From an optimization exercise on the open Yosys and OpenROAD flow, aimed at small area, a short achievable clock period and few clock cycles per item; shortcuts taken in it are not production practice. Where RTL was checked, it was by simulation tests only, not by an equivalence proof against the original. The series may have gaps, and a smaller design here may also do less where the tests do not look. Only the layout flow was run in runs 1 to 4 and 13; the RTL was not checked for function there.

==> flow/design.v, too long to show whole: its modules and the start of the top module <==
// module systolic_array: 2279 lines
module systolic_array #(
    parameter DATAWIDTH = 16,
    parameter N_SIZE = 4
) (
    input clk, rst_n,
    input valid_in,
    input [N_SIZE*DATAWIDTH-1:0] matrix_a_in,  
    input [N_SIZE*DATAWIDTH-1:0] matrix_b_in,  
    output reg valid_out,
    output [N_SIZE*DATAWIDTH*2-1:0] matrix_out  
);
  // ...
==> flow/flow/run.sh <==
#!/bin/bash
# Layout flow: the standard ORFS flow (standard.sh), run with a larger setup slack
# margin so that the repair steps push the paths well below the 10 ns clock period.
# The SDC, the period and every other setting are the standard flow's own.
set -euo pipefail
bash standard.sh SETUP_SLACK_MARGIN=6.8 finish > standard_flow.log 2>&1
==> flow/standard.sh <==
#!/bin/bash
# synth_recipe.tcl (not shown) runs the flow's synth.tcl, then flattens the netlist and writes it again
# the make line also repeats each setting of config.mk as NAME=value (left out here)
make -C /OpenROAD-flow-scripts/flow DESIGN_CONFIG=/design/flow/config.mk WORK_HOME=/design/flow/orfs CLKGATE_MAP_FILE= SYNTH_SCRIPT=/design/flow/synth_recipe.tcl "${@:-finish}"
==> flow/config.mk <==
export PLATFORM = sky130hd
export DESIGN_NAME = systolic_array
export DESIGN_NICKNAME = systolic_array
export VERILOG_FILES = /design/flow/design.v
export SDC_FILE = /design/flow/constraint.sdc
export NUM_CORES = 8
export LEC_CHECK = 0
export CAP_MARGIN = 20
export CORE_MARGIN = 2
export CORE_UTILIZATION = 40
export SLEW_MARGIN = 20
==> flow/constraint.sdc <==
create_clock -name core_clock -period 10.0 [get_ports {clk}]
set_input_delay 2.0000 -clock core_clock [delete_from_list [all_inputs] [get_ports {clk}]]
set_output_delay 2.0000 -clock core_clock [all_outputs]
set_load 0.01 [all_outputs]
run_1/detail.png
Region (242, 242) to (292, 292) µm. Cells in gray, sequential cells in the stronger gray; small squares are vias.
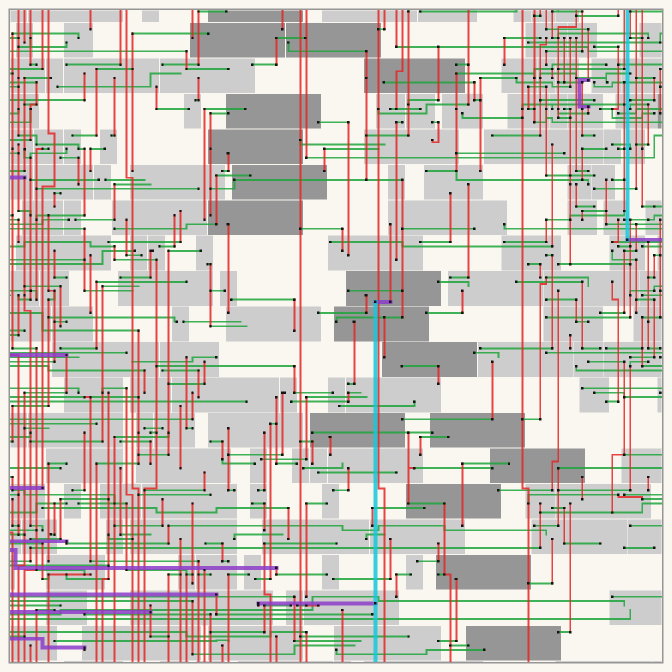
- cyan: metal 4
- red: metal 2
- purple: metal 3
- green: metal 1
- most frequent: fa_1 (24), inv_1 (19), dfxtp_1 (15)
- sequential cells in the window: 16
- cells with their middle in the window: 131

run_1/layout.png
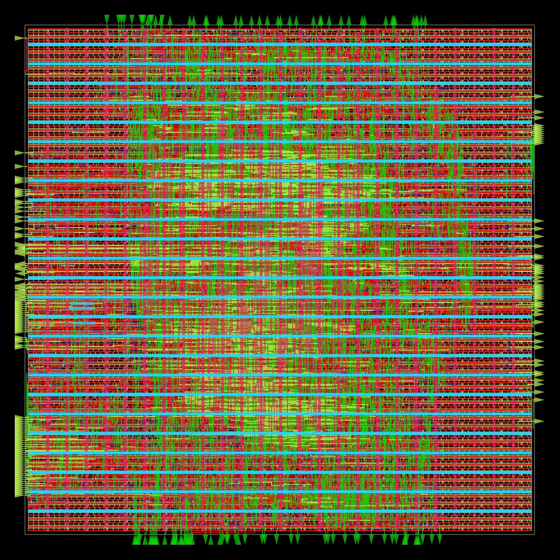
io pins: 260
die area: 0.127 mm²

run_1/layer_met3.png
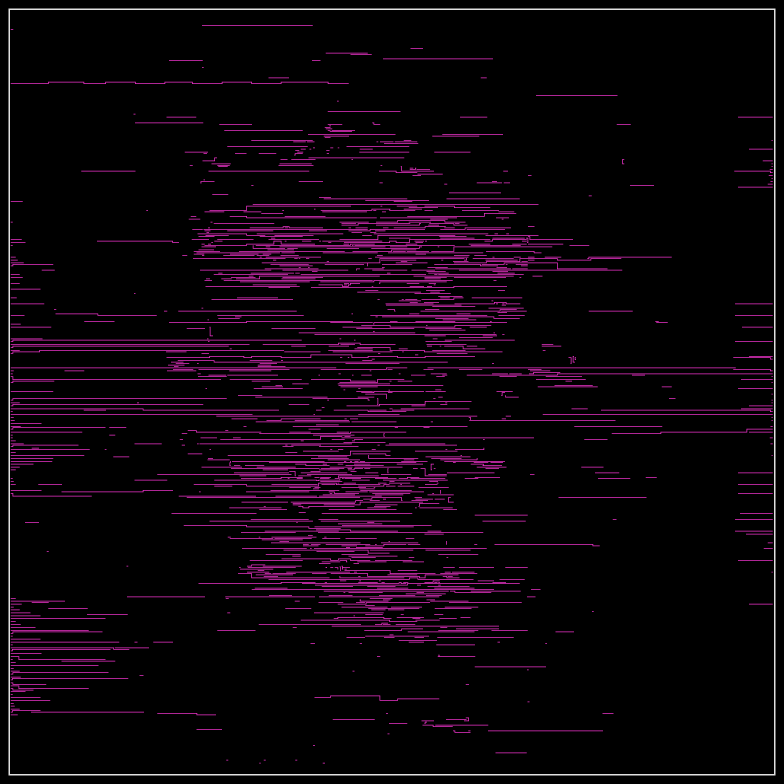
- longest straight run: 152 µm
- main direction: horizontal

==> qor.yml, run 1 <==
sta:
  post-route-min-period_ps: 3640
  skew_ps: 67.1
  min_period_over_period: 0.364
  final-setup-viol-count: 0
  rsz0062_at_grt: "true"
cts:
  hold_buffers: 0
  cts_tree: "yes"
  cts_resized: 1233
  h-tree-depth: 3
  clkLatencyLatePin_ps: 720
  post-cts-setup-buffer-count: 174
global_route:
  antenna_found_initial: 8
  grt_pass1_wl_mm: 239
detailed_routing:
  first_iter_violations: 3339
  drc_errors: 0
  routed_wl_mm: 168
  final_antenna_net_count: 0
yosys:
  ys_seq_area_frac: 0.345
  synthFlopType: "dfxtp_1"
  synth_area_mm2: 0.0497
layout:
  drive_gt1_frac: 0.313
  area_growth_syn_to_layout_pct: 30.8
  final_cells: 6661
  mostFrequentLayoutCells: "655 x dfxtp_1, 549 x xnor2_1, 445 x fa_1, 384 x inv_1, 355 x a22oi_1"
outcome:
  status: "finished clean"
critical_path:
  rrSetupSlack_ps: 6360
  path_max_fanout: 9
  cp.arrival_ps: 4290
  cp-end-kind: "register"
floorplan:
  core_area_mm2: 0.123
  initial_core_util: 0.402
  fp.dieW_um: 356
  die_h_um: 356
job:
  drv_cap: 0
hold_path:
  hold_depth: 0
placement:
  gp_congestion: 0.864
run 1: per-layer routing:
metal | track usage | up-vias | share of wire
li1 | - | 15699 | -
met1 | 0.323 | 18002 | 0.39
met2 | 0.385 | 1905 | 0.43
met3 | 0.0788 | 589 | 0.11
met4 | 0.121 | 6 | 0.063
met5 | 0 | - | 0.00024
run 1: Yosys cell counts, types with 19 or more instances:
master | number | area, µm²
nand3_1 | 19 | 95.1
mux2_2 | 124 | 1400
nor2b_1 | 132 | 826
inv_1 | 446 | 1670
buf_1 | 84 | 315
a21oi_1 | 105 | 526
nor2_1 | 58 | 218
ha_1 | 208 | 2600
dfxtp_1 | 847 | 17000
o21ai_0 | 56 | 280
nand2_1 | 168 | 631
fa_1 | 540 | 10800
and2_1 | 30 | 188
a22oi_1 | 480 | 3600
nand2b_1 | 19 | 119
xor2_1 | 89 | 780
clkbuf_1 | 267 | 1000
xnor2_1 | 589 | 5160
a21o_1 | 69 | 518
run 1: logic make-up after synthesis:
family                     count (synthesis)  share of synthesized area
AOI/OAI and AO/OA                        820                      0.118
xor gates and xnor gates                 678                      0.120
adders and majority gates                748                      0.270
buffers and inverters                    805                     0.0609
DFF                                      854                      0.345
muxes                                    147                     0.0368
and+or+nand+nor                          484                     0.0495
run 1: cell type report:
class                           count  area, µm²
Fill cell                       10499      58500
Multi-Input combinational cell   2877      32100
Sequential cell                   854      17600
Timing Repair Buffer              669       8200
Clock buffer                      119       2520
Tap cell                         1637       2050
Inverter                          451       1730
Clock inverter                     47        707
Antenna cell                        7       17.5
run 1: per-stage QoR:
step	utilization	area, µm²
after floorplan	-	50100
after detailed placement	0.434	53600
final	0.526	64900
after global routing	0.526	64900
after global placement	0.434	53600
after CTS	0.501	61800
run 1: critical path: cells and delay by family (launching register included):
family,cells,cell delay [ps]
buffers and inverters,3,430
DFF,1,430
and+or+nand+nor,5,850
adders and majority gates,2,810
AOI/OAI and AO/OA,3,890
xor gates and xnor gates,1,160
==> run 2: changes to the inputs <==
--- a/flow/flow/run.sh
+++ b/flow/flow/run.sh
@@ -4,3 +4,3 @@
 # The SDC, the period and every other setting are the standard flow's own.
 set -euo pipefail
-bash standard.sh SETUP_SLACK_MARGIN=6.8 finish > standard_flow.log 2>&1
+bash standard.sh SETUP_SLACK_MARGIN=6.0  finish > standard_flow.log 2>&1
==> qor.yml, run 2 <==
outcome:
  status: "finished clean"
critical_path:
  rrSetupSlack_ps: 6130  # -230 ps
  path_max_fanout: 2  # -7
  cp-end-kind: "output pin"
  cp.depth: 1  # -13
  cp_num_buf_inv: 1  # -2
  cp.arrival_ps: 1910  # -2380 ps
cts:
  cts_tree: "yes"
job:
  drv_cap: 0  # unchanged
placement:
  placed_area_mm2: 0.0534  # -0.35%
  gp_congestion: 0.851  # -1.6%
yosys:
  ys_top_cells_by_count: "847 x dfxtp_1, 589 x xnor2_1, 540 x fa_1"
  synth_top_area_frac: 0.342  # unchanged
  synth_largest_area_cell: "dfxtp_1"
  synth_most_common_cell: "dfxtp_1"
  synth_area_leaders: "dfxtp_1 34%, fa_1 22%, xnor2_1 10%"
  synth_area_mm2: 0.0497  # unchanged
  synthFlopType: "dfxtp_1"
global_route:
  antenna_found_initial: 1  # -7
  grt_pass1_wl_mm: 208  # -13%
hold_path:
  hold_depth: 0  # unchanged
floorplan:
  die-area_mm2: 0.127  # unchanged
  core_area_mm2: 0.123  # unchanged
layout:
  drive_gt1_frac: 0.0912  # -0.222
  fin_area_mm2: 0.0569  # -12%
sta:
  rsz0062_at_grt: "false"
  skew_ps: 85.0  # +17.9 ps
==> run 2: cell counts after synthesis <==
Identical to the previous run, type by type.
==> run 2: area by class of cell <==
class | instances | area, µm²
Fill cell | 11455 | 66500
Multi-Input combinational cell | 2877 | 29500
Sequential cell | 854 | 17200
Timing Repair Buffer | 318 | 3170
Clock buffer | 124 | 2650
Tap cell | 1637 | 2050
Inverter | 451 | 1700
Clock inverter | 45 | 654
Antenna cell | 2 | 5.00
==> run 2: kinds of logic (layout without fill, tap and decap cells) <==
| group | Yosys count | count (layout) | share of synthesized area |
|---|---|---|---|
| compound gates | 820 | 820 | 0.118 |
| buf+inv | 805 | 938 | 0.0609 |
| flops | 854 | 854 | 0.345 |
| fa+ha+maj | 748 | 748 | 0.270 |
| mux | 147 | 147 | 0.0368 |
| other cells | 0 | 2 | 0 |
| xor+xnor | 678 | 678 | 0.120 |
| simple gates | 484 | 484 | 0.0495 |
==> run 2: repair_timing <==
| action | CTS | global route |
|---|---|---|
| hold endpoints to repair | 0 | 0 |
| setup buffers | 3 | 4 |
| pin swaps | 0 | 2 |
| endpoints found under the setup margin | 102 | 34 |
| resized for setup | 15 | 20 |
| cloned | 0 | 1 |
==> run 2: stage by stage <==
step                 util  hold WS, ps
floorplan               -          310
global placement    0.432          310
detailed placement  0.432          312
CTS                 0.460          295
global route        0.461          311
finish              0.461          295
==> run 2: worst reg2reg max path, stage by stage, from the launching register on <==
cell,delay (ps)
dfxtp_2,310
buf_4,740
a22oi_1,320
xnor2_1,230
fa_1,460
inv_1,70
fa_1,440
fa_1,560
inv_1,70
fa_1,530
==> run 2: per-layer routing <==
layer	routed length, µm	GRT usage
met2	62300	0.342
met1	58600	0.286
met5	0	0
met4	4690	0.0824
met3	9600	0.0386
run_2/logic_types.png
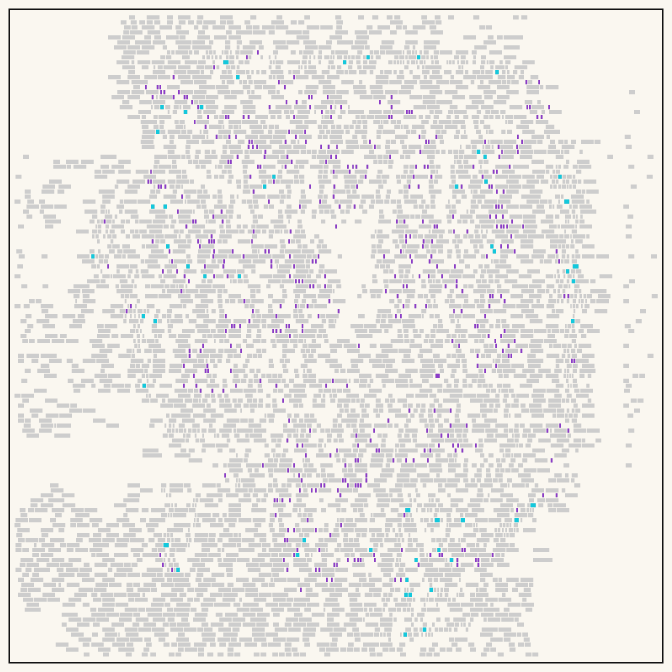
- purple: inverters (cells 451; most used inv_1)
- cyan: AND and OR gates (cells 53; most used and2_1; where widely spread)

run_2/io_fan.png
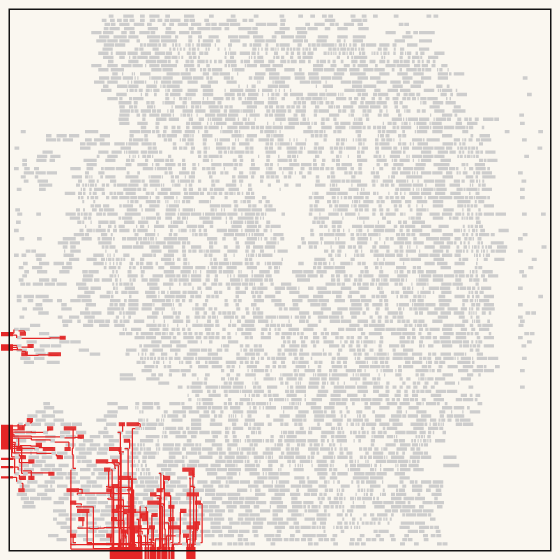
- red: matrix_a_in (direction input; end cells 64; buffers 64; wire 2440 µm)

run_2/layout.png
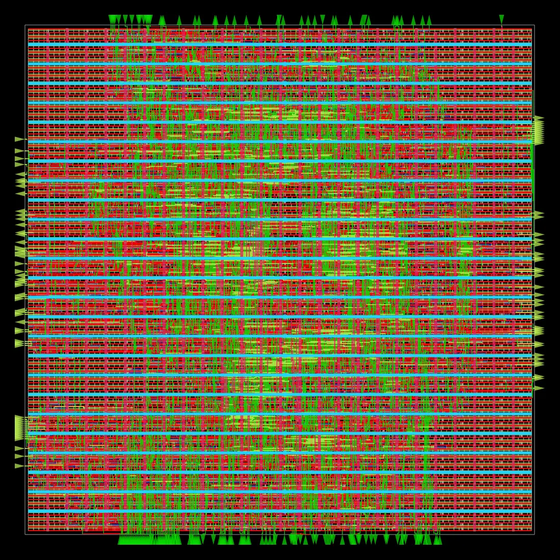
WL final: 135 mm
Cell Count, Final, Fillers Out: 6308
final core occ: 0.461
Die X: 356 µm
DIE HEIGHT: 356 µm

run_2/detail.png
Region (242, 242) to (292, 292) µm. Cells in gray, sequential cells in the stronger gray; small squares are vias.
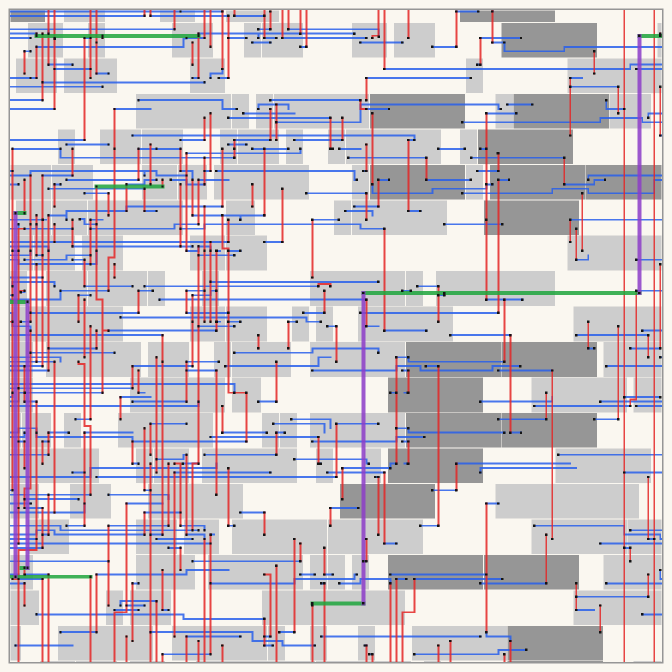
- purple: metal 4
- red: metal 2
- blue: metal 1
- green: metal 3
- sequential cells in the window: 18
- cells with their middle in the window: 131
- most frequent: fa_1 (30), inv_1 (25), xnor2_1 (20)

==> run 3: changes to the inputs <==
--- a/flow/flow/run.sh
+++ b/flow/flow/run.sh
@@ -4,3 +4,3 @@
 # The SDC, the period and every other setting are the standard flow's own.
 set -euo pipefail
-bash standard.sh SETUP_SLACK_MARGIN=6.0  finish > standard_flow.log 2>&1
+bash standard.sh SETUP_SLACK_MARGIN=6.5 BUFFER_PORTS_ARGS='-buffer_cell sky130_fd_sc_hd__buf_2' finish > standard_flow.log 2>&1
==> qor.yml, run 3 <==
outcome:
  status: "finished clean"
floorplan:
  die_h_um: 356  # unchanged
  fp.dieW_um: 356  # unchanged
  core_area_mm2: 0.123  # unchanged
  die-area_mm2: 0.127  # unchanged
  pin_count: 260
sta:
  postLayoutSetupSlackWorst_ps: 6350
  skew_ps: 85.7  # +0.742 ps
  post-route-min-period_ps: 3650
  worst_pin_slew_ps: 1050
  rsz0062_at_grt: "true"
  fmax_ghz: 0.274
  final-setup-viol-count: 0
layout:
  drive_gt1_frac: 0.207  # +0.116
  mostFrequentLayoutCells: "782 x dfxtp_1, 588 x xnor2_1, 533 x fa_1, 480 x a22oi_1, 441 x inv_1"
  area_growth_syn_to_layout_pct: 18.1
job:
  drv_cap: 0  # unchanged
placement:
  placed_area_mm2: 0.0522  # -2.3%
  place_ws_ps: 5430
  gp_congestion: 0.878  # +3.2%
detailed_routing:
  first_iter_violations: 2708
  routed_wl_mm: 146  # +7.7%
  wire_per_inst_um: 22.7
  first_pass_iters: 8
  drc_errors: 0
yosys:
  synth_largest_area_cell: "dfxtp_1"
  synth_most_common_cell: "dfxtp_1"
  synth_area_mm2: 0.0497  # unchanged
  synth_warnings: 1
  synth_top_area_frac: 0.342  # unchanged
  synth_area_leaders: "dfxtp_1 34%, fa_1 22%, xnor2_1 10%"
  ys_top_cells_by_count: "847 x dfxtp_1, 589 x xnor2_1, 540 x fa_1"
  synthCells: 4536
  yosysUniqueCellTypes: 75
  synthFlopType: "dfxtp_1"
hold_path:
  hold_depth: 0  # unchanged
  hold_class: "register to register"
critical_path:
  cp.arrival_ps: 4250  # +2340 ps
  reg2regPathDepth: 15
  path_max_fanout: 6  # +4
  worstSetupStartpointType: "register"
  cp-end-kind: "register"
  rrSetupSlack_ps: 6350  # +220 ps
  crit_type: "register to register"
  cpMostUsedCell: "a21oi_4"
  cp.required_ps: 10610
global_route:
  antenna_found_initial: 10  # +9
  grt_pass1_wl_mm: 214  # +2.8%
  grt-ovfl-total: 0
cts:
  clkLatencyLatePin_ps: 760
  hold_buffers: 0
  cts_tree: "yes"
  cts.clk_slew.worst_paths_ps: 70
[run 3: cell counts after synthesis]
Identical to the previous run, type by type.
[run 3: cell families after synthesis]
logic type | after synthesis | synth area share
XOR/XNOR | 678 | 0.120
buffers and inverters | 805 | 0.0609
adder cells (fa/ha/maj) | 748 | 0.270
multiplexers | 147 | 0.0368
flip-flops | 854 | 0.345
AO/OA/AOI/OAI | 820 | 0.118
AND/OR/NAND/NOR | 484 | 0.0495
[run 3: repair_timing]
action	in CTS	in global routing
resized for setup	199	210
gates cloned	5	17
setup buffers	33	56
pin swaps	27	89
endpoints found under the setup margin	206	121
[run 3: worst max-delay path: cells and delay by family, from the launching register on]
kind,cells,cell delay [ps]
compound gates,6,1190
fa+ha+maj,2,760
buf+inv,3,400
flops,1,360
simple gates,4,820
[run 3: per-stage QoR]
step	utilization	std cells	hold slack, ps
4_1_cts	0.460	6342	272
3_3_place_gp	0.422	6137	310
5_1_grt	0.475	6416	278
2_1_floorplan	-	4536	310
6_report	0.475	6420	283
3_5_place_dp	0.422	6137	312
[run 3: per-layer routing]
layer	routed length, µm	GRT usage
met5	74	0
met3	14100	0.0595
met2	64500	0.345
met4	6960	0.0900
met1	59800	0.286
[run 3: area by class of cell]
| cell class | instances | area (µm²) |
|---|---|---|
| Fill cell | 11233 | 64800 |
| Multi-Input combinational cell | 2877 | 30700 |
| Sequential cell | 854 | 17300 |
| Timing Repair Buffer | 429 | 3610 |
| Clock buffer | 117 | 2540 |
| Tap cell | 1637 | 2050 |
| Inverter | 451 | 1720 |
| Clock inverter | 50 | 785 |
| Antenna cell | 5 | 12.5 |
run_3/layout.png
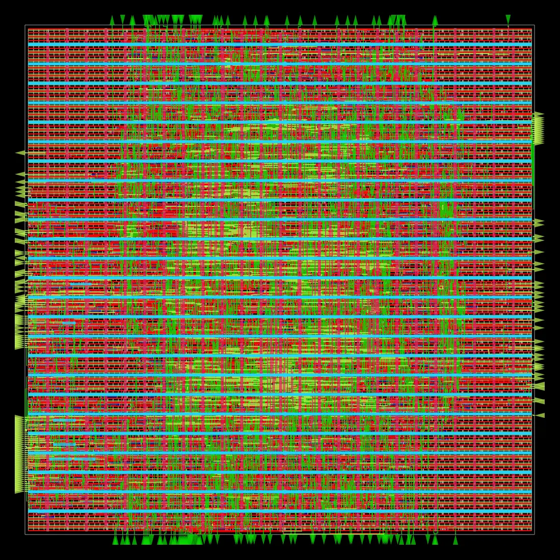
final instance area: 0.0587 mm²
Cell Count, Final, Fillers Out: 6420
Rows: 129

run_3/logic_types.png
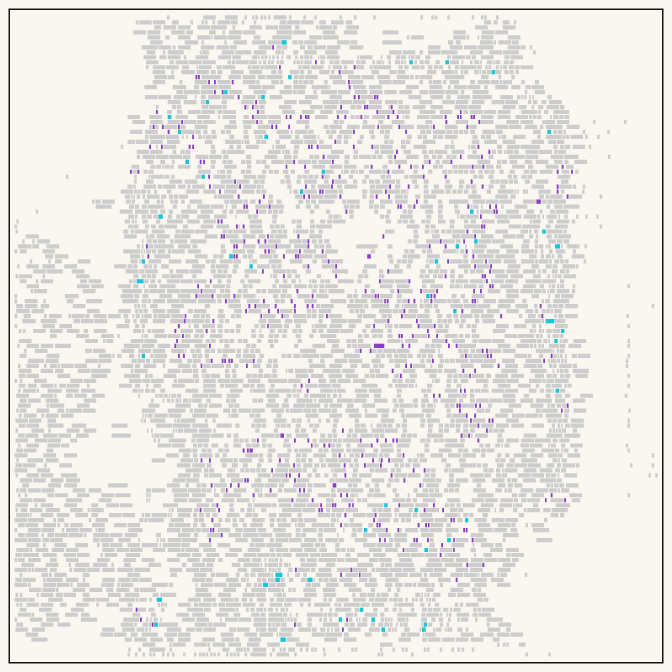
most common cell after layout, fill and taps aside: dfxtp_1
multi-input logic portion of the cell area: 0.523

run_3/detail.png
Region (242, 242) to (292, 292) µm. Cells in gray, sequential cells in the stronger gray; small squares are vias.
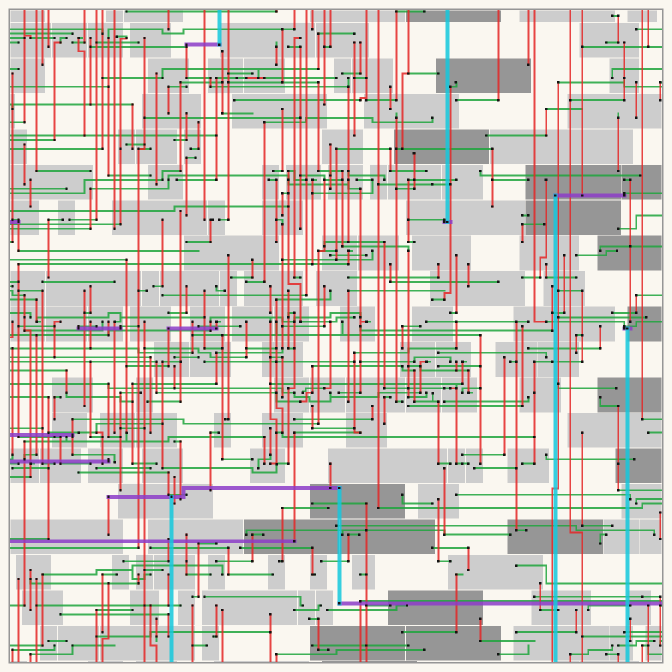
- red: metal 2
- purple: metal 3
- green: metal 1
- cyan: metal 4
- cells with their middle in the window: 136
- most frequent: xnor2_1 (37), a22oi_1 (25), fa_1 (15)
- sequential cells in the window: 13

run_3/io_fan.png
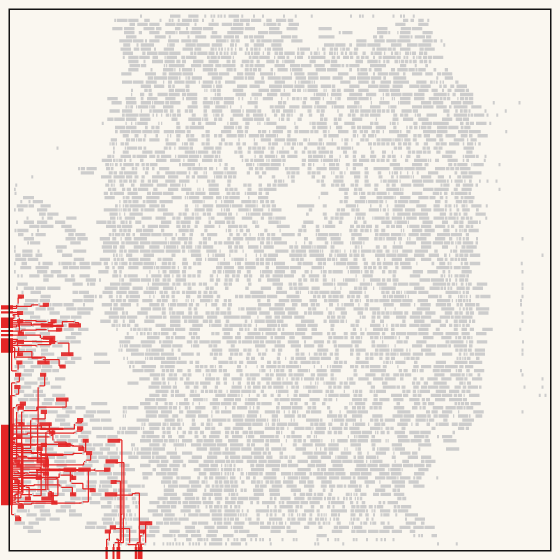
I/O Buffers: 259

==> run 4: changes to the inputs <==
==> flow/flow/run.sh (replaced) <==
#!/bin/bash
# Layout flow: the standard ORFS flow (standard.sh), run with a larger setup slack
# margin so that the repair steps push the paths well below the 10 ns clock period.
# The SDC, the period and every other setting are the standard flow's own.
set -euo pipefail
bash standard.sh SETUP_SLACK_MARGIN=6.3 BUFFER_PORTS_ARGS='-buffer_cell sky130_fd_sc_hd__buf_2' finish > standard_flow.log 2>&1
==> qor.yml, run 4 <==
yosys:
  synth_area_leaders: "dfxtp_1 34%, fa_1 22%, xnor2_1 10%"
  synth_most_common_cell: "dfxtp_1"
  synth_warnings: 1  # unchanged
  ys_top_cells_by_count: "847 x dfxtp_1, 589 x xnor2_1, 540 x fa_1"
  synthCells: 4536  # unchanged
  synthFlopType: "dfxtp_1"
  synth-edff-count: 0
  synth_top_area_frac: 0.342  # unchanged
  synth_area_mm2: 0.0497  # unchanged
  yosysUniqueCellTypes: 75  # unchanged
  synth_largest_area_cell: "dfxtp_1"
  syn_avg_cell_area_um2: 10.9
floorplan:
  fp.dieW_um: 356  # unchanged
  die_h_um: 356  # unchanged
  rows: 129  # unchanged
  pin_count: 260  # unchanged
  core_area_mm2: 0.123  # unchanged
  die-area_mm2: 0.127  # unchanged
critical_path:
  cp_num_buf_inv: 1  # -2
  rrSetupSlack_ps: 6290  # -60 ps
  path_max_fanout: 14  # +8
  cp_top_family: "compound AO/OA/AOI/OAI gates"
  cp.depth: 14  # -1
  cp.required_ps: 10610  # about the same
  cp-end-kind: "register"
  reg2regPathDepth: 14  # -1
  path_cells: "buf_16, nor2b_1, fa_1, ha_1, fa_1, a21o_1, a21oi_2, nor2b_1, o21ai_2, or3_1, a32oi_2, a221o_1, nor4b_2, nor3_1"
  cp.arrival_ps: 4320  # +70 ps
layout:
  drive_gt1_frac: 0.175  # -0.0322
  final_common_cell: "dfxtp_1"
  area_growth_syn_to_layout_pct: 14.6
cts:
  cts_tree: "yes"
  clkLatencyLatePin_ps: 750  # about the same
  cts.clk_slew.worst_paths_ps: 60  # about the same
sta:
  worst_pin_slew_ps: 1000  # -45.2 ps
  rsz0062_at_grt: "true"
  skew_ps: 66.5  # -19.2 ps
  post-route-min-period_ps: 3710  # +61.5 ps
  final-setup-viol-count: 0  # unchanged
  postLayoutSetupSlackWorst_ps: 6290  # -61.5 ps
detailed_routing:
  first_iter_violations: 2426  # -10%
  first_pass_iters: 6  # -2
  wire_per_inst_um: 21.8  # -3.7%
  drc_errors: 0  # unchanged
  routed_wl_mm: 139  # -4.6%
placement:
  gp_congestion: 0.857  # -2.4%
  placed_cells: 6139  # +0.033%
  place_ws_ps: 4940  # -499 ps
  port_buffers: 259  # unchanged
  dp_hpwl_mm: 88.8
hold_path:
  hold_depth: 0  # unchanged
  hold_class: "register to register"
global_route:
  antenna_found_initial: 4  # -6
  grt_pass1_wl_mm: 213  # -0.56%
  grt-ovfl-total: 0  # unchanged
outcome:
  status: "finished clean"
job:
  drv_cap: 0  # unchanged
run 4: logic make-up after synthesis:
logic type,Yosys count,synth area share
buf+inv,805,0.0609
flops,854,0.345
fa+ha+maj,748,0.270
simple gates,484,0.0495
mux,147,0.0368
xor+xnor,678,0.120
compound gates,820,0.118
run 4: per-stage QoR:
step	cell area (µm²)	utilization	hold WS, ps
floorplan	49700	-	310
global placement	52200	0.423	310
detailed placement	52200	0.423	312
CTS	56100	0.454	277
global route	56900	0.461	290
finish	56900	0.461	281
run 4: per-layer routing:
layer,share of wire,up-vias,global-route usage
li1,-,15087,-
met1,0.43,16773,0.288
met2,0.45,1356,0.343
met3,0.086,291,0.0559
met4,0.036,8,0.0811
met5,0.00038,-,0
run 4: layout make-up:
class	instances	area, µm²
Clock inverter	49	704
Timing Repair Buffer	373	2630
Multi-Input combinational cell	2877	30000
Sequential cell	854	17200
Fill cell	11478	66600
Tap cell	1637	2050
Clock buffer	122	2650
Inverter	451	1700
Antenna cell	2	5.00
run 4: what timing repair did:
action	CTS	global route
pin swaps	12	31
resized for setup	67	122
setup buffers	22	26
setup endpoints to repair	195	94
gates cloned	1	4
hold buffers	0	0
run 4: worst register-to-register path: cells and delay by family (launching register included):
family / cells / cell delay (ps)
flip-flops: 1 / 480
AND/OR/NAND/NOR: 5 / 690
adder cells (fa/ha/maj): 3 / 1090
buffers and inverters: 1 / 210
AO/OA/AOI/OAI: 5 / 1100
run_4/detail.png
Region (242, 242) to (292, 292) µm. Cells in gray, sequential cells in the stronger gray; small squares are vias.
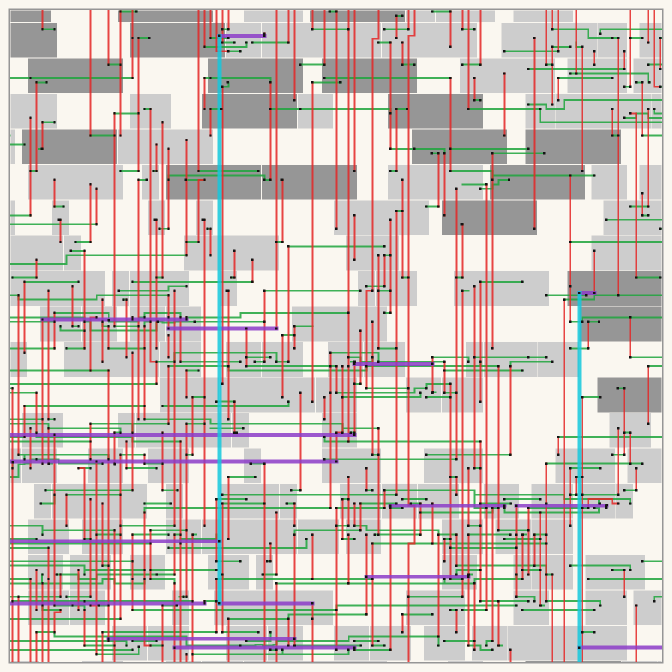

run_4/layer_met3.png
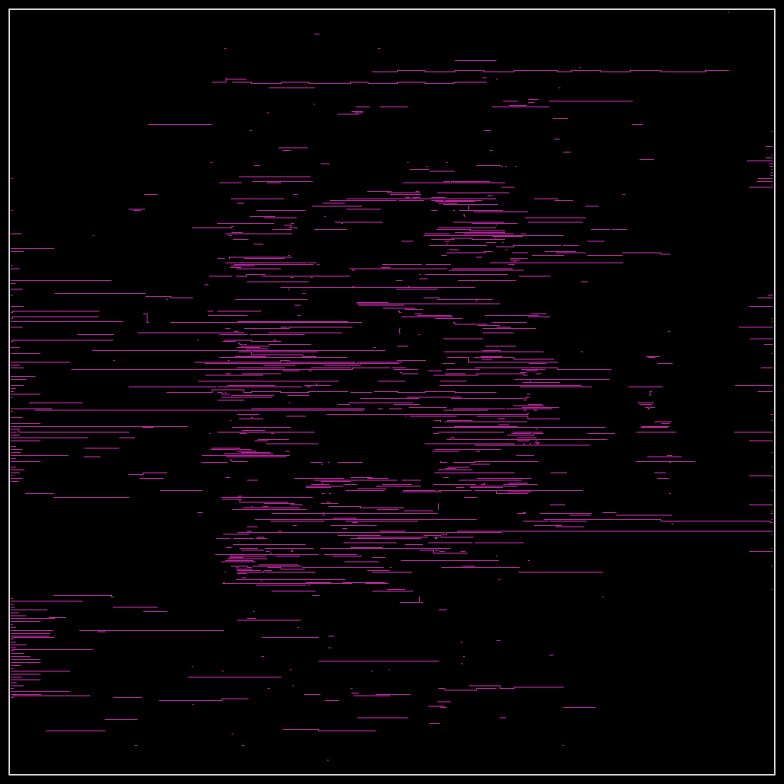
- nets with wire on the layer: 363
- main direction: horizontal
- wire length on this layer: 11900 µm
- longest straight run: 153 µm

run_4/logic_types.png
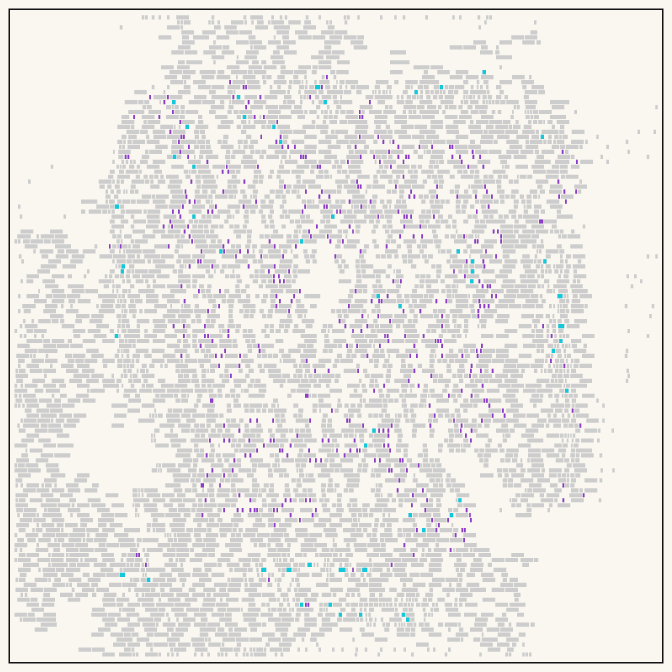
Cell Count, Final, Fillers Out: 6365
multi-input logic portion of the cell area: 0.526

run_4/io_fan.png
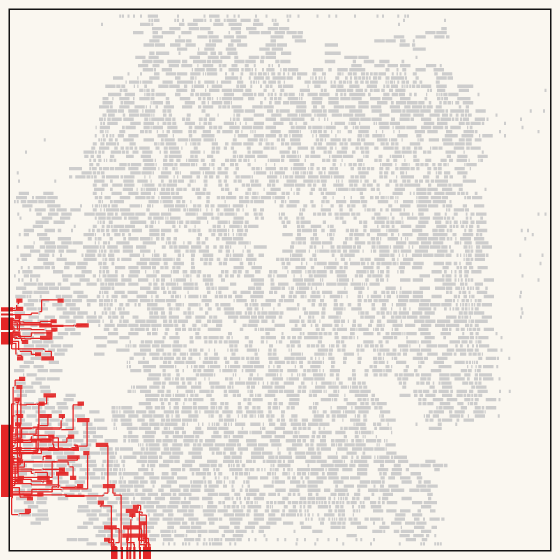

==> run 5: too many edits to list; what changed since run 4 <==
flow/design.v: 2279 -> 2291 lines; modules unchanged: 0
  systolic_array: edited, 2279 -> 2291 lines
==> qor.yml, run 5 <==
sta:
  worst_pin_slew_ps: 1040  # +34.2 ps
  rsz0062_at_grt: "false"
  holdWs_ps: 307  # +25.9 ps
  final-setup-viol-count: 0  # unchanged
detailed_routing:
  wl_met3_mm: 14.3  # +20%
  wl_met1_mm: 65.4  # +11%
  routed_wl_mm: 149  # +7.4%
  first_pass_iters: 6  # unchanged
  wire_per_inst_um: 22.0  # +0.74%
layout:
  final_common_cell: "dfxtp_1"
  area_growth_syn_to_layout_pct: 12.8
  drive_gt1_frac: 0.153  # -0.0216
yosys:
  synthFlopType: "dfxtp_1"
  synth_area_leaders: "dfxtp_1 37%, fa_1 20%, xnor2_1 9.5%"
  synth_area_mm2: 0.0534  # +7.5%
  synth_warnings: 1  # unchanged
cts:
  cts.clk_slew.worst_paths_ps: 60  # about the same
  clkLatencyLatePin_ps: 760  # about the same
  cts_tree: "yes"
critical_path:
  path_max_fanout: 64  # +50
  cp_num_buf_inv: 3  # +2
  cp.arrival_ps: 4160  # -160 ps
  cp.depth: 9  # -5
  cp-end-kind: "register"
  cp.required_ps: 10560  # -50 ps
global_route:
  antenna_found_initial: 18  # +14
  grt_pass1_wl_mm: 227  # +6.7%
  grt-ovfl-total: 0  # unchanged
outcome:
  status: "finished clean"
floorplan:
  die-area_mm2: 0.136  # +7.4%
  pin_count: 260  # unchanged
placement:
  gp_congestion: 0.865  # +0.99%
Testbench counts for the RTL of run 5, summed over its fixed seeds: cycles 14,592, matrices 768.
run 5: logic make-up after synthesis:
logic type	Yosys count	share of synthesized area
DFF	982	0.369
AOI/OAI and AO/OA	870	0.116
buffers and inverters	854	0.0608
adders and majority gates	748	0.251
xor gates and xnor gates	678	0.111
and+or+nand+nor	578	0.0530
muxes	167	0.0387
run 5: final cells by class:
type,instances,area (µm²)
clock inverter,54,751
multi-input combinational,3041,30600
fill,12387,72700
clock buffer,137,2900
timing repair buffer,332,2240
antenna,7,17.5
inverter,467,1770
tap,1768,2210
sequential,982,19800
run 5: per-stage QoR:
step           instances  setup WS [ps]
2_1_floorplan       4877           6350
3_3_place_gp        6573           5720
3_5_place_dp        6573           5640
4_1_cts             6775           6300
5_1_grt             6782           6310
6_report            6788           6390
run 5: per-layer routing:
metal  up-vias  global-route usage
met5         -                   0
met4        24              0.0724
met3       329              0.0565
met2      1614               0.328
met1     17808               0.299
li1      16093                   -
run 5: repair_timing:
action / 4_1_cts / 5_1_grt
gates cloned: 1 / 1
endpoints found under the setup margin: 174 / 73
buffers inserted: 10 / 5
resized for setup: 57 / 52
pin swaps: 2 / 6
run_5/layer_met3.png
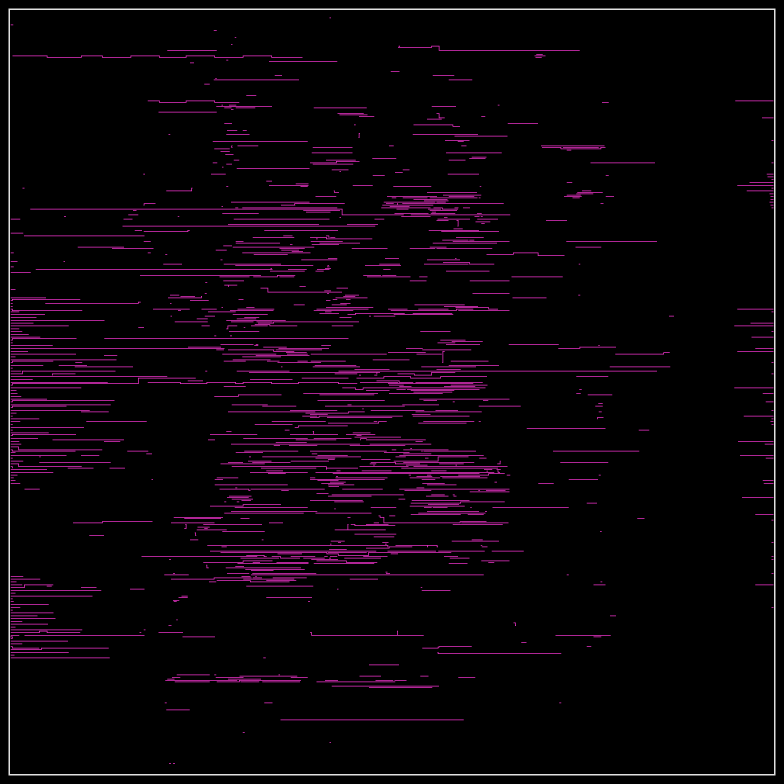
- longest straight run: 154 µm
- wire length on this layer: 14300 µm
- nets with wire on the layer: 412
- main direction: horizontal
- share of all routed wire: 9.6%

run_5/layout.png
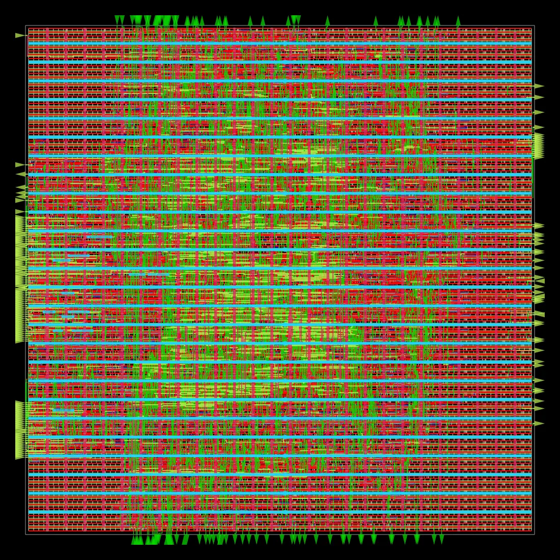
Die X: 369 µm
final instance area: 0.0602 mm²
final core occ: 0.453
Cell Count, Final, Fillers Out: 6788
Rows: 134

run_5/logic_types.png
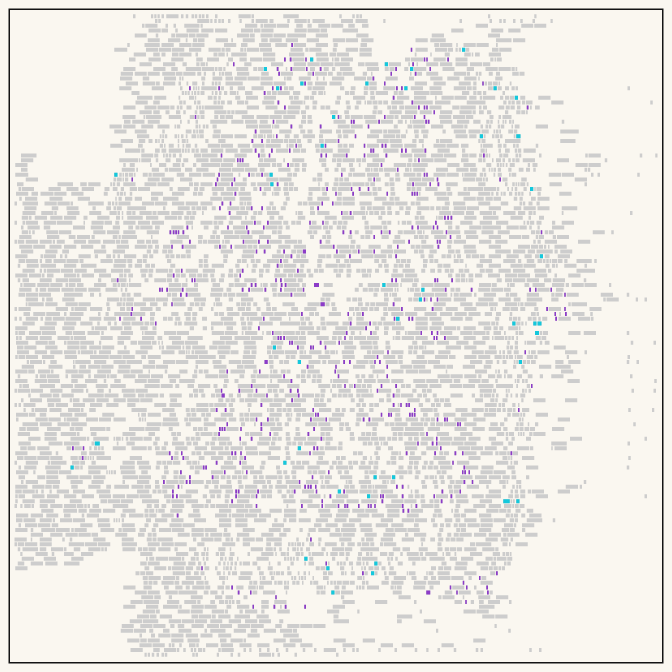
- cyan: AND and OR gates (cells 46; most used and2_1)
- purple: inverters (cells 467; most used inv_1)

run_5/io_fan.png
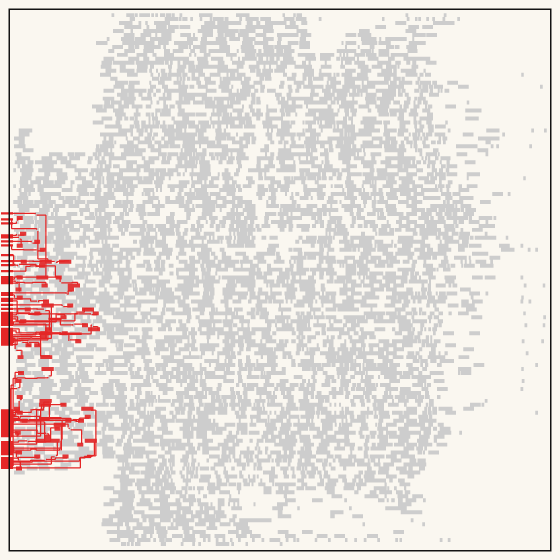
- red: matrix_a_in (direction input; end cells 64; buffers 64; wire 2380 µm)

==> run 6: changes to the inputs <==
==> flow/flow/run.sh (replaced) <==
#!/bin/bash
# Layout flow: the standard ORFS flow (standard.sh), run with a larger setup slack
# margin so that the repair steps push the paths well below the 10 ns clock period.
# The SDC, the period and every other setting are the standard flow's own.
set -euo pipefail
bash standard.sh SETUP_SLACK_MARGIN=6.6 BUFFER_PORTS_ARGS='-buffer_cell sky130_fd_sc_hd__buf_2' finish > standard_flow.log 2>&1
==> qor.yml, run 6 <==
yosys:
  synth_area_mm2: 0.0534  # unchanged
  synth_mux_area_frac: 0.0387  # unchanged
  synth-xor-area-share: 0.111  # unchanged
  synth_warnings: 1  # unchanged
  synth_area_leaders: "dfxtp_1 37%, fa_1 20%, xnor2_1 9.5%"
  synth-simple-area-share: 0.0530  # unchanged
  synthAdderAreaFrac: 0.251  # unchanged
cts:
  clkLatencyLatePin_ps: 750  # about the same
  cts_tree: "yes"
placement:
  gp_congestion: 0.873  # +0.87%
critical_path:
  cp.arrival_ps: 4010  # -150 ps
  cp.required_ps: 10610  # +50 ps
  path_max_fanout: 4  # -94%
sta:
  worst_pin_slew_ps: 1050  # +11.4 ps
  rsz0062_at_grt: "true"
  final-setup-viol-count: 0  # unchanged
global_route:
  grt_pass1_wl_mm: 230  # +1.1%
  grt-ovfl-total: 0  # unchanged
  antenna_found_initial: 23  # +5
layout:
  final_common_cell: "dfxtp_1"
floorplan:
  fp.dieW_um: 369  # unchanged
  pin_count: 260  # unchanged
outcome:
  status: "finished clean"
detailed_routing:
  wire_per_inst_um: 22.3  # +1.4%
==> run 6: cell type report <==
type,instances,area [µm²]
fillers,12201,71500
multi-input cells,3041,30800
flip-flops and latches,982,19800
repair buffers,383,2970
clock buffers,139,2950
well taps,1768,2210
inverters,467,1780
clock inverters,56,886
diodes,11,27.5
==> run 6: per-layer routing <==
metal / routed length [µm] / GRT usage / vias to the layer above / share of wire
met5: 188 / 0 / - / 0.0012
met4: 4720 / 0.0730 / 28 / 0.031
met3: 14500 / 0.0564 / 331 / 0.095
met2: 66300 / 0.332 / 1536 / 0.43
met1: 67000 / 0.304 / 17976 / 0.44
li1: - / - / 16215 / -
==> run 6: per-stage QoR <==
step | utilization | hold slack [ps] | instances | setup slack [ps] | instance area [µm²]
after global routing | 0.462 | 322 | 6838 | 6470 | 61500
after floorplan | - | 310 | 4877 | 6610 | 53400
after global placement | 0.420 | 310 | 6573 | 5730 | 55900
after detailed placement | 0.420 | 312 | 6573 | 5660 | 55900
after CTS | 0.456 | 317 | 6798 | 6600 | 60700
final | 0.462 | 312 | 6847 | 6600 | 61500
==> run 6: worst max-delay path, cell delays in order (launching register included) <==
cell and delay [ps]:
dfxtp_2 340, clkinvlp_4 100, buf_12 160, fa_1 500, inv_2 50, fa_2 390
a211oi_2 270, o21bai_2 120, a211oi_4 370, nand3_2 150, a211oi_4 400, buf_4 190
xnor2_2 80, nor2b_1 140
==> run 6: logic make-up (layout without fill, tap and decap cells) <==
kind of cell,Yosys count,after routing
other,0,11
and+or+nand+nor,578,578
AOI/OAI and AO/OA,870,870
DFF,982,982
adders and majority gates,748,748
xor gates and xnor gates,678,678
muxes,167,167
buffers and inverters,854,1045
==> run 6: what timing repair did <==
action,in CTS,in global routing
endpoints found under the setup margin,276,127
pin swaps,13,31
resized for setup,141,78
buffers inserted,28,32
hold buffers,0,0
gates cloned,2,6
run_6/layout.png
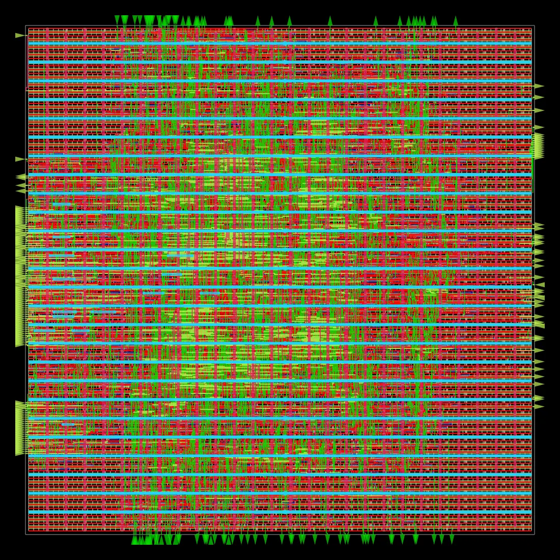
die area: 0.136 mm²
Cell Count, Final, Fillers Out: 6847
WL final: 153 mm
final core occ: 0.462
final instance area: 0.0615 mm²

run_6/io_fan.png
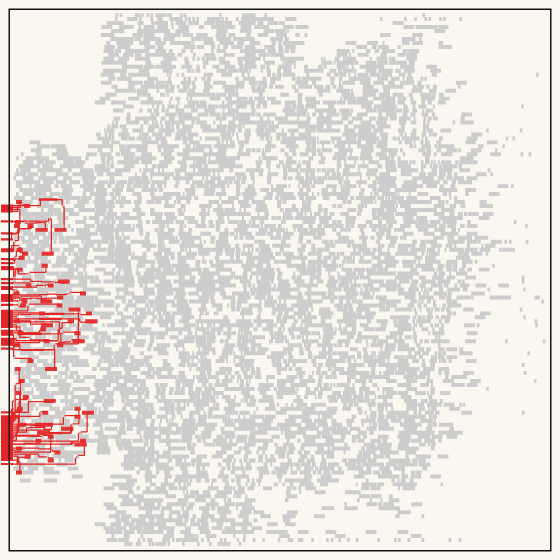
- red: matrix_a_in (direction input; end cells 64; buffers 64; wire 2040 µm)

run_6/detail.png
Region (252, 252) to (302, 302) µm. Cells in gray, sequential cells in the stronger gray; small squares are vias.
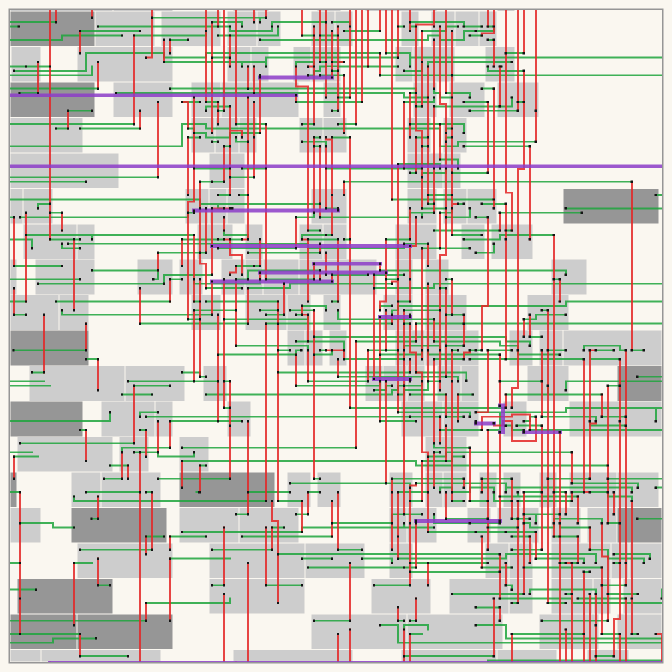

run_6/layer_met3.png
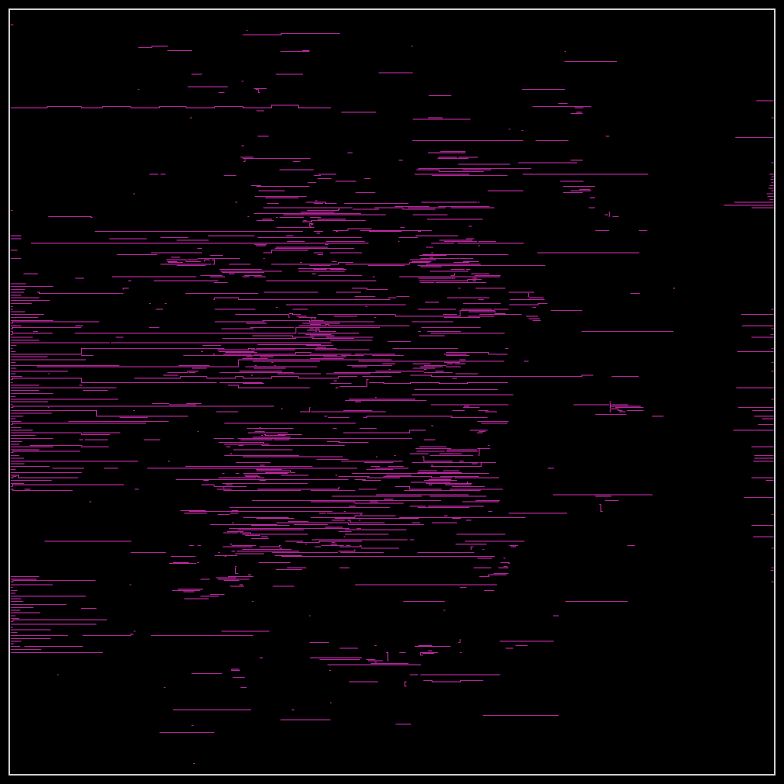
- wire length on this layer: 14500 µm
- nets with wire on the layer: 430
- longest straight run: 163 µm

==> run 7: changes to the inputs <==
==> flow/flow/run.sh (replaced) <==
#!/bin/bash
# Layout flow: the standard ORFS flow (standard.sh), run with a larger setup slack
# margin so that the repair steps push the paths well below the 10 ns clock period.
# The SDC, the period and every other setting are the standard flow's own.
set -euo pipefail
bash standard.sh SETUP_SLACK_MARGIN=6.6 BUFFER_PORTS_ARGS='-buffer_cell sky130_fd_sc_hd__buf_2' CORE_UTILIZATION=65 finish > standard_flow.log 2>&1
==> qor.yml, run 7 <==
critical_path:
  cpMostUsedCell: "fa_1"
  cp_top_family: "adder cells"
  path_cells: "a22oi_1, xnor2_1, fa_1, fa_1, inv_1, fa_1, inv_1, fa_1"
  cp.depth: 8  # -5
  path_max_fanout: 18  # +14
  cp.arrival_ps: 3900  # -110 ps
  cp.required_ps: 10540  # -70 ps
  critPathSlowestCell: "dfxtp_2"
  cp_num_buf_inv: 2  # -2
layout:
  multi_input_area_mm2: 0.0308  # -0.12%
  area_growth_syn_to_layout_pct: 13.6
  final_common_cell: "dfxtp_1"
  fillers: 5724  # -53%
  seq_area_mm2: 0.0199  # +0.13%
  fin_area_mm2: 0.0607  # -1.4%
yosys:
  synth_area_mm2: 0.0534  # unchanged
  synth_warnings: 1  # unchanged
  ys_top_cells_by_count: "975 x dfxtp_1, 582 x xnor2_1, 540 x fa_1"
  synth_area_leaders: "dfxtp_1 37%, fa_1 20%, xnor2_1 9.5%"
sta:
  final-setup-viol-count: 0  # unchanged
  worst_pin_slew_ps: 1000  # -47.2 ps
  postLayoutSetupSlackWorst_ps: 6640  # +34.9 ps
  post-route-min-period_ps: 3360
  rsz0062_at_grt: "true"
detailed_routing:
  final_antenna_net_count: 0
global_route:
  busiest_layer: "met2"
  grt_pass1_wl_mm: 220  # -4.1%
  use_met2: 0.507  # +0.174
  grt-ovfl-total: 0  # unchanged
  grt_use_total: 0.338
  use_met1: 0.474  # +0.170
  antenna_found_initial: 17  # -26%
floorplan:
  pin_count: 260  # unchanged
  fp.dieW_um: 291  # -21%
  die-area_mm2: 0.0844  # -38%
placement:
  place_ws_ps: 5640  # -21.1 ps
  gp_congestion: 0.900  # +3.2%
cts:
  hold_buffers: 0  # unchanged
  cts_tree: "yes"
  clkLatencyLatePin_ps: 730  # -20 ps
  root_buffer: "clkbuf_16"
outcome:
  status: "finished clean"
==> run 7: cell count changes in the layout (fill, tap and decap cells not counted), moves of 4 or more <==
cell        change
a211oi_2        +4
buf_16          +4
buf_4           +9
bufinv_16       -8
clkinv_2        +4
clkinvlp_4      -4
dfxtp_1         -6
dfxtp_4         +7
diode_2         -7
xnor2_1         +5
xnor2_2         -5
==> run 7: layout make-up <==
type	instances	share of cell area
antenna	4	0.000165
clock buffer	131	0.0455
clock inverter	50	0.0110
inverter	467	0.0294
multi-input combinational	3041	0.508
sequential	982	0.327
tap	1070	0.0221
timing repair buffer	409	0.0567
==> run 7: kinds of logic (layout without fill, tap and decap cells) <==
family | count (synthesis) | in the layout | synth area share
DFF | 982 | 982 | 0.369
AOI/OAI and AO/OA | 870 | 870 | 0.116
buffers and inverters | 854 | 1057 | 0.0608
adders and majority gates | 748 | 748 | 0.251
xor gates and xnor gates | 678 | 678 | 0.111
and+or+nand+nor | 578 | 578 | 0.0530
muxes | 167 | 167 | 0.0387
other | 0 | 4 | 0
==> run 7: metal layers <==
metal / part of all wire / wire length [µm] / up-vias
met2: 0.43 / 63700 / 2046
li1: - / - / 16276
met5: 0.00072 / 107 / -
met1: 0.41 / 61700 / 18173
met4: 0.042 / 6310 / 18
met3: 0.12 / 17500 / 478
==> run 7: metrics by stage <==
stage                     instances  utilization
final                          6154        0.742
after detailed placement       5868        0.673
after floorplan                4877            -
after global routing           6151        0.742
after global placement         5868        0.673
after CTS                      6086        0.728
==> run 7: what timing repair did <==
| action | 4_1_cts | 5_1_grt |
|---|---|---|
| buffers inserted | 34 | 49 |
| pin swaps | 24 | 24 |
| cloned | 3 | 15 |
| gates resized for setup | 153 | 79 |
| setup endpoints to repair | 264 | 111 |
run_7/logic_types.png
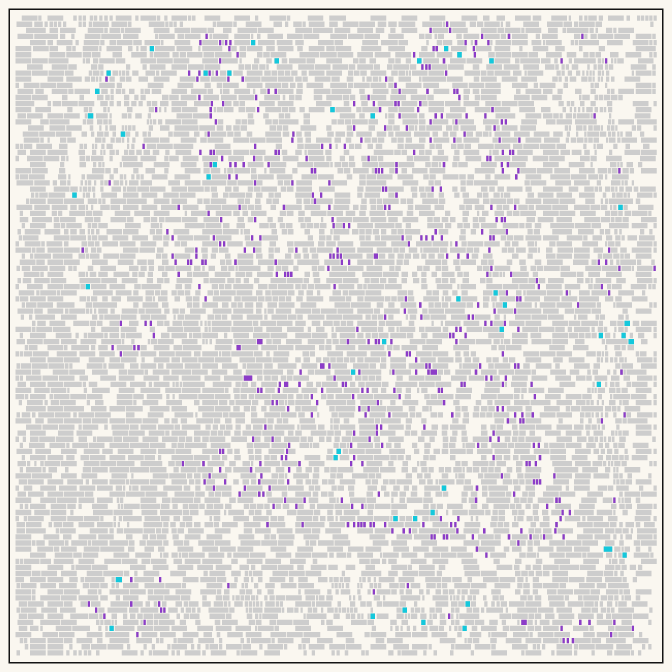
Cell Count, Final, Fillers Out: 6154
multi-input logic portion of the cell area: 0.508

run_7/io_fan.png
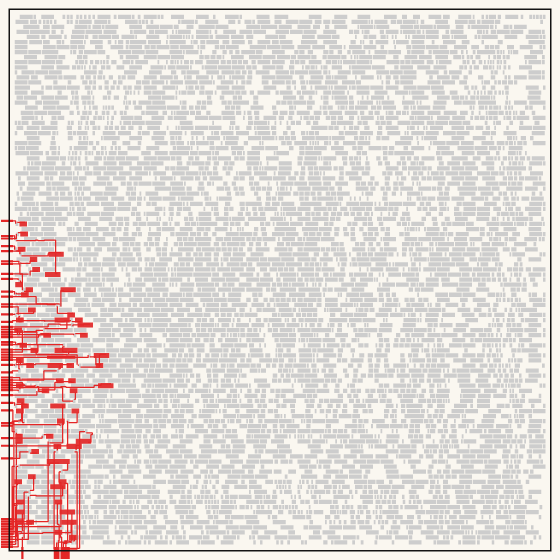
- red: matrix_a_in (direction input; end cells 64; buffers 64; wire 2050 µm)

run_7/layer_met3.png
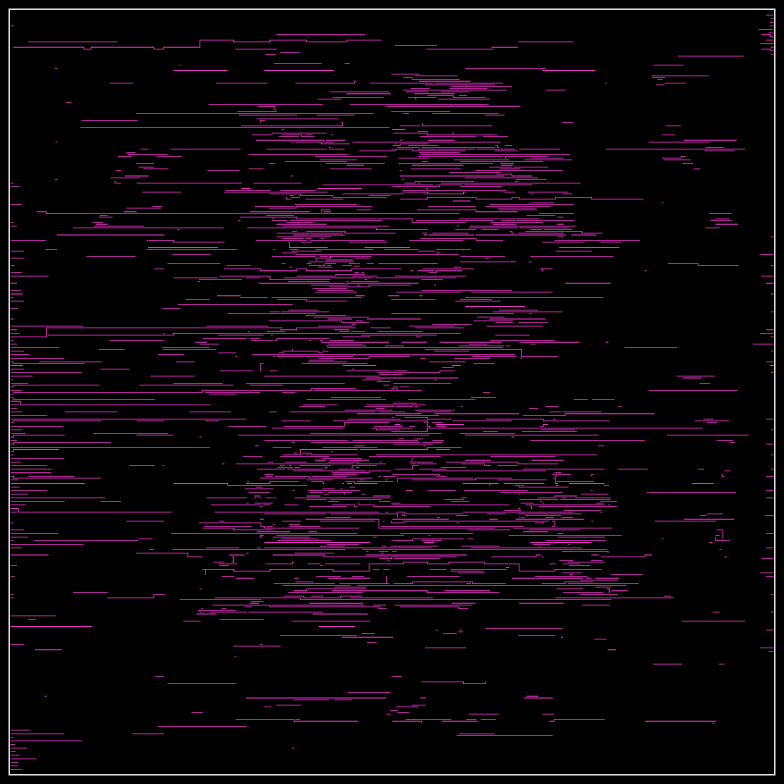
GR Util met3: 0.0959
Via Count: 36991
WL final: 149 mm

run_7/detail.png
Region (193, 193) to (243, 243) µm. Cells in gray, sequential cells in the stronger gray; small squares are vias.
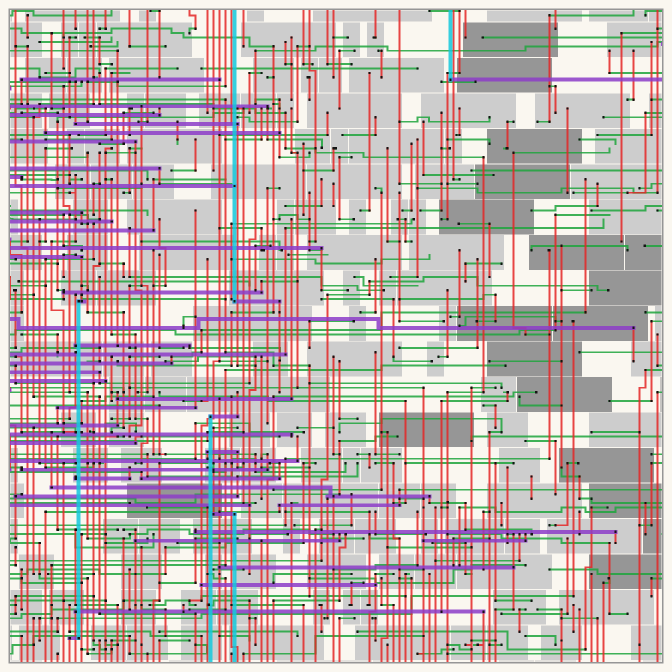
- green: metal 1
- purple: metal 3
- cyan: metal 4
- red: metal 2
- sequential cells in the window: 16
- most frequent: xnor2_1 (30), fa_1 (29), a22oi_1 (28)
- cells with their middle in the window: 146

==> run 8: changes to the inputs <==
==> flow/flow/run.sh (replaced) <==
#!/bin/bash
# Layout flow: the standard ORFS flow (standard.sh), run with a larger setup slack
# margin so that the repair steps push the paths well below the 10 ns clock period.
# The SDC, the period and every other setting are the standard flow's own.
set -euo pipefail
bash standard.sh SETUP_SLACK_MARGIN=6.6 BUFFER_PORTS_ARGS='-buffer_cell sky130_fd_sc_hd__buf_2' CTS_CLUSTER_SIZE=30 CTS_CLUSTER_DIAMETER=60 finish > standard_flow.log 2>&1
==> qor.yml, run 8 <==
global_route:
  grt-ovfl-total: 0  # unchanged
  grt_use_total: 0.218  # -0.120
  grt_pass1_vias: 37250
  antenna_found_initial: 24  # +7
  grt_pass1_wl_mm: 229  # +3.8%
sta:
  rsz0062_at_grt: "true"
  skew_ps: 42.6
  worst_pin_slew_ps: 1040  # +37.1 ps
  final-setup-viol-count: 0  # unchanged
  post-route-min-period_ps: 3350  # -9.43 ps
  hold_viol_final: 0
detailed_routing:
  detail_route.vias_per_cell: 5.34
  final_antenna_net_count: 0  # unchanged
  first_pass_iters: 6
  route.vias.total: 36337  # -1.8%
job:
  drv_cap: 0
floorplan:
  pin_count: 260  # unchanged
  fp.dieW_um: 369  # +27%
  die-area_mm2: 0.136  # +62%
  initial_core_util: 0.402
placement:
  gp_congestion: 0.873  # -3.1%
  placed_cells: 6573  # +12%
  dp_hpwl_mm: 97.0
cts:
  cts_buffers: 81
  root_buffer: "clkbuf_16"
  hold_buffers: 0  # unchanged
  h-tree-depth: 3
  clkLatencyLatePin_ps: 720  # about the same
  cts_tree: "yes"
critical_path:
  cp.required_ps: 10630  # +90 ps
  crit_type: "register to register"
  cp.arrival_ps: 3980  # +80 ps
  path_max_fanout: 32  # +14
yosys:
  synth_area_mm2: 0.0534  # unchanged
  synth_most_common_cell: "dfxtp_1"
  synth_area_leaders: "dfxtp_1 37%, fa_1 20%, xnor2_1 9.5%"
  synth_warnings: 1  # unchanged
  ys_top_cells_by_count: "975 x dfxtp_1, 582 x xnor2_1, 540 x fa_1"
  synth_nets: 5756
layout:
  final_common_cell: "dfxtp_1"
  area_growth_syn_to_layout_pct: 14.2
  mostFrequentLayoutCells: "910 x dfxtp_1, 574 x xnor2_1, 535 x fa_1, 480 x a22oi_1, 456 x inv_1"
hold_path:
  hold_class: "register to register"
outcome:
  status: "finished clean"
[run 8: critical path, stage by stage (launching register included)]
cell     delay, ps
dfxtp_2        460
buf_16         250
a22oi_1        160
xnor2_1        180
fa_1           460
fa_1           520
inv_1           60
fa_1           530
inv_1           50
fa_1           520
[run 8: through the flow]
stage / area, µm² / worst slack, ps / utilization
CTS: 59900 / 6600 / 0.451
finish: 61000 / 6650 / 0.459
detailed placement: 55900 / 5660 / 0.420
global placement: 55900 / 5730 / 0.420
global route: 61000 / 6540 / 0.459
floorplan: 53400 / 6610 / -
[run 8: per-layer routing]
metal / vias to the layer above / part of all wire / track usage
met5: - / 0.0015 / 0
met4: 34 / 0.038 / 0.0708
met3: 411 / 0.10 / 0.0594
met2: 1635 / 0.43 / 0.331
met1: 18075 / 0.43 / 0.301
li1: 16182 / - / -
[run 8: kinds of logic after synthesis]
group	count (synthesis)	synth area share
AOI/OAI and AO/OA	870	0.116
xor gates and xnor gates	678	0.111
adders and majority gates	748	0.251
buffers and inverters	854	0.0608
DFF	982	0.369
muxes	167	0.0387
and+or+nand+nor	578	0.0530
[run 8: cell type report]
type	count	area [µm²]
Sequential cell	982	19800
Clock buffer	86	2100
Antenna cell	10	25.0
Timing Repair Buffer	393	3210
Multi-Input combinational cell	3041	30900
Clock inverter	63	985
Inverter	467	1780
Fill cell	12222	72000
Tap cell	1768	2210
[run 8: what timing repair did]
action,in CTS,in global routing
setup buffers,28,35
pin swaps,17,28
gates resized for setup,142,87
setup endpoints to repair,277,122
gates cloned,2,13
run_8/io_fan.png
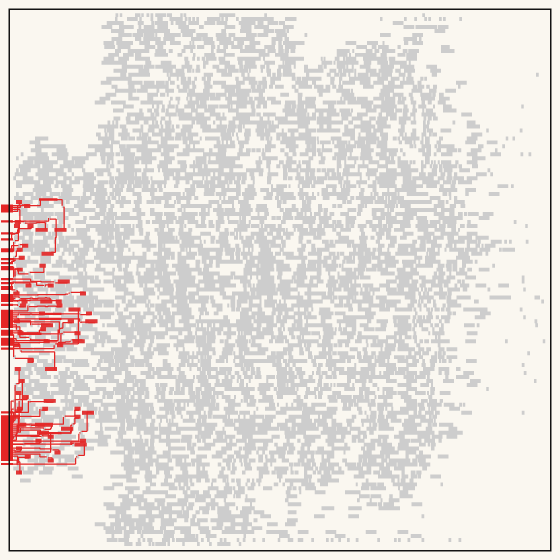
- red: matrix_a_in (direction input; end cells 64; buffers 64; wire 2050 µm)

run_8/layer_met3.png
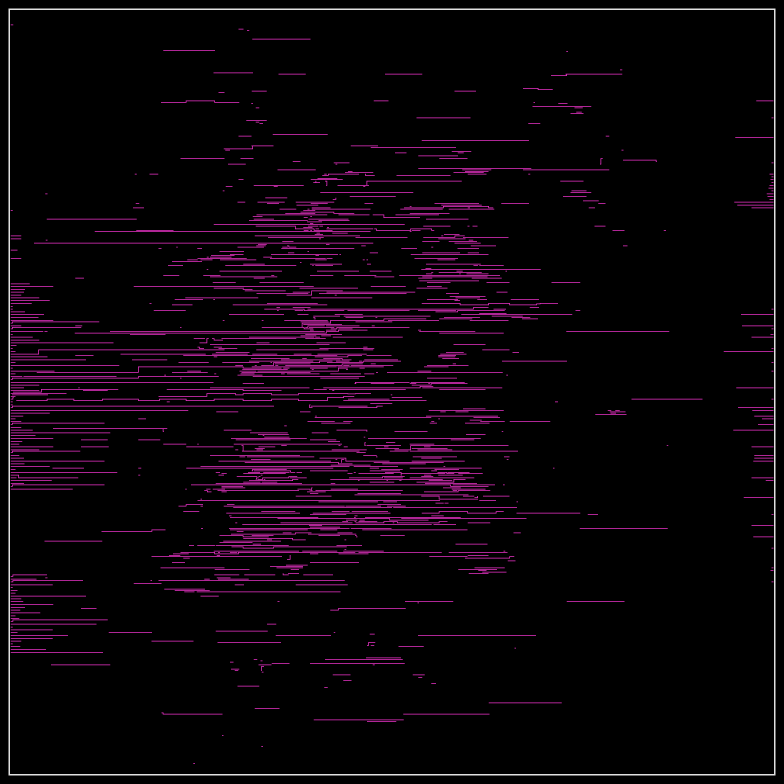
- share of all routed wire: 10%
- nets with wire on the layer: 434
- longest straight run: 164 µm

run_8/layout.png
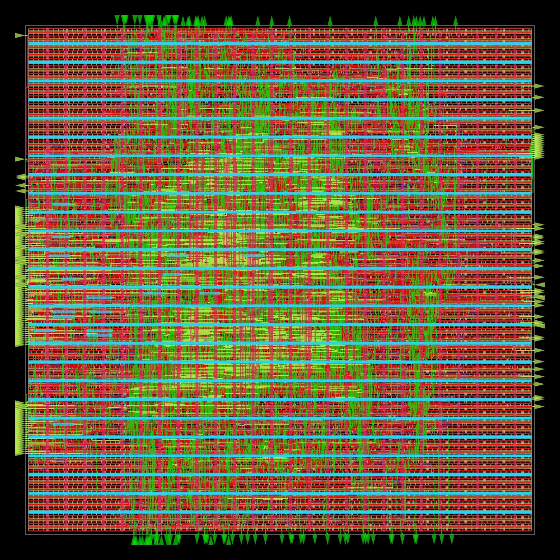
Cell Count, Final, Fillers Out: 6810
DIE HEIGHT: 369 µm
final instance area: 0.0610 mm²
final core occ: 0.459
WL final: 156 mm

run_8/detail.png
Region (252, 252) to (302, 302) µm. Cells in gray, sequential cells in the stronger gray; small squares are vias.
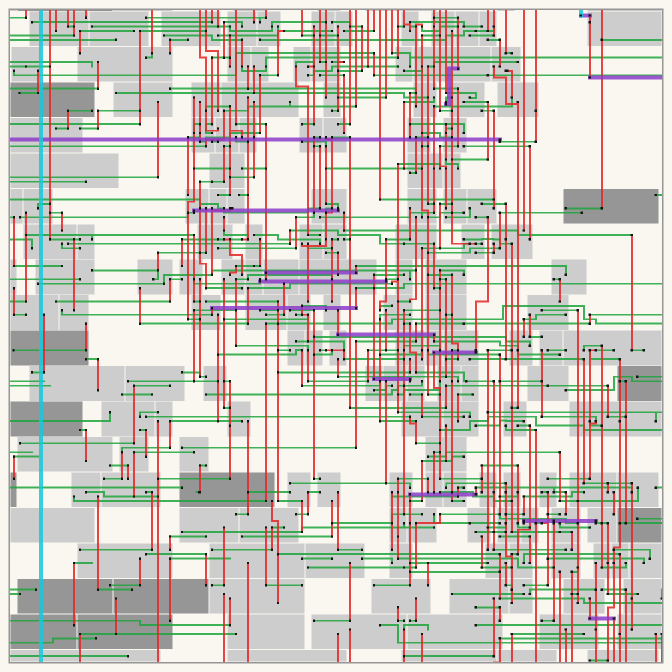
- green: metal 1
- cyan: metal 4
- purple: metal 3
- red: metal 2
- sequential cells in the window: 9
- cells with their middle in the window: 157
- most frequent: a21oi_1 (18), nand2_1 (17), ha_1 (14)

==> run 9: changes to the inputs <==
==> flow/flow/run.sh (replaced) <==
#!/bin/bash
# Layout flow: the standard ORFS flow (standard.sh) with three changes:
#  - after the standard synthesis, flow/fixpol.py removes most of the inverters that
#    Yosys' full-adder extraction leaves between full adders (each full adder may be used
#    in its inverted form, since FA(~a,~b,~c) = ~FA(a,b,c)); registers are not touched;
#  - the repair steps aim for a larger setup slack margin, so that the paths end well
#    below the 10 ns clock period; the SDC and the period are the standard flow's own;
#  - port buffers are buf_2, and the clock tree uses larger sink clusters.
set -euo pipefail
R=orfs/results/sky130hd/systolic_array/base
ARGS="SETUP_SLACK_MARGIN=6.8 CORE_UTILIZATION=65 CTS_CLUSTER_SIZE=30 CTS_CLUSTER_DIAMETER=60"
bash standard.sh synth > standard_synth.log 2>&1
cp $R/1_2_yosys.v $R/1_2_yosys.standard.v
python3 flow/fixpol.py $R/1_2_yosys.standard.v $R/1_2_yosys.v > fixpol.log 2>&1
bash standard.sh $ARGS BUFFER_PORTS_ARGS='-buffer_cell sky130_fd_sc_hd__buf_2' finish > standard_flow.log 2>&1
==> flow/flow/fixpol.py (new file) <==
#!/usr/bin/env python3
"""Remove inverters around full adders in a sky130hd gate netlist.

A full adder is self-dual: FA(~a, ~b, ~c) = (~sum, ~carry).  Yosys' extract_fa leaves many
inverters between full adders; this script picks, for each full adder, whether to use it
as is or in its inverted form (all inputs and both outputs inverted) so that as few
inverters as possible are needed, and rewrites the netlist.  Only inverters and full
adders change (and xor2/xnor2 cells may swap with each other); registers are untouched.

usage: fixpol.py in.v out.v
"""
import random
import re
import sys
from collections import defaultdict

OUTPINS = {'X', 'Y', 'Q', 'Q_N', 'SUM', 'COUT', 'HI', 'LO'}
P = 'sky130_fd_sc_hd__'
# cells that can be replaced by their complement: new type, output pin renames
SWAP = {
    'xnor2_1': ('xor2_1', {'Y': 'X'}), 'xor2_1': ('xnor2_1', {'X': 'Y'}),
    'nand2_1': ('and2_1', {'Y': 'X'}), 'and2_1': ('nand2_1', {'X': 'Y'}),
    'nor2_1': ('or2_1', {'Y': 'X'}), 'or2_1': ('nor2_1', {'X': 'Y'}),
}


def parse(txt):
    cells = []
    for m in re.finditer(r'^(\s*)(sky130_fd_sc_hd__\w+)\s+(\S+)\s*\((.*?)\);\n', txt, re.S | re.M):
        typ, name, body = m.group(2), m.group(3), m.group(4)
        pins = [(p, n.strip()) for p, n in re.findall(r'\.(\w+)\(([^()]*)\)', body)]
        cells.append({'typ': typ, 'name': name, 'pins': pins, 'span': m.span()})
    return cells


def esc(n):
    return n + ' ' if n.startswith('\\') else n


def norm(n):
    # escaped identifiers keep their trailing space in the text; compare stripped
    return n.strip()


def main():
    src, dst = sys.argv[1], sys.argv[2]
    txt = open(src).read()
    cells = parse(txt)
    drv = {}
    loads = defaultdict(list)
    for ci, c in enumerate(cells):
        for p, n in c['pins']:
            if p in OUTPINS:
                drv[n] = (ci, p)
            else:
                loads[n].append((ci, p))
    ports = set()
    for m in re.finditer(r'^\s*(?:input|output)\s+(?:\[[^\]]*\]\s*)?(\S+);', txt, re.M):
        ports.add(m.group(1))

    assigned = set()
    for m in re.finditer(r'^\s*assign\s+(.*?);', txt, re.M | re.S):
        for t in re.findall(r'(\\\S+|[A-Za-z_][\w$]*(?:\s*\[\d+\])?)', m.group(1)):
            assigned.add(t.strip())
            assigned.add(t.strip().split('[')[0].strip())

    def frozen_net(n):
        return n in assigned or n.split('[')[0].strip() in assigned

    def is_fa(ci):
        return cells[ci]['typ'] in (P + 'fa_1', P + 'fa_2', P + 'fa_4')

    def is_inv(ci):
        return cells[ci]['typ'] in (P + 'inv_1', P + 'inv_2')

    def port_net(n):
        base = n.lstrip('\\').split('[')[0].strip()
        return base in ports

    # inverters we may remove: input not driven by an inverter, output not a port and
    # not driving an inverter
    removable = set()
    for ci, c in enumerate(cells):
        if not is_inv(ci):
            continue
        pins = dict(c['pins'])
        a, y = pins['A'], pins['Y']
        if a in drv and is_inv(drv[a][0]):
            continue
        if port_net(y) or port_net(a) or not loads[y] or frozen_net(y) or frozen_net(a):
            continue
        if any(is_inv(l[0]) for l in loads[y]):
            continue
        removable.add(ci)

    # sources: nets that feed removable inverters or full adders
    # each load pin: (cell, pin) wants value V(src) ^ w
    want = defaultdict(list)      # src net -> list of [cell, pin, w]
    for ci, c in enumerate(cells):
        if ci in removable:
            continue
        for p, n in c['pins']:
            if p in OUTPINS:
                continue
            if n in drv and drv[n][0] in removable:
                a = dict(cells[drv[n][0]]['pins'])['A']
                want[a].append([ci, p, 1])
            elif n in drv and is_fa(drv[n][0]):
                want[n].append([ci, p, 0])
            elif is_fa(ci):
                want[n].append([ci, p, 0])
    fas = [ci for ci in range(len(cells)) if is_fa(ci)
           and not any(p in OUTPINS and (port_net(n) or frozen_net(n)) for p, n in cells[ci]['pins'])]
    flip = {ci: 0 for ci in fas}

    def phi(n):
        d = drv.get(n)
        if d and d[0] in flip:
            return flip[d[0]]
        return 0

    def swappable(n):
        d = drv.get(n)
        if not d:
            return False
        t = cells[d[0]]['typ']
        if len(loads[n]) != len(want[n]) or port_net(n) or frozen_net(n):
            return False
        return t[len(P):] in SWAP

    def net_cost(n):
        ph = phi(n)
        need = [(w ^ flip.get(ci, 0) ^ ph) for ci, p, w in want[n]]
        if not any(need):
            return 0
        if all(need) and swappable(n):
            return 0
        return 1

    touch = defaultdict(set)
    for n, lst in want.items():
        d = drv.get(n)
        if d and d[0] in flip:
            touch[d[0]].add(n)
        for ci, p, w in lst:
            if ci in flip:
                touch[ci].add(n)

    base = sum(net_cost(n) for n in want)
    cur = base
    rng = random.Random(1)
    best = dict(flip)
    bestc = cur
    for rnd in range(60):
        improved = True
        while improved:
            improved = False
            order = list(fas)
            rng.shuffle(order)
            for v in order:
                nets = touch[v]
                before = sum(net_cost(n) for n in nets)
                flip[v] ^= 1
                after = sum(net_cost(n) for n in nets)
                if after < before:
                    cur += after - before
                    improved = True
                else:
                    flip[v] ^= 1
        if cur < bestc:
            bestc = cur
            best = dict(flip)
        # perturb
        flip = dict(best)
        cur = bestc
        for v in rng.sample(fas, max(1, len(fas) // 20)):
            nets = touch[v]
            before = sum(net_cost(n) for n in nets)
            flip[v] ^= 1
            cur += sum(net_cost(n) for n in nets) - before
    flip = best
    sys.stderr.write("fixpol: inverters on adder nets %d -> %d (%d full adders flipped)\n"
                     % (base, bestc, sum(flip.values())))

    # rewrite
    newpins = {ci: list(c['pins']) for ci, c in enumerate(cells)}
    newtyp = {ci: c['typ'] for ci, c in enumerate(cells)}
    added = []
    k = 0
    for n, lst in want.items():
        ph = phi(n)
        need = [(w ^ flip.get(ci, 0) ^ ph) for ci, p, w in lst]
        target = {}
        if any(need) and all(need) and swappable(n):
            d = drv[n][0]
            t = newtyp[d]
            nt, ren = SWAP[t[len(P):]]
            newtyp[d] = P + nt
            newpins[d] = [(ren.get(pp, pp), nn_) for pp, nn_ in newpins[d]]
            for (ci, p, w) in lst:
                target[(ci, p)] = n
        elif any(need):
            nn = 'fixpol_n%d' % k
            added.append((k, n, nn))
            k += 1
            for (ci, p, w), q in zip(lst, need):
                target[(ci, p)] = nn if q else n
        else:
            for (ci, p, w) in lst:
                target[(ci, p)] = n
        for (ci, p), t in target.items():
            newpins[ci] = [(pp, t if pp == p else nn_) for pp, nn_ in newpins[ci]]
    # flipped full adders keep their pins (inputs were rewired above); their outputs now
    # carry the inverted values, which the loads above account for
    out = []
    pos = 0
    for ci, c in enumerate(cells):
        s, e = c['span']
        out.append(txt[pos:s])
        pos = e
        if ci in removable:
            continue
        indent = re.match(r'\s*', txt[s:e]).group(0)
        body = ",\n".join("%s  .%s(%s)" % (indent.strip('\n'), p, esc(n)) for p, n in newpins[ci])
        out.append("%s%s %s (\n%s\n%s);\n" % (indent, newtyp[ci], c['name'], body, indent.strip('\n')))
    rest = txt[pos:]
    decl = "".join("  wire %s;\n" % nn for _, _, nn in added)
    insts = "".join("  %sinv_1 fixpol_inv%d (\n    .A(%s),\n    .Y(%s)\n  );\n" % (P, i, esc(n), nn)
                    for i, n, nn in added)
    rest = rest.replace("endmodule", insts + "endmodule", 1)
    res = "".join(out) + rest
    # declare the new wires after the module's port list
    m = re.search(r'\);\n', res)
    res = res[:m.end()] + decl + res[m.end():]
    open(dst, 'w').write(res)


if __name__ == '__main__':
    main()
==> qor.yml, run 9 <==
outcome:
  status: "finished clean"
critical_path:
  crit_type: "register to register"
  worstSetupStartpointType: "register"
  cp.arrival_ps: 4420  # +440 ps
  reg2regPathDepth: 7
  path_max_fanout: 16  # -50%
  cp.required_ps: 10510  # -120 ps
floorplan:
  pin_count: 260  # unchanged
  fp.dieW_um: 287  # -22%
  core_area_mm2: 0.0791
  initial_core_util: 0.657  # +0.256
yosys:
  synth_warnings: 1  # unchanged
  synth_area_mm2: 0.0520  # -2.6%
  synth_nets: 5365  # -6.8%
sta:
  tns_ps: 0
  rsz0062_at_grt: "true"
  hold_viol_final: 0  # unchanged
  post-route-min-period_ps: 3920  # +563 ps
  timing_max_transition_violations_final: 0
  skew_ps: 46.2  # +3.61 ps
  final-setup-viol-count: 0  # unchanged
  worst_pin_slew_ps: 1050  # +11.4 ps
  worst_slew_margin_rel: 0.296
hold_path:
  hold_class: "register to register"
  hold_depth: 0
global_route:
  antenna_found_initial: 21  # -13%
  grt_use_total: 0.348  # +0.130
  grt-ovfl-total: 0  # unchanged
  grt_pass1_vias: 36522  # -2.0%
  grt_pass1_wl_mm: 217  # -4.9%
detailed_routing:
  detail_route.vias_per_cell: 6.39  # +20%
  final_antenna_net_count: 0  # unchanged
  first_pass_iters: 7  # +1
  first_iter_violations: 4340
  drc_errors: 0
  route.vias.total: 36455  # +0.32%
cts:
  hold_buffers: 0  # unchanged
  clockBufferDepth: 3
  clkLatencyLatePin_ps: 670  # -50 ps
  h-tree-depth: 3  # unchanged
  cts_buffers: 66  # -19%
  root_buffer: "clkbuf_16"
  cts_tree: "yes"
layout:
  final_cells: 5708  # -16%
  fillers: 5311  # -57%
  mostFrequentLayoutCells: "905 x dfxtp_1, 509 x fa_1, 507 x xnor2_1, 447 x a22oi_1, 260 x buf_2"
  final_common_cell: "dfxtp_1"
  area_growth_syn_to_layout_pct: 13.7
  nets: 5479
placement:
  dp_hpwl_mm: 87.3  # -10%
  placed_cells: 5461  # -17%
  gp_congestion: 0.927  # +6.2%
job:
  drv_cap: 0  # unchanged
run 9: timing repair:
action,CTS,global route
buffers inserted,46,33
cloned,13,29
hold endpoints to repair,0,0
pin swaps,21,104
endpoints found under the setup margin,317,137
resized for setup,182,165
run 9: cell type report:
class                   instances  area [µm²]  area share
clock buffers                  74        1720      0.0291
diodes                          6        15.0    0.000254
flip-flops and latches        982       19900       0.337
repair buffers                433        4040      0.0683
well taps                    1050        1310      0.0222
multi-input cells            3041       31100       0.526
inverters                      76         318     0.00537
clock inverters                46         682      0.0115
run 9: metrics by stage:
stage          hold slack (ps)  worst slack, ps  instance area, µm²
6_report                   309             6080               59200
5_1_grt                    325             6150               59100
4_1_cts                    315             6770               57500
3_5_place_dp               312             5790               53600
3_3_place_gp               310             5860               53600
2_1_floorplan              310             6800               52100
run 9: routing by layer:
metal / part of all wire / GRT usage / vias up
met5: 0.0012 / 0 / -
met4: 0.070 / 0.150 / 25
met3: 0.14 / 0.104 / 782
li1: - / - / 15423
met1: 0.38 / 0.472 / 17767
met2: 0.41 / 0.522 / 2458
run 9: critical path: stages (launching register included):
cell and delay, ps:
dfxtp_4 480, buf_16 210, a22oi_1 120, xnor2_1 840
fa_1 640, fa_1 480, fa_1 460, fa_1 500
run_9/layout.png
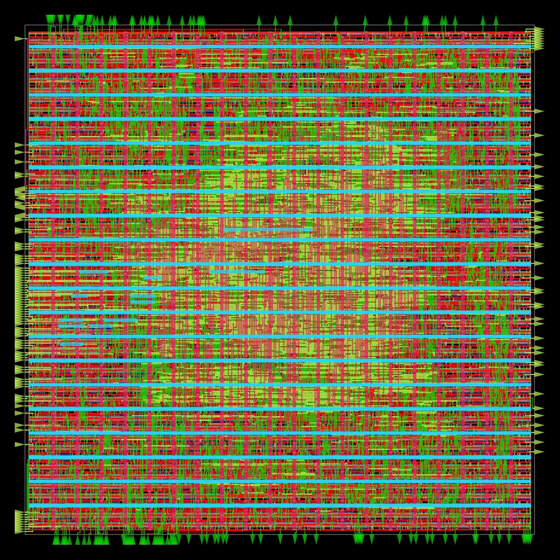
DIE HEIGHT: 287 µm
die area: 0.0823 mm²
final core occ: 0.748

run_9/layer_met3.png
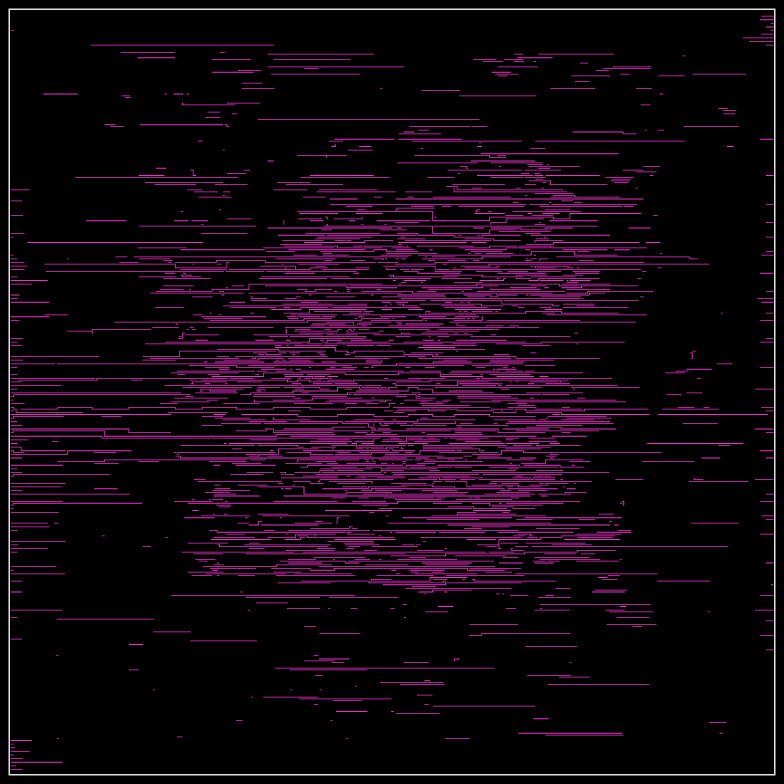
WL final: 156 mm
GR Util met3: 0.104

run_9/io_fan.png
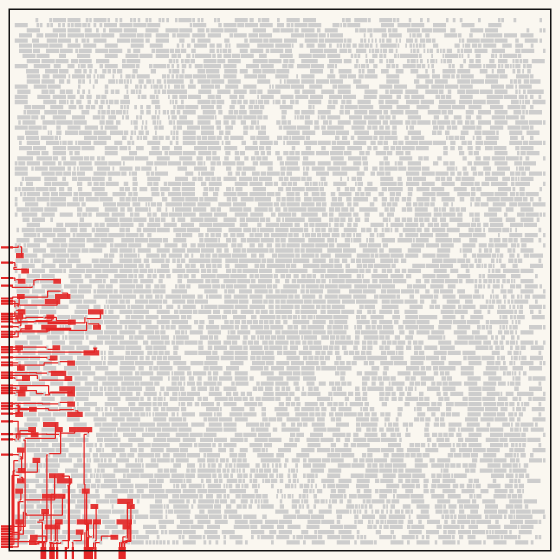
- red: matrix_a_in (direction input; end cells 64; buffers 64; wire 1760 µm)

run_9/logic_types.png
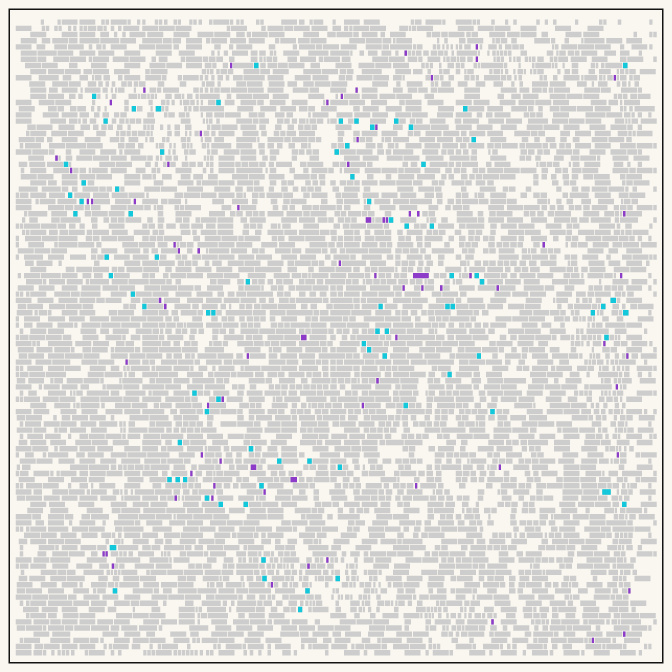
- cyan: AND and OR gates (cells 82; most used and2_1)
- purple: inverters (cells 76; most used inv_1; where widely spread)

==> run 10: changes to the inputs <==
--- a/flow/flow/run.sh
+++ b/flow/flow/run.sh
@@ -9,5 +9,5 @@
 set -euo pipefail
 R=orfs/results/sky130hd/systolic_array/base
-ARGS="SETUP_SLACK_MARGIN=6.8 CORE_UTILIZATION=65 CTS_CLUSTER_SIZE=30 CTS_CLUSTER_DIAMETER=60"
+ARGS="SETUP_SLACK_MARGIN=6.6 CORE_UTILIZATION=65 CTS_CLUSTER_SIZE=30 CTS_CLUSTER_DIAMETER=60"
 bash standard.sh synth > standard_synth.log 2>&1
 cp $R/1_2_yosys.v $R/1_2_yosys.standard.v
==> qor.yml, run 10 <==
sta:
  timing_max_transition_violations_final: 0  # unchanged
  tns_ps: 0  # unchanged
  rsz0062_at_grt: "true"
  worst_slew_margin_rel: 0.325  # +0.0297
  worst_pin_slew_ps: 1010  # -37.0 ps
  final-setup-viol-count: 0  # unchanged
  hold_viol_final: 0  # unchanged
  post-route-min-period_ps: 3340  # -571 ps
  skew_ps: 45.4  # -0.748 ps
cts:
  root_buffer: "clkbuf_16"
  clockBufferDepth: 3  # unchanged
  h-tree-depth: 3  # unchanged
  cts_buffers: 68  # +3.0%
  cts_tree: "yes"
critical_path:
  cp.arrival_ps: 3840  # -580 ps
  reg2regPathDepth: 6  # -1
  path_max_fanout: 28  # +12
  cp.required_ps: 10500  # about the same
  crit_type: "register to register"
placement:
  gp_congestion: 0.903  # -2.6%
  dp_hpwl_mm: 88.8  # +1.7%
  place_ws_ps: 5780  # -6.29 ps
floorplan:
  initial_core_util: 0.657  # unchanged
  core_area_mm2: 0.0791  # unchanged
  pin_count: 260  # unchanged
  die-area_mm2: 0.0823  # unchanged
  fp.dieW_um: 287  # unchanged
  die_h_um: 287  # unchanged
detailed_routing:
  first_iter_violations: 3169  # -27%
  detail_route.vias_per_cell: 6.15  # -3.8%
  first_pass_iters: 8  # +1
  drc_errors: 0  # unchanged
global_route:
  antenna_found_initial: 20  # -4.8%
  grt-ovfl-total: 0  # unchanged
  grt_use_total: 0.329  # -0.0187
  grt_pass1_wl_mm: 208  # -4.3%
layout:
  area_growth_syn_to_layout_pct: 10.0
  fillers: 5654  # +6.5%
job:
  drv_cap: 0  # unchanged
yosys:
  synth_area_mm2: 0.0520  # unchanged
  synth_nets: 5365  # unchanged
outcome:
  status: "finished clean"
hold_path:
  hold_class: "register to register"
  hold_depth: 0  # unchanged
-- run 10: layout make-up --
cell class | count | area, µm² | share of cell area
flip-flops and latches | 982 | 19800 | 0.347
repair buffers | 366 | 2620 | 0.0457
multi-input cells | 3041 | 30600 | 0.535
diodes | 11 | 27.5 | 0.000481
inverters | 76 | 312 | 0.00544
clock buffers | 75 | 1770 | 0.0309
well taps | 1050 | 1310 | 0.0230
clock inverters | 49 | 724 | 0.0127
-- run 10: timing repair --
action | CTS | global route
setup endpoints to repair | 262 | 114
cloned | 2 | 2
pin swaps | 2 | 11
resized for setup | 104 | 56
setup buffers | 15 | 34
hold endpoints to repair | 0 | 0
-- run 10: metrics by stage --
step / util / area, µm² / cells / hold WS [ps]
floorplan: - / 52000 / 4486 / 310
global placement: 0.677 / 53600 / 5462 / 310
detailed placement: 0.677 / 53600 / 5462 / 312
CTS: 0.716 / 56700 / 5603 / 323
global route: 0.723 / 57200 / 5641 / 321
finish: 0.723 / 57200 / 5650 / 324
-- run 10: critical path: stages, from the launching register on --
cell and delay [ps]:
dfxtp_4 580, buf_6 420, xnor2_1 170, fa_1 450
fa_1 520, fa_1 520, fa_1 490
-- run 10: per-layer routing --
| layer | GRT usage | vias to the layer above | wire [µm] |
|---|---|---|---|
| li1 | - | 15276 | - |
| met1 | 0.457 | 17355 | 56600 |
| met2 | 0.507 | 1756 | 60700 |
| met3 | 0.0821 | 326 | 13800 |
| met4 | 0.114 | 14 | 4640 |
| met5 | 0 | - | 87 |
run_10/detail.png
Region (190, 190) to (240, 240) µm. Cells in gray, sequential cells in the stronger gray; small squares are vias.
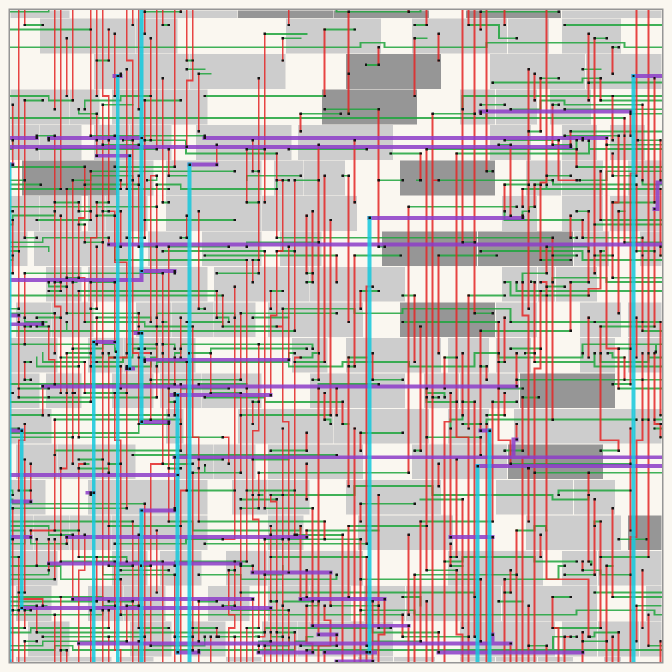

run_10/logic_types.png
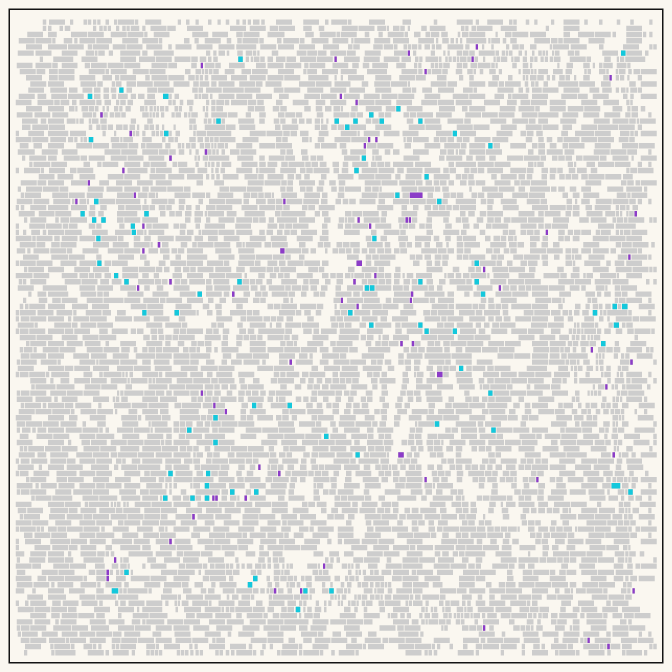
- cyan: AND and OR gates (cells 82; most used and2_1)
- purple: inverters (cells 76; most used inv_1; where widely spread)

run_10/io_fan.png
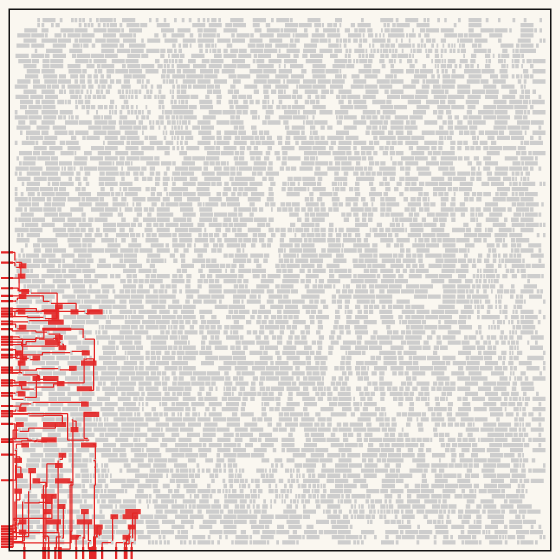

run_10/layer_met3.png
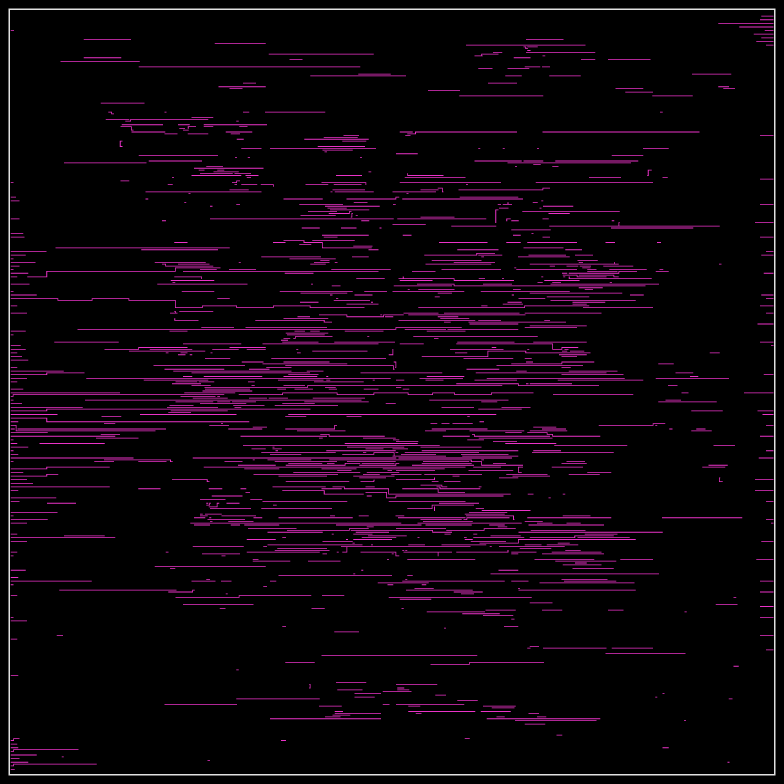
GR Util met3: 0.0821
Via Count: 34727
WL final: 136 mm

==> run 11: changes to the inputs <==
--- a/flow/flow/run.sh
+++ b/flow/flow/run.sh
@@ -13,3 +13,3 @@
 cp $R/1_2_yosys.v $R/1_2_yosys.standard.v
 python3 flow/fixpol.py $R/1_2_yosys.standard.v $R/1_2_yosys.v > fixpol.log 2>&1
-bash standard.sh $ARGS BUFFER_PORTS_ARGS='-buffer_cell sky130_fd_sc_hd__buf_2' finish > standard_flow.log 2>&1
+bash standard.sh $ARGS BUFFER_PORTS_ARGS='-buffer_cell sky130_fd_sc_hd__buf_2' CTS_BUF_LIST='sky130_fd_sc_hd__clkbuf_8 sky130_fd_sc_hd__clkbuf_16' finish > standard_flow.log 2>&1
==> qor.yml, run 11 <==
outcome:
  status: "finished clean"
critical_path:
  critPathSlowestCell: "dfxtp_4"
  path_cells: "buf_6, xnor2_1, fa_1, fa_1, fa_1, fa_1"
  path_max_fanout: 28  # unchanged
  crit_path_max_incr_delay_ps: 590  # about the same
  crit_type: "register to register"
  cpMostUsedCell: "fa_1"
  cp.required_ps: 10500  # about the same
  reg2regPathDepth: 6  # unchanged
  cp.arrival_ps: 3850  # about the same
yosys:
  synth_warnings: 1
  synth_area_mm2: 0.0520  # unchanged
  synth_nets: 5365  # unchanged
job:
  drv_cap: 0  # unchanged
sta:
  skew_ps: 44.2  # -1.28 ps
  hold_viol_final: 0  # unchanged
  worst_pin_slew_ps: 1010  # -0.539 ps
  post-route-min-period_ps: 3350  # +2.39 ps
  rsz0062_at_grt: "true"
  tns_ps: 0  # unchanged
  timing_max_transition_violations_final: 0  # unchanged
  final-setup-viol-count: 0  # unchanged
  worst_slew_margin_rel: 0.326  # +0.000359
detailed_routing:
  route.vias.total: 34780  # +0.15%
  drc_errors: 0  # unchanged
  first_pass_iters: 6  # -2
  routed_wl_mm: 136  # about the same
  detail_route.vias_per_cell: 6.16  # +0.17%
  first_iter_violations: 3212  # +1.4%
floorplan:
  initial_core_util: 0.657  # unchanged
  core_area_mm2: 0.0791  # unchanged
  pin_count: 260  # unchanged
  die-area_mm2: 0.0823  # unchanged
layout:
  fillers: 5655  # +0.018%
  seq_area_mm2: 0.0198  # unchanged
  multi_input_area_mm2: 0.0306  # unchanged
  area_growth_syn_to_layout_pct: 10.0  # about the same
  drive_gt1_frac: 0.167
placement:
  dp_hpwl_mm: 88.8  # unchanged
  gp_congestion: 0.903  # unchanged
  placed_area_mm2: 0.0536  # unchanged
cts:
  h-tree-depth: 3  # unchanged
  cts_buffers: 68  # unchanged
  clockBufferDepth: 3  # unchanged
  clock-sinks: 982
  cts_tree: "yes"
  root_buffer: "clkbuf_16"
global_route:
  antenna_found_initial: 20  # unchanged
  grt_use_total: 0.329  # unchanged
  grt_pass1_wl_mm: 208  # unchanged
hold_path:
  hold_depth: 0  # unchanged
## run 11: area by class of cell
type                    count  area share
repair buffers            366      0.0457
flip-flops and latches    982       0.347
clock inverters            53      0.0129
multi-input cells        3041       0.535
inverters                  76     0.00544
diodes                     10    0.000437
well taps                1050      0.0230
clock buffers              71      0.0307
## run 11: worst max-delay path: cells and delay by family, from the launching register on
| family | cells | cell delay [ps] |
|---|---|---|
| xor gates and xnor gates | 1 | 170 |
| buffers and inverters | 1 | 420 |
| DFF | 1 | 590 |
| adders and majority gates | 4 | 1980 |
## run 11: per-layer routing
| metal | vias to the layer above | wire (µm) | global-route usage |
|---|---|---|---|
| met5 | - | 87 | 0 |
| met4 | 14 | 4600 | 0.114 |
| met3 | 321 | 14000 | 0.0821 |
| met2 | 1772 | 60800 | 0.507 |
| met1 | 17389 | 56400 | 0.457 |
| li1 | 15284 | - | - |
## run 11: per-stage QoR
step	hold slack [ps]	cells	setup WS (ps)	util
after floorplan	310	4486	6610	-
after global placement	310	5462	5880	0.677
after detailed placement	312	5462	5780	0.677
after CTS	323	5603	6590	0.716
after global routing	320	5641	6550	0.723
final	325	5649	6650	0.723
## run 11: timing repair
action / 4_1_cts / 5_1_grt
buffers inserted: 15 / 34
pin swaps: 2 / 11
setup endpoints to repair: 262 / 114
gates resized for setup: 104 / 56
cloned: 2 / 2
run_11/layer_met3.png
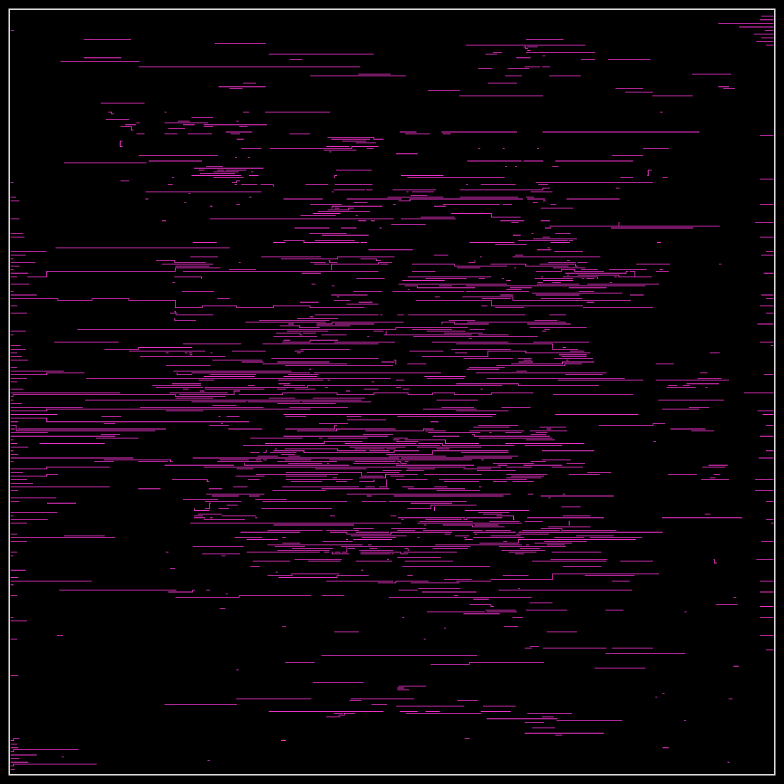
- nets with wire on the layer: 496
- longest straight run: 119 µm

run_11/detail.png
Region (190, 190) to (240, 240) µm. Cells in gray, sequential cells in the stronger gray; small squares are vias.
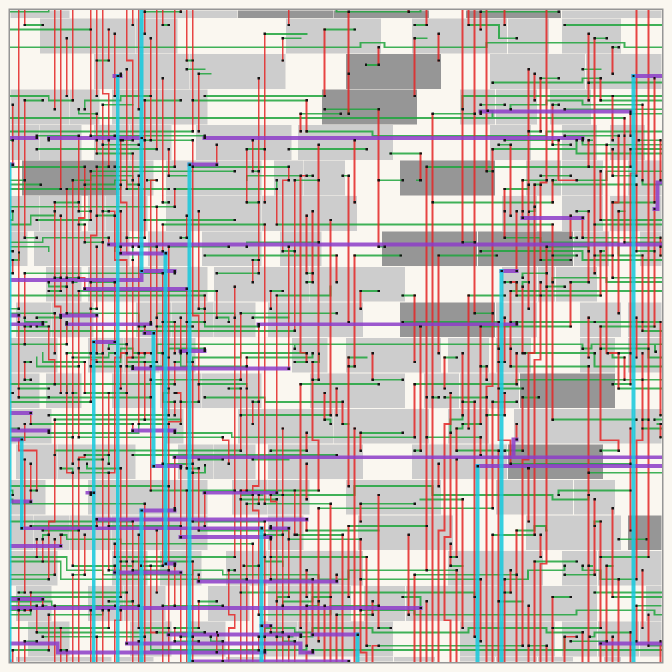

run_11/layout.png
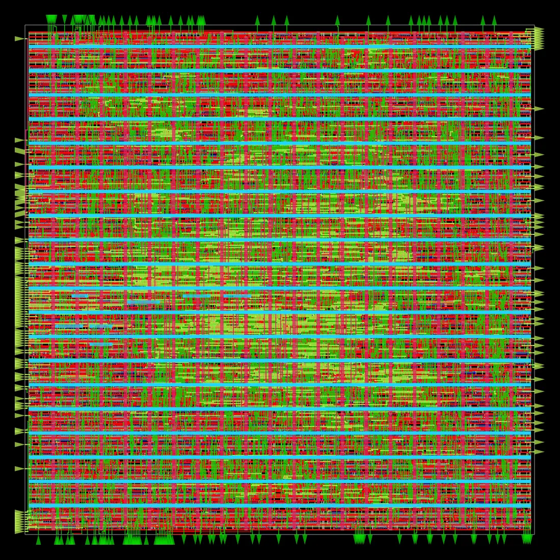
final instance area: 0.0572 mm²
final core occ: 0.723
Die X: 287 µm

==> run 12: changes to the inputs <==
--- a/flow/flow/run.sh
+++ b/flow/flow/run.sh
@@ -13,3 +13,3 @@
 cp $R/1_2_yosys.v $R/1_2_yosys.standard.v
 python3 flow/fixpol.py $R/1_2_yosys.standard.v $R/1_2_yosys.v > fixpol.log 2>&1
-bash standard.sh $ARGS BUFFER_PORTS_ARGS='-buffer_cell sky130_fd_sc_hd__buf_2' CTS_BUF_LIST='sky130_fd_sc_hd__clkbuf_8 sky130_fd_sc_hd__clkbuf_16' finish > standard_flow.log 2>&1
+bash standard.sh $ARGS BUFFER_PORTS_ARGS='-buffer_cell sky130_fd_sc_hd__buf_2' PRE_RESIZE_TCL=$PWD/flow/pre_resize.tcl finish > standard_flow.log 2>&1
==> flow/flow/pre_resize.tcl (new file) <==
set_max_fanout 20 [current_design]
==> qor.yml, run 12 <==
hold_path:
  hold_class: "register to register"
  hold_depth: 0  # unchanged
job:
  drv_cap: 0  # unchanged
critical_path:
  path_max_fanout: 10  # -64%
  cp.required_ps: 10530  # +30 ps
  worstSetupStartpointType: "register"
  crit_path_max_incr_delay_ps: 570  # -20 ps
  cp_top_family: "adder cells"
  reg2regPathDepth: 10  # +4
  cp_num_buf_inv: 4  # +3
  critPathSlowestCell: "fa_2"
  cp.depth: 10  # +4
  path_cells: "buf_12, buf_12, buf_12, buf_4, a22oi_1, xnor2_1, fa_1, fa_1, fa_2, fa_1"
  cp.arrival_ps: 3940  # +90 ps
  crit_type: "register to register"
yosys:
  synth_warnings: 1  # unchanged
  synth_nets: 5365  # unchanged
  synth_area_mm2: 0.0520  # unchanged
layout:
  area_growth_syn_to_layout_pct: 15.4
  mostFrequentLayoutCells: "906 x dfxtp_1, 495 x fa_1, 493 x xnor2_1, 432 x a22oi_1, 264 x buf_2"
  drive_gt1_frac: 0.215  # +0.0476
  nets: 5546
detailed_routing:
  first_iter_violations: 4301  # +34%
  first_pass_iters: 7  # +1
  route.vias.total: 36199  # +4.1%
  detail_route.vias_per_cell: 6.26  # +1.7%
  drc_errors: 0  # unchanged
  routed_wl_mm: 149  # +10%
sta:
  hold_viol_final: 0  # unchanged
  worst_slew_margin_rel: 0.336  # +0.0105
  final-setup-viol-count: 0  # unchanged
  tns_ps: 0  # unchanged
  post-route-min-period_ps: 3410  # +66.6 ps
  rsz0062_at_grt: "true"
  skew_ps: 48.1  # +3.98 ps
  timing_max_transition_violations_final: 0  # unchanged
  worst_pin_slew_ps: 993  # -18.8 ps
cts:
  cts_tree: "yes"
  h-tree-depth: 3  # unchanged
  cts_buffers: 69  # +1.5%
  root_buffer: "clkbuf_16"
  clock-sinks: 982  # unchanged
  clockBufferDepth: 3  # unchanged
placement:
  gp_congestion: 0.903  # unchanged
  dp_hpwl_mm: 101  # +14%
global_route:
  grt_use_total: 0.360  # +0.0303
  grt_pass1_wl_mm: 224  # +7.6%
  antenna_found_initial: 21  # +5.0%
floorplan:
  fp.dieW_um: 287  # unchanged
  core_area_mm2: 0.0791  # unchanged
  die-area_mm2: 0.0823  # unchanged
  pin_count: 260  # unchanged
  initial_core_util: 0.657  # unchanged
outcome:
  status: "finished clean"
run 12: cell types whose count changed in the layout (fill, tap and decap cells not counted), sizes merged, moves of 2 or more:
cell           change
clkdlybuf4s50      +5
clkbuf            +24
diode              -2
buf               +91
bufbuf            +17
clkinvlp           -2
inv                -7
bufinv             +2
clkdlybuf4s15      +3
run 12: metal layers:
metal,part of all wire,global-route usage,vias to the layer above
met5,0.00067,0,-
met4,0.046,0.153,16
met3,0.12,0.109,539
met2,0.44,0.539,2260
met1,0.39,0.488,17813
li1,-,-,15571
run 12: metrics by stage:
step            util  hold WS, ps  instance area, µm²  setup WS [ps]  instances
2_1_floorplan      -          310               52000           6610       4486
3_3_place_gp   0.677          310               53600           5880       5462
3_5_place_dp   0.689          312               54500           2440       5562
4_1_cts        0.741          318               58600           6570       5726
5_1_grt        0.758          320               60000           6540       5774
6_report       0.758          317               60000           6590       5780
run 12: area by class of cell:
class,instances,area (µm²)
repair buffers,497,4720
inverters,76,309
well taps,1050,1310
clock buffers,81,1920
clock inverters,45,729
multi-input cells,3041,31200
diodes,8,20.0
fillers,5256,19100
flip-flops and latches,982,19800
run 12: repair_timing:
action,in CTS,in global routing
gates resized for setup,673,196
gates cloned,20,13
hold buffers,0,0
endpoints found under the setup margin,440,132
buffers inserted,18,33
pin swaps,34,121
run_12/layer_met3.png
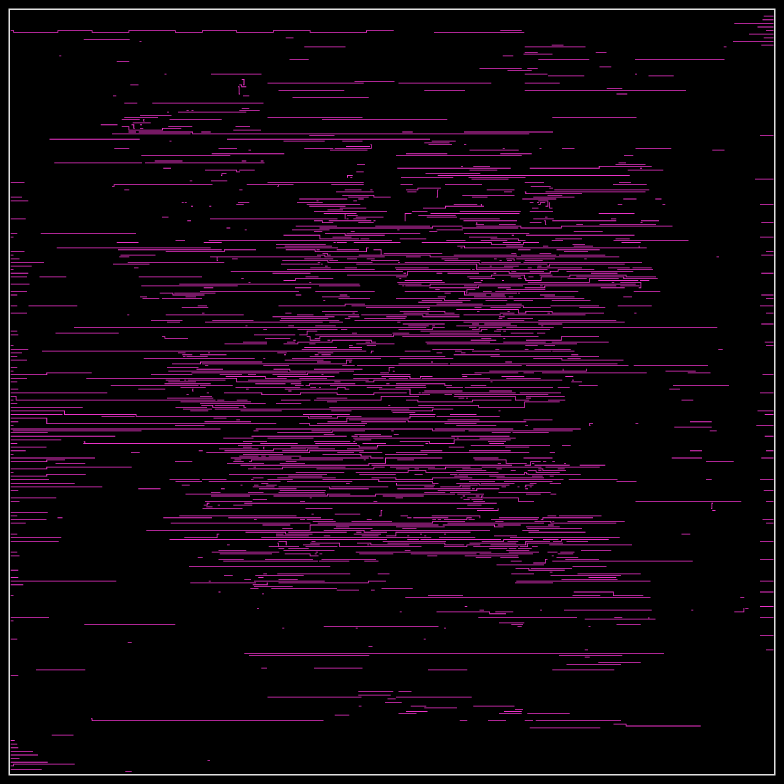
- nets with wire on the layer: 619
- wire length on this layer: 18600 µm

run_12/detail.png
Region (190, 190) to (240, 240) µm. Cells in gray, sequential cells in the stronger gray; small squares are vias.
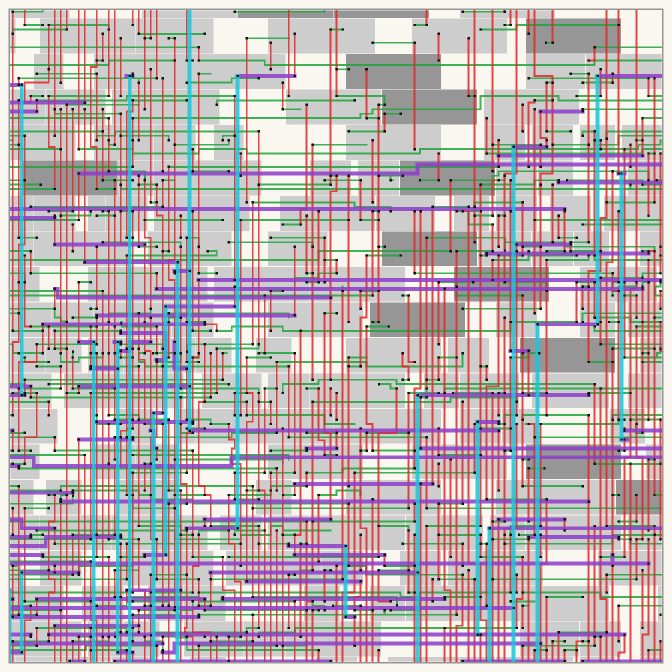
- green: metal 1
- red: metal 2
- cyan: metal 4
- purple: metal 3
- cells with their middle in the window: 140
- most frequent: a22oi_1 (30), fa_1 (29), xnor2_1 (28)
- sequential cells in the window: 10

run_12/logic_types.png
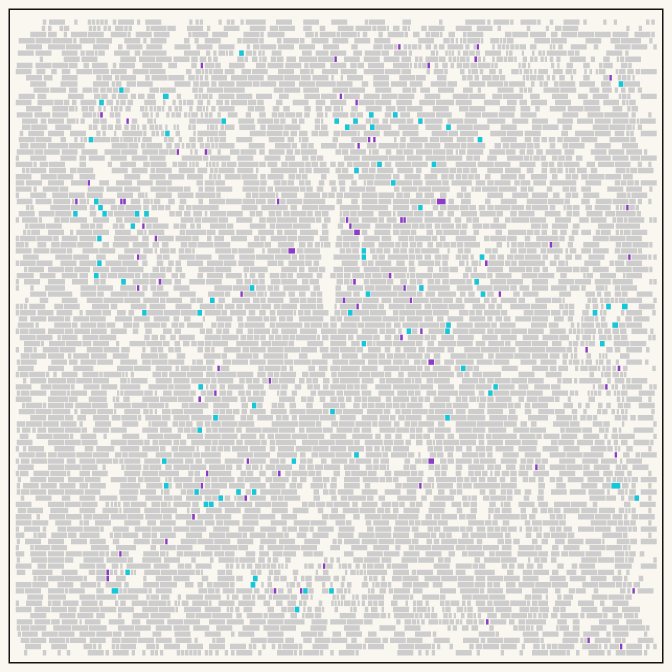
- cyan: AND and OR gates (cells 82; most used and2_1)
- purple: inverters (cells 76; most used inv_1; where widely spread)

run_12/io_fan.png
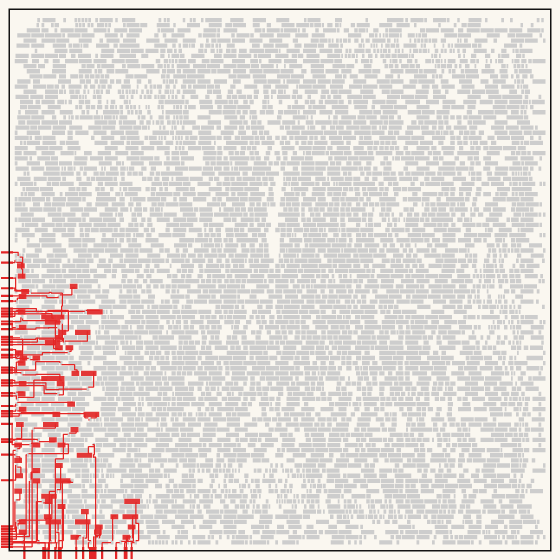

==> run 13: changes to the inputs <==
--- a/flow/design.v
+++ b/flow/design.v
@@ -28,7 +28,7 @@
         end
     end
-    reg last;
+    reg first;       
     always @(posedge clk)
-        last <= (cnt[1:0] == 2'd0);
+        first <= (cnt[1:0] == 2'd1);
     reg [15:0] ra1_0, ra1_1, ra1_2, ra1_3;
     reg [15:0] ra2_0, ra2_1, ra2_2, ra2_3;
@@ -627,11 +627,8 @@
     wire [31:0] t0c = {m0_s262, m0_s260, m0_s258, m0_s256, m0_s254, m0_s252, m0_s250, m0_s248, m0_s246, m0_s244, m0_s242, m0_s240, m0_s238, m0_s236, m0_s234, m0_s232, m0_s230, m0_s228, m0_s226, m0_s224, m0_s222, m0_s220, m0_s218, m0_s216, m0_s214, m0_s212, m0_s210, m0_s208, m0_s206, m0_s204, 1'b0, bneg[0]};
     reg [31:0] ps0, pc0, acc0;
-    reg [31:0] out0;
-    wire [31:0] sum0 = acc0 + ps0 + pc0;
     always @(posedge clk) begin
         ps0 <= t0s;
         pc0 <= t0c;
-        out0 <= sum0;
-        acc0 <= last ? 32'd0 : sum0;
+        acc0 <= (first ? 32'd0 : acc0) + ps0 + pc0;
     end
     wire [15:0] b1 = rb0[16 +: 16];
@@ -1178,11 +1175,8 @@
     wire [31:0] t1c = {m1_s262, m1_s260, m1_s258, m1_s256, m1_s254, m1_s252, m1_s250, m1_s248, m1_s246, m1_s244, m1_s242, m1_s240, m1_s238, m1_s236, m1_s234, m1_s232, m1_s230, m1_s228, m1_s226, m1_s224, m1_s222, m1_s220, m1_s218, m1_s216, m1_s214, m1_s212, m1_s210, m1_s208, m1_s206, m1_s204, 1'b0, bneg[0]};
     reg [31:0] ps1, pc1, acc1;
-    reg [31:0] out1;
-    wire [31:0] sum1 = acc1 + ps1 + pc1;
     always @(posedge clk) begin
         ps1 <= t1s;
         pc1 <= t1c;
-        out1 <= sum1;
-        acc1 <= last ? 32'd0 : sum1;
+        acc1 <= (first ? 32'd0 : acc1) + ps1 + pc1;
     end
     wire [15:0] b2 = rb0[32 +: 16];
@@ -1729,11 +1723,8 @@
     wire [31:0] t2c = {m2_s262, m2_s260, m2_s258, m2_s256, m2_s254, m2_s252, m2_s250, m2_s248, m2_s246, m2_s244, m2_s242, m2_s240, m2_s238, m2_s236, m2_s234, m2_s232, m2_s230, m2_s228, m2_s226, m2_s224, m2_s222, m2_s220, m2_s218, m2_s216, m2_s214, m2_s212, m2_s210, m2_s208, m2_s206, m2_s204, 1'b0, bneg[0]};
     reg [31:0] ps2, pc2, acc2;
-    reg [31:0] out2;
-    wire [31:0] sum2 = acc2 + ps2 + pc2;
     always @(posedge clk) begin
         ps2 <= t2s;
         pc2 <= t2c;
-        out2 <= sum2;
-        acc2 <= last ? 32'd0 : sum2;
+        acc2 <= (first ? 32'd0 : acc2) + ps2 + pc2;
     end
     wire [15:0] b3 = rb0[48 +: 16];
@@ -2280,12 +2271,9 @@
     wire [31:0] t3c = {m3_s262, m3_s260, m3_s258, m3_s256, m3_s254, m3_s252, m3_s250, m3_s248, m3_s246, m3_s244, m3_s242, m3_s240, m3_s238, m3_s236, m3_s234, m3_s232, m3_s230, m3_s228, m3_s226, m3_s224, m3_s222, m3_s220, m3_s218, m3_s216, m3_s214, m3_s212, m3_s210, m3_s208, m3_s206, m3_s204, 1'b0, bneg[0]};
     reg [31:0] ps3, pc3, acc3;
-    reg [31:0] out3;
-    wire [31:0] sum3 = acc3 + ps3 + pc3;
     always @(posedge clk) begin
         ps3 <= t3s;
         pc3 <= t3c;
-        out3 <= sum3;
-        acc3 <= last ? 32'd0 : sum3;
+        acc3 <= (first ? 32'd0 : acc3) + ps3 + pc3;
     end
-    assign matrix_out = {out3, out2, out1, out0};
+    assign matrix_out = {acc3, acc2, acc1, acc0};
 endmodule
--- a/flow/flow/run.sh
+++ b/flow/flow/run.sh
@@ -13,3 +13,3 @@
 cp $R/1_2_yosys.v $R/1_2_yosys.standard.v
 python3 flow/fixpol.py $R/1_2_yosys.standard.v $R/1_2_yosys.v > fixpol.log 2>&1
-bash standard.sh $ARGS BUFFER_PORTS_ARGS='-buffer_cell sky130_fd_sc_hd__buf_2' PRE_RESIZE_TCL=$PWD/flow/pre_resize.tcl finish > standard_flow.log 2>&1
+bash standard.sh $ARGS BUFFER_PORTS_ARGS='-buffer_cell sky130_fd_sc_hd__buf_2' finish > standard_flow.log 2>&1
removed: flow/flow/pre_resize.tcl
==> qor.yml, run 13 <==
outcome:
  status: "finished clean"
job:
  drv_cap: 0  # unchanged
detailed_routing:
  route.vias.total: 32960  # -8.9%
  routed_wl_mm: 134  # -11%
  first_pass_iters: 8  # +1
  detail_route.vias_per_cell: 6.21  # -0.80%
yosys:
  synth_warnings: 1  # unchanged
floorplan:
  fp.dieW_um: 277  # -3.6%
  initial_core_util: 0.659  # +0.00174
  pin_count: 260  # unchanged
critical_path:
  worstSetupStartpointType: "register"
  path_max_fanout: 7  # -3
  cp_num_buf_inv: 4  # unchanged
  cp_top_family: "simple AND/OR/NAND/NOR gates"
sta:
  holdWs_ps: 319  # +2.04 ps
  timing_max_transition_violations_final: 0  # unchanged
  rsz0062_at_grt: "true"
  worst_pin_slew_ps: 1090  # +99.3 ps
cts:
  root_buffer: "clkbuf_16"
  h-tree-depth: 2  # -1
  cts_buffers: 60  # -13%
layout:
  area_growth_syn_to_layout_pct: 14.7
  clk_share: 0.0436  # -0.000457
  final_cells: 5305  # -8.2%
  nets: 5174  # -6.7%
placement:
  dp_hpwl_mm: 80.6  # -20%
  placed_cells: 5070  # -8.8%
run 13: per-layer routing:
layer	GRT usage	share of wire
met4	0.134	0.047
met2	0.542	0.46
met1	0.449	0.40
met5	0	0
met3	0.0742	0.094
run 13: worst reg2reg max path, delay by kind of cell (launching register included):
kind / cells / cell delay, ps
and+or+nand+nor: 5 / 960
adders and majority gates: 2 / 780
AOI/OAI and AO/OA: 3 / 730
buffers and inverters: 4 / 570
DFF: 1 / 450
xor gates and xnor gates: 1 / 190
run 13: timing repair:
action	in CTS	in global routing
pin swaps	21	112
cloned	7	8
hold buffers	0	0
setup endpoints to repair	262	151
setup buffers	32	75
endpoints found under the hold margin	0	0
gates resized for setup	149	250
run_13/detail.png
Region (183, 183) to (233, 233) µm. Cells in gray, sequential cells in the stronger gray; small squares are vias.
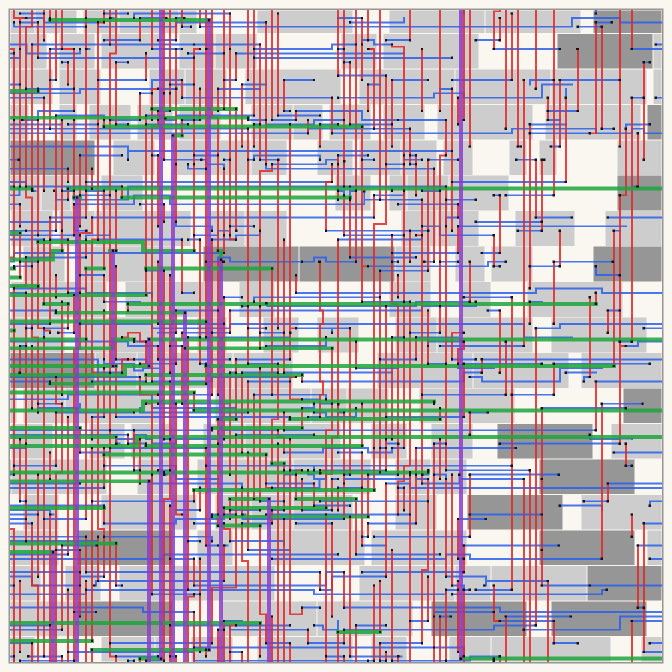
- purple: metal 4
- green: metal 3
- blue: metal 1
- red: metal 2
- sequential cells in the window: 16
- cells with their middle in the window: 151
- most frequent: fa_1 (38), a22oi_1 (35), xnor2_1 (29)

run_13/logic_types.png
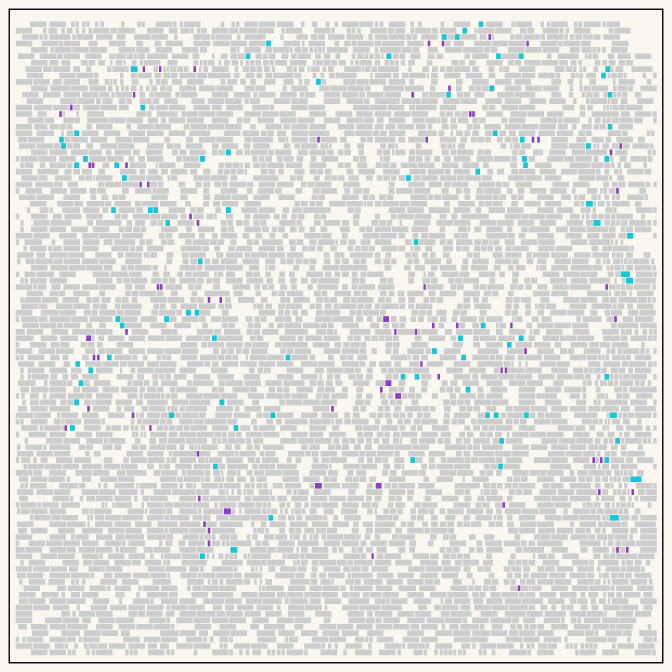
- purple: inverters (cells 75; most used inv_1; where widely spread)
- cyan: AND and OR gates (cells 89; most used and2_1)

run_13/io_fan.png
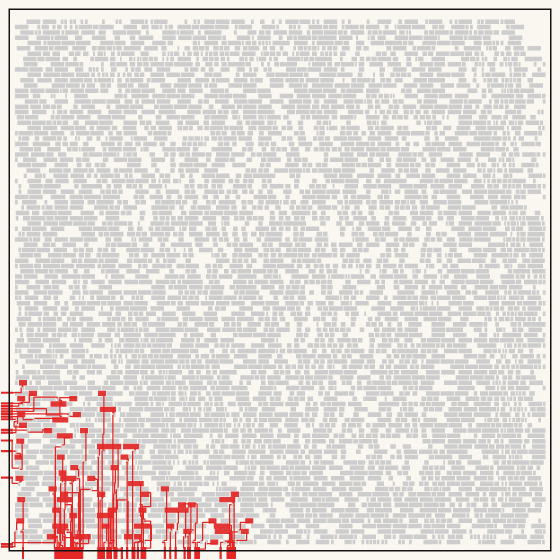
- red: matrix_a_in (direction input; end cells 64; buffers 64; wire 1860 µm)

run_13/layer_met3.png
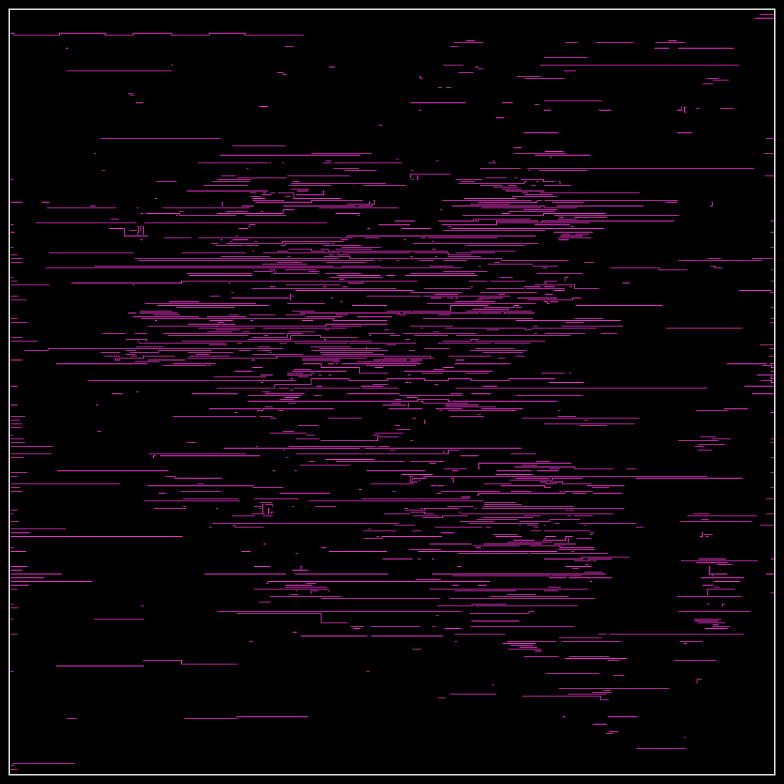
- longest straight run: 150 µm
- nets with wire on the layer: 412
- share of all routed wire: 9.5%
- wire length on this layer: 12600 µm
- main direction: horizontal

==> separate check: timing with driven ports <==
In the flow no input, the clock included, has a driving cell. The finished layouts below were timed again as built, in two steps.
Step 1: set_driving_cell puts a clkbuf_16 on clk and a buf_2 on each other input, an assumption about the parent block.
Step 2 moves the port delays by t, midway between the first and last clock arrival at a register: inputs arrive t later, outputs are due t later. That takes back most of the time a late clock gives input paths.
Slacks: ideal / step 1 / step 2; pairs: ideal / step 1.
| run | shift t [ns] | setup WS [ns] | worst setup path at the end | latest minus earliest clock arrival (ns) |
|---|---|---|---|---|
| run 1 | 0.764 | 6.356 / 6.356 / 6.356 | register to register | 0.072 / 0.072 |
| run 2 | 0.793 | 6.087 / 6.006 / 6.126 | register to register | 0.087 / 0.086 |
| run 3 | 0.795 | 6.353 / 6.353 / 6.353 | register to register | 0.087 / 0.087 |
| run 4 | 0.795 | 6.291 / 6.291 / 6.291 | register to register | 0.067 / 0.067 |
| run 5 | 0.800 | 6.395 / 6.395 / 6.395 | register to register | 0.082 / 0.082 |
| run 6 | 0.810 | 6.603 / 6.603 / 6.603 | register to register | 0.058 / 0.057 |
| run 7 | 0.766 | 6.638 / 6.638 / 6.638 | register to register | 0.071 / 0.071 |
| run 8 | 0.774 | 6.647 / 6.647 / 6.647 | register to register | 0.047 / 0.047 |
| run 9 | 0.721 | 6.084 / 6.084 / 6.084 | register to register | 0.048 / 0.048 |
| run 10 | 0.706 | 6.655 / 6.655 / 6.507 | input to register | 0.047 / 0.047 |
| run 11 | 0.707 | 6.653 / 6.653 / 6.508 | input to register | 0.048 / 0.047 |
| run 12 | 0.708 | 6.586 / 6.586 / 6.499 | input to register | 0.051 / 0.051 |
| run 13 | 0.753 | 6.223 / 6.223 / 6.223 | register to register | 0.045 / 0.044 |
After both steps every run listed still meets setup and hold. For run 10, which loses most, drivers alone change the setup slack by 0.000 ns; drivers and shift together by -0.148 ns.
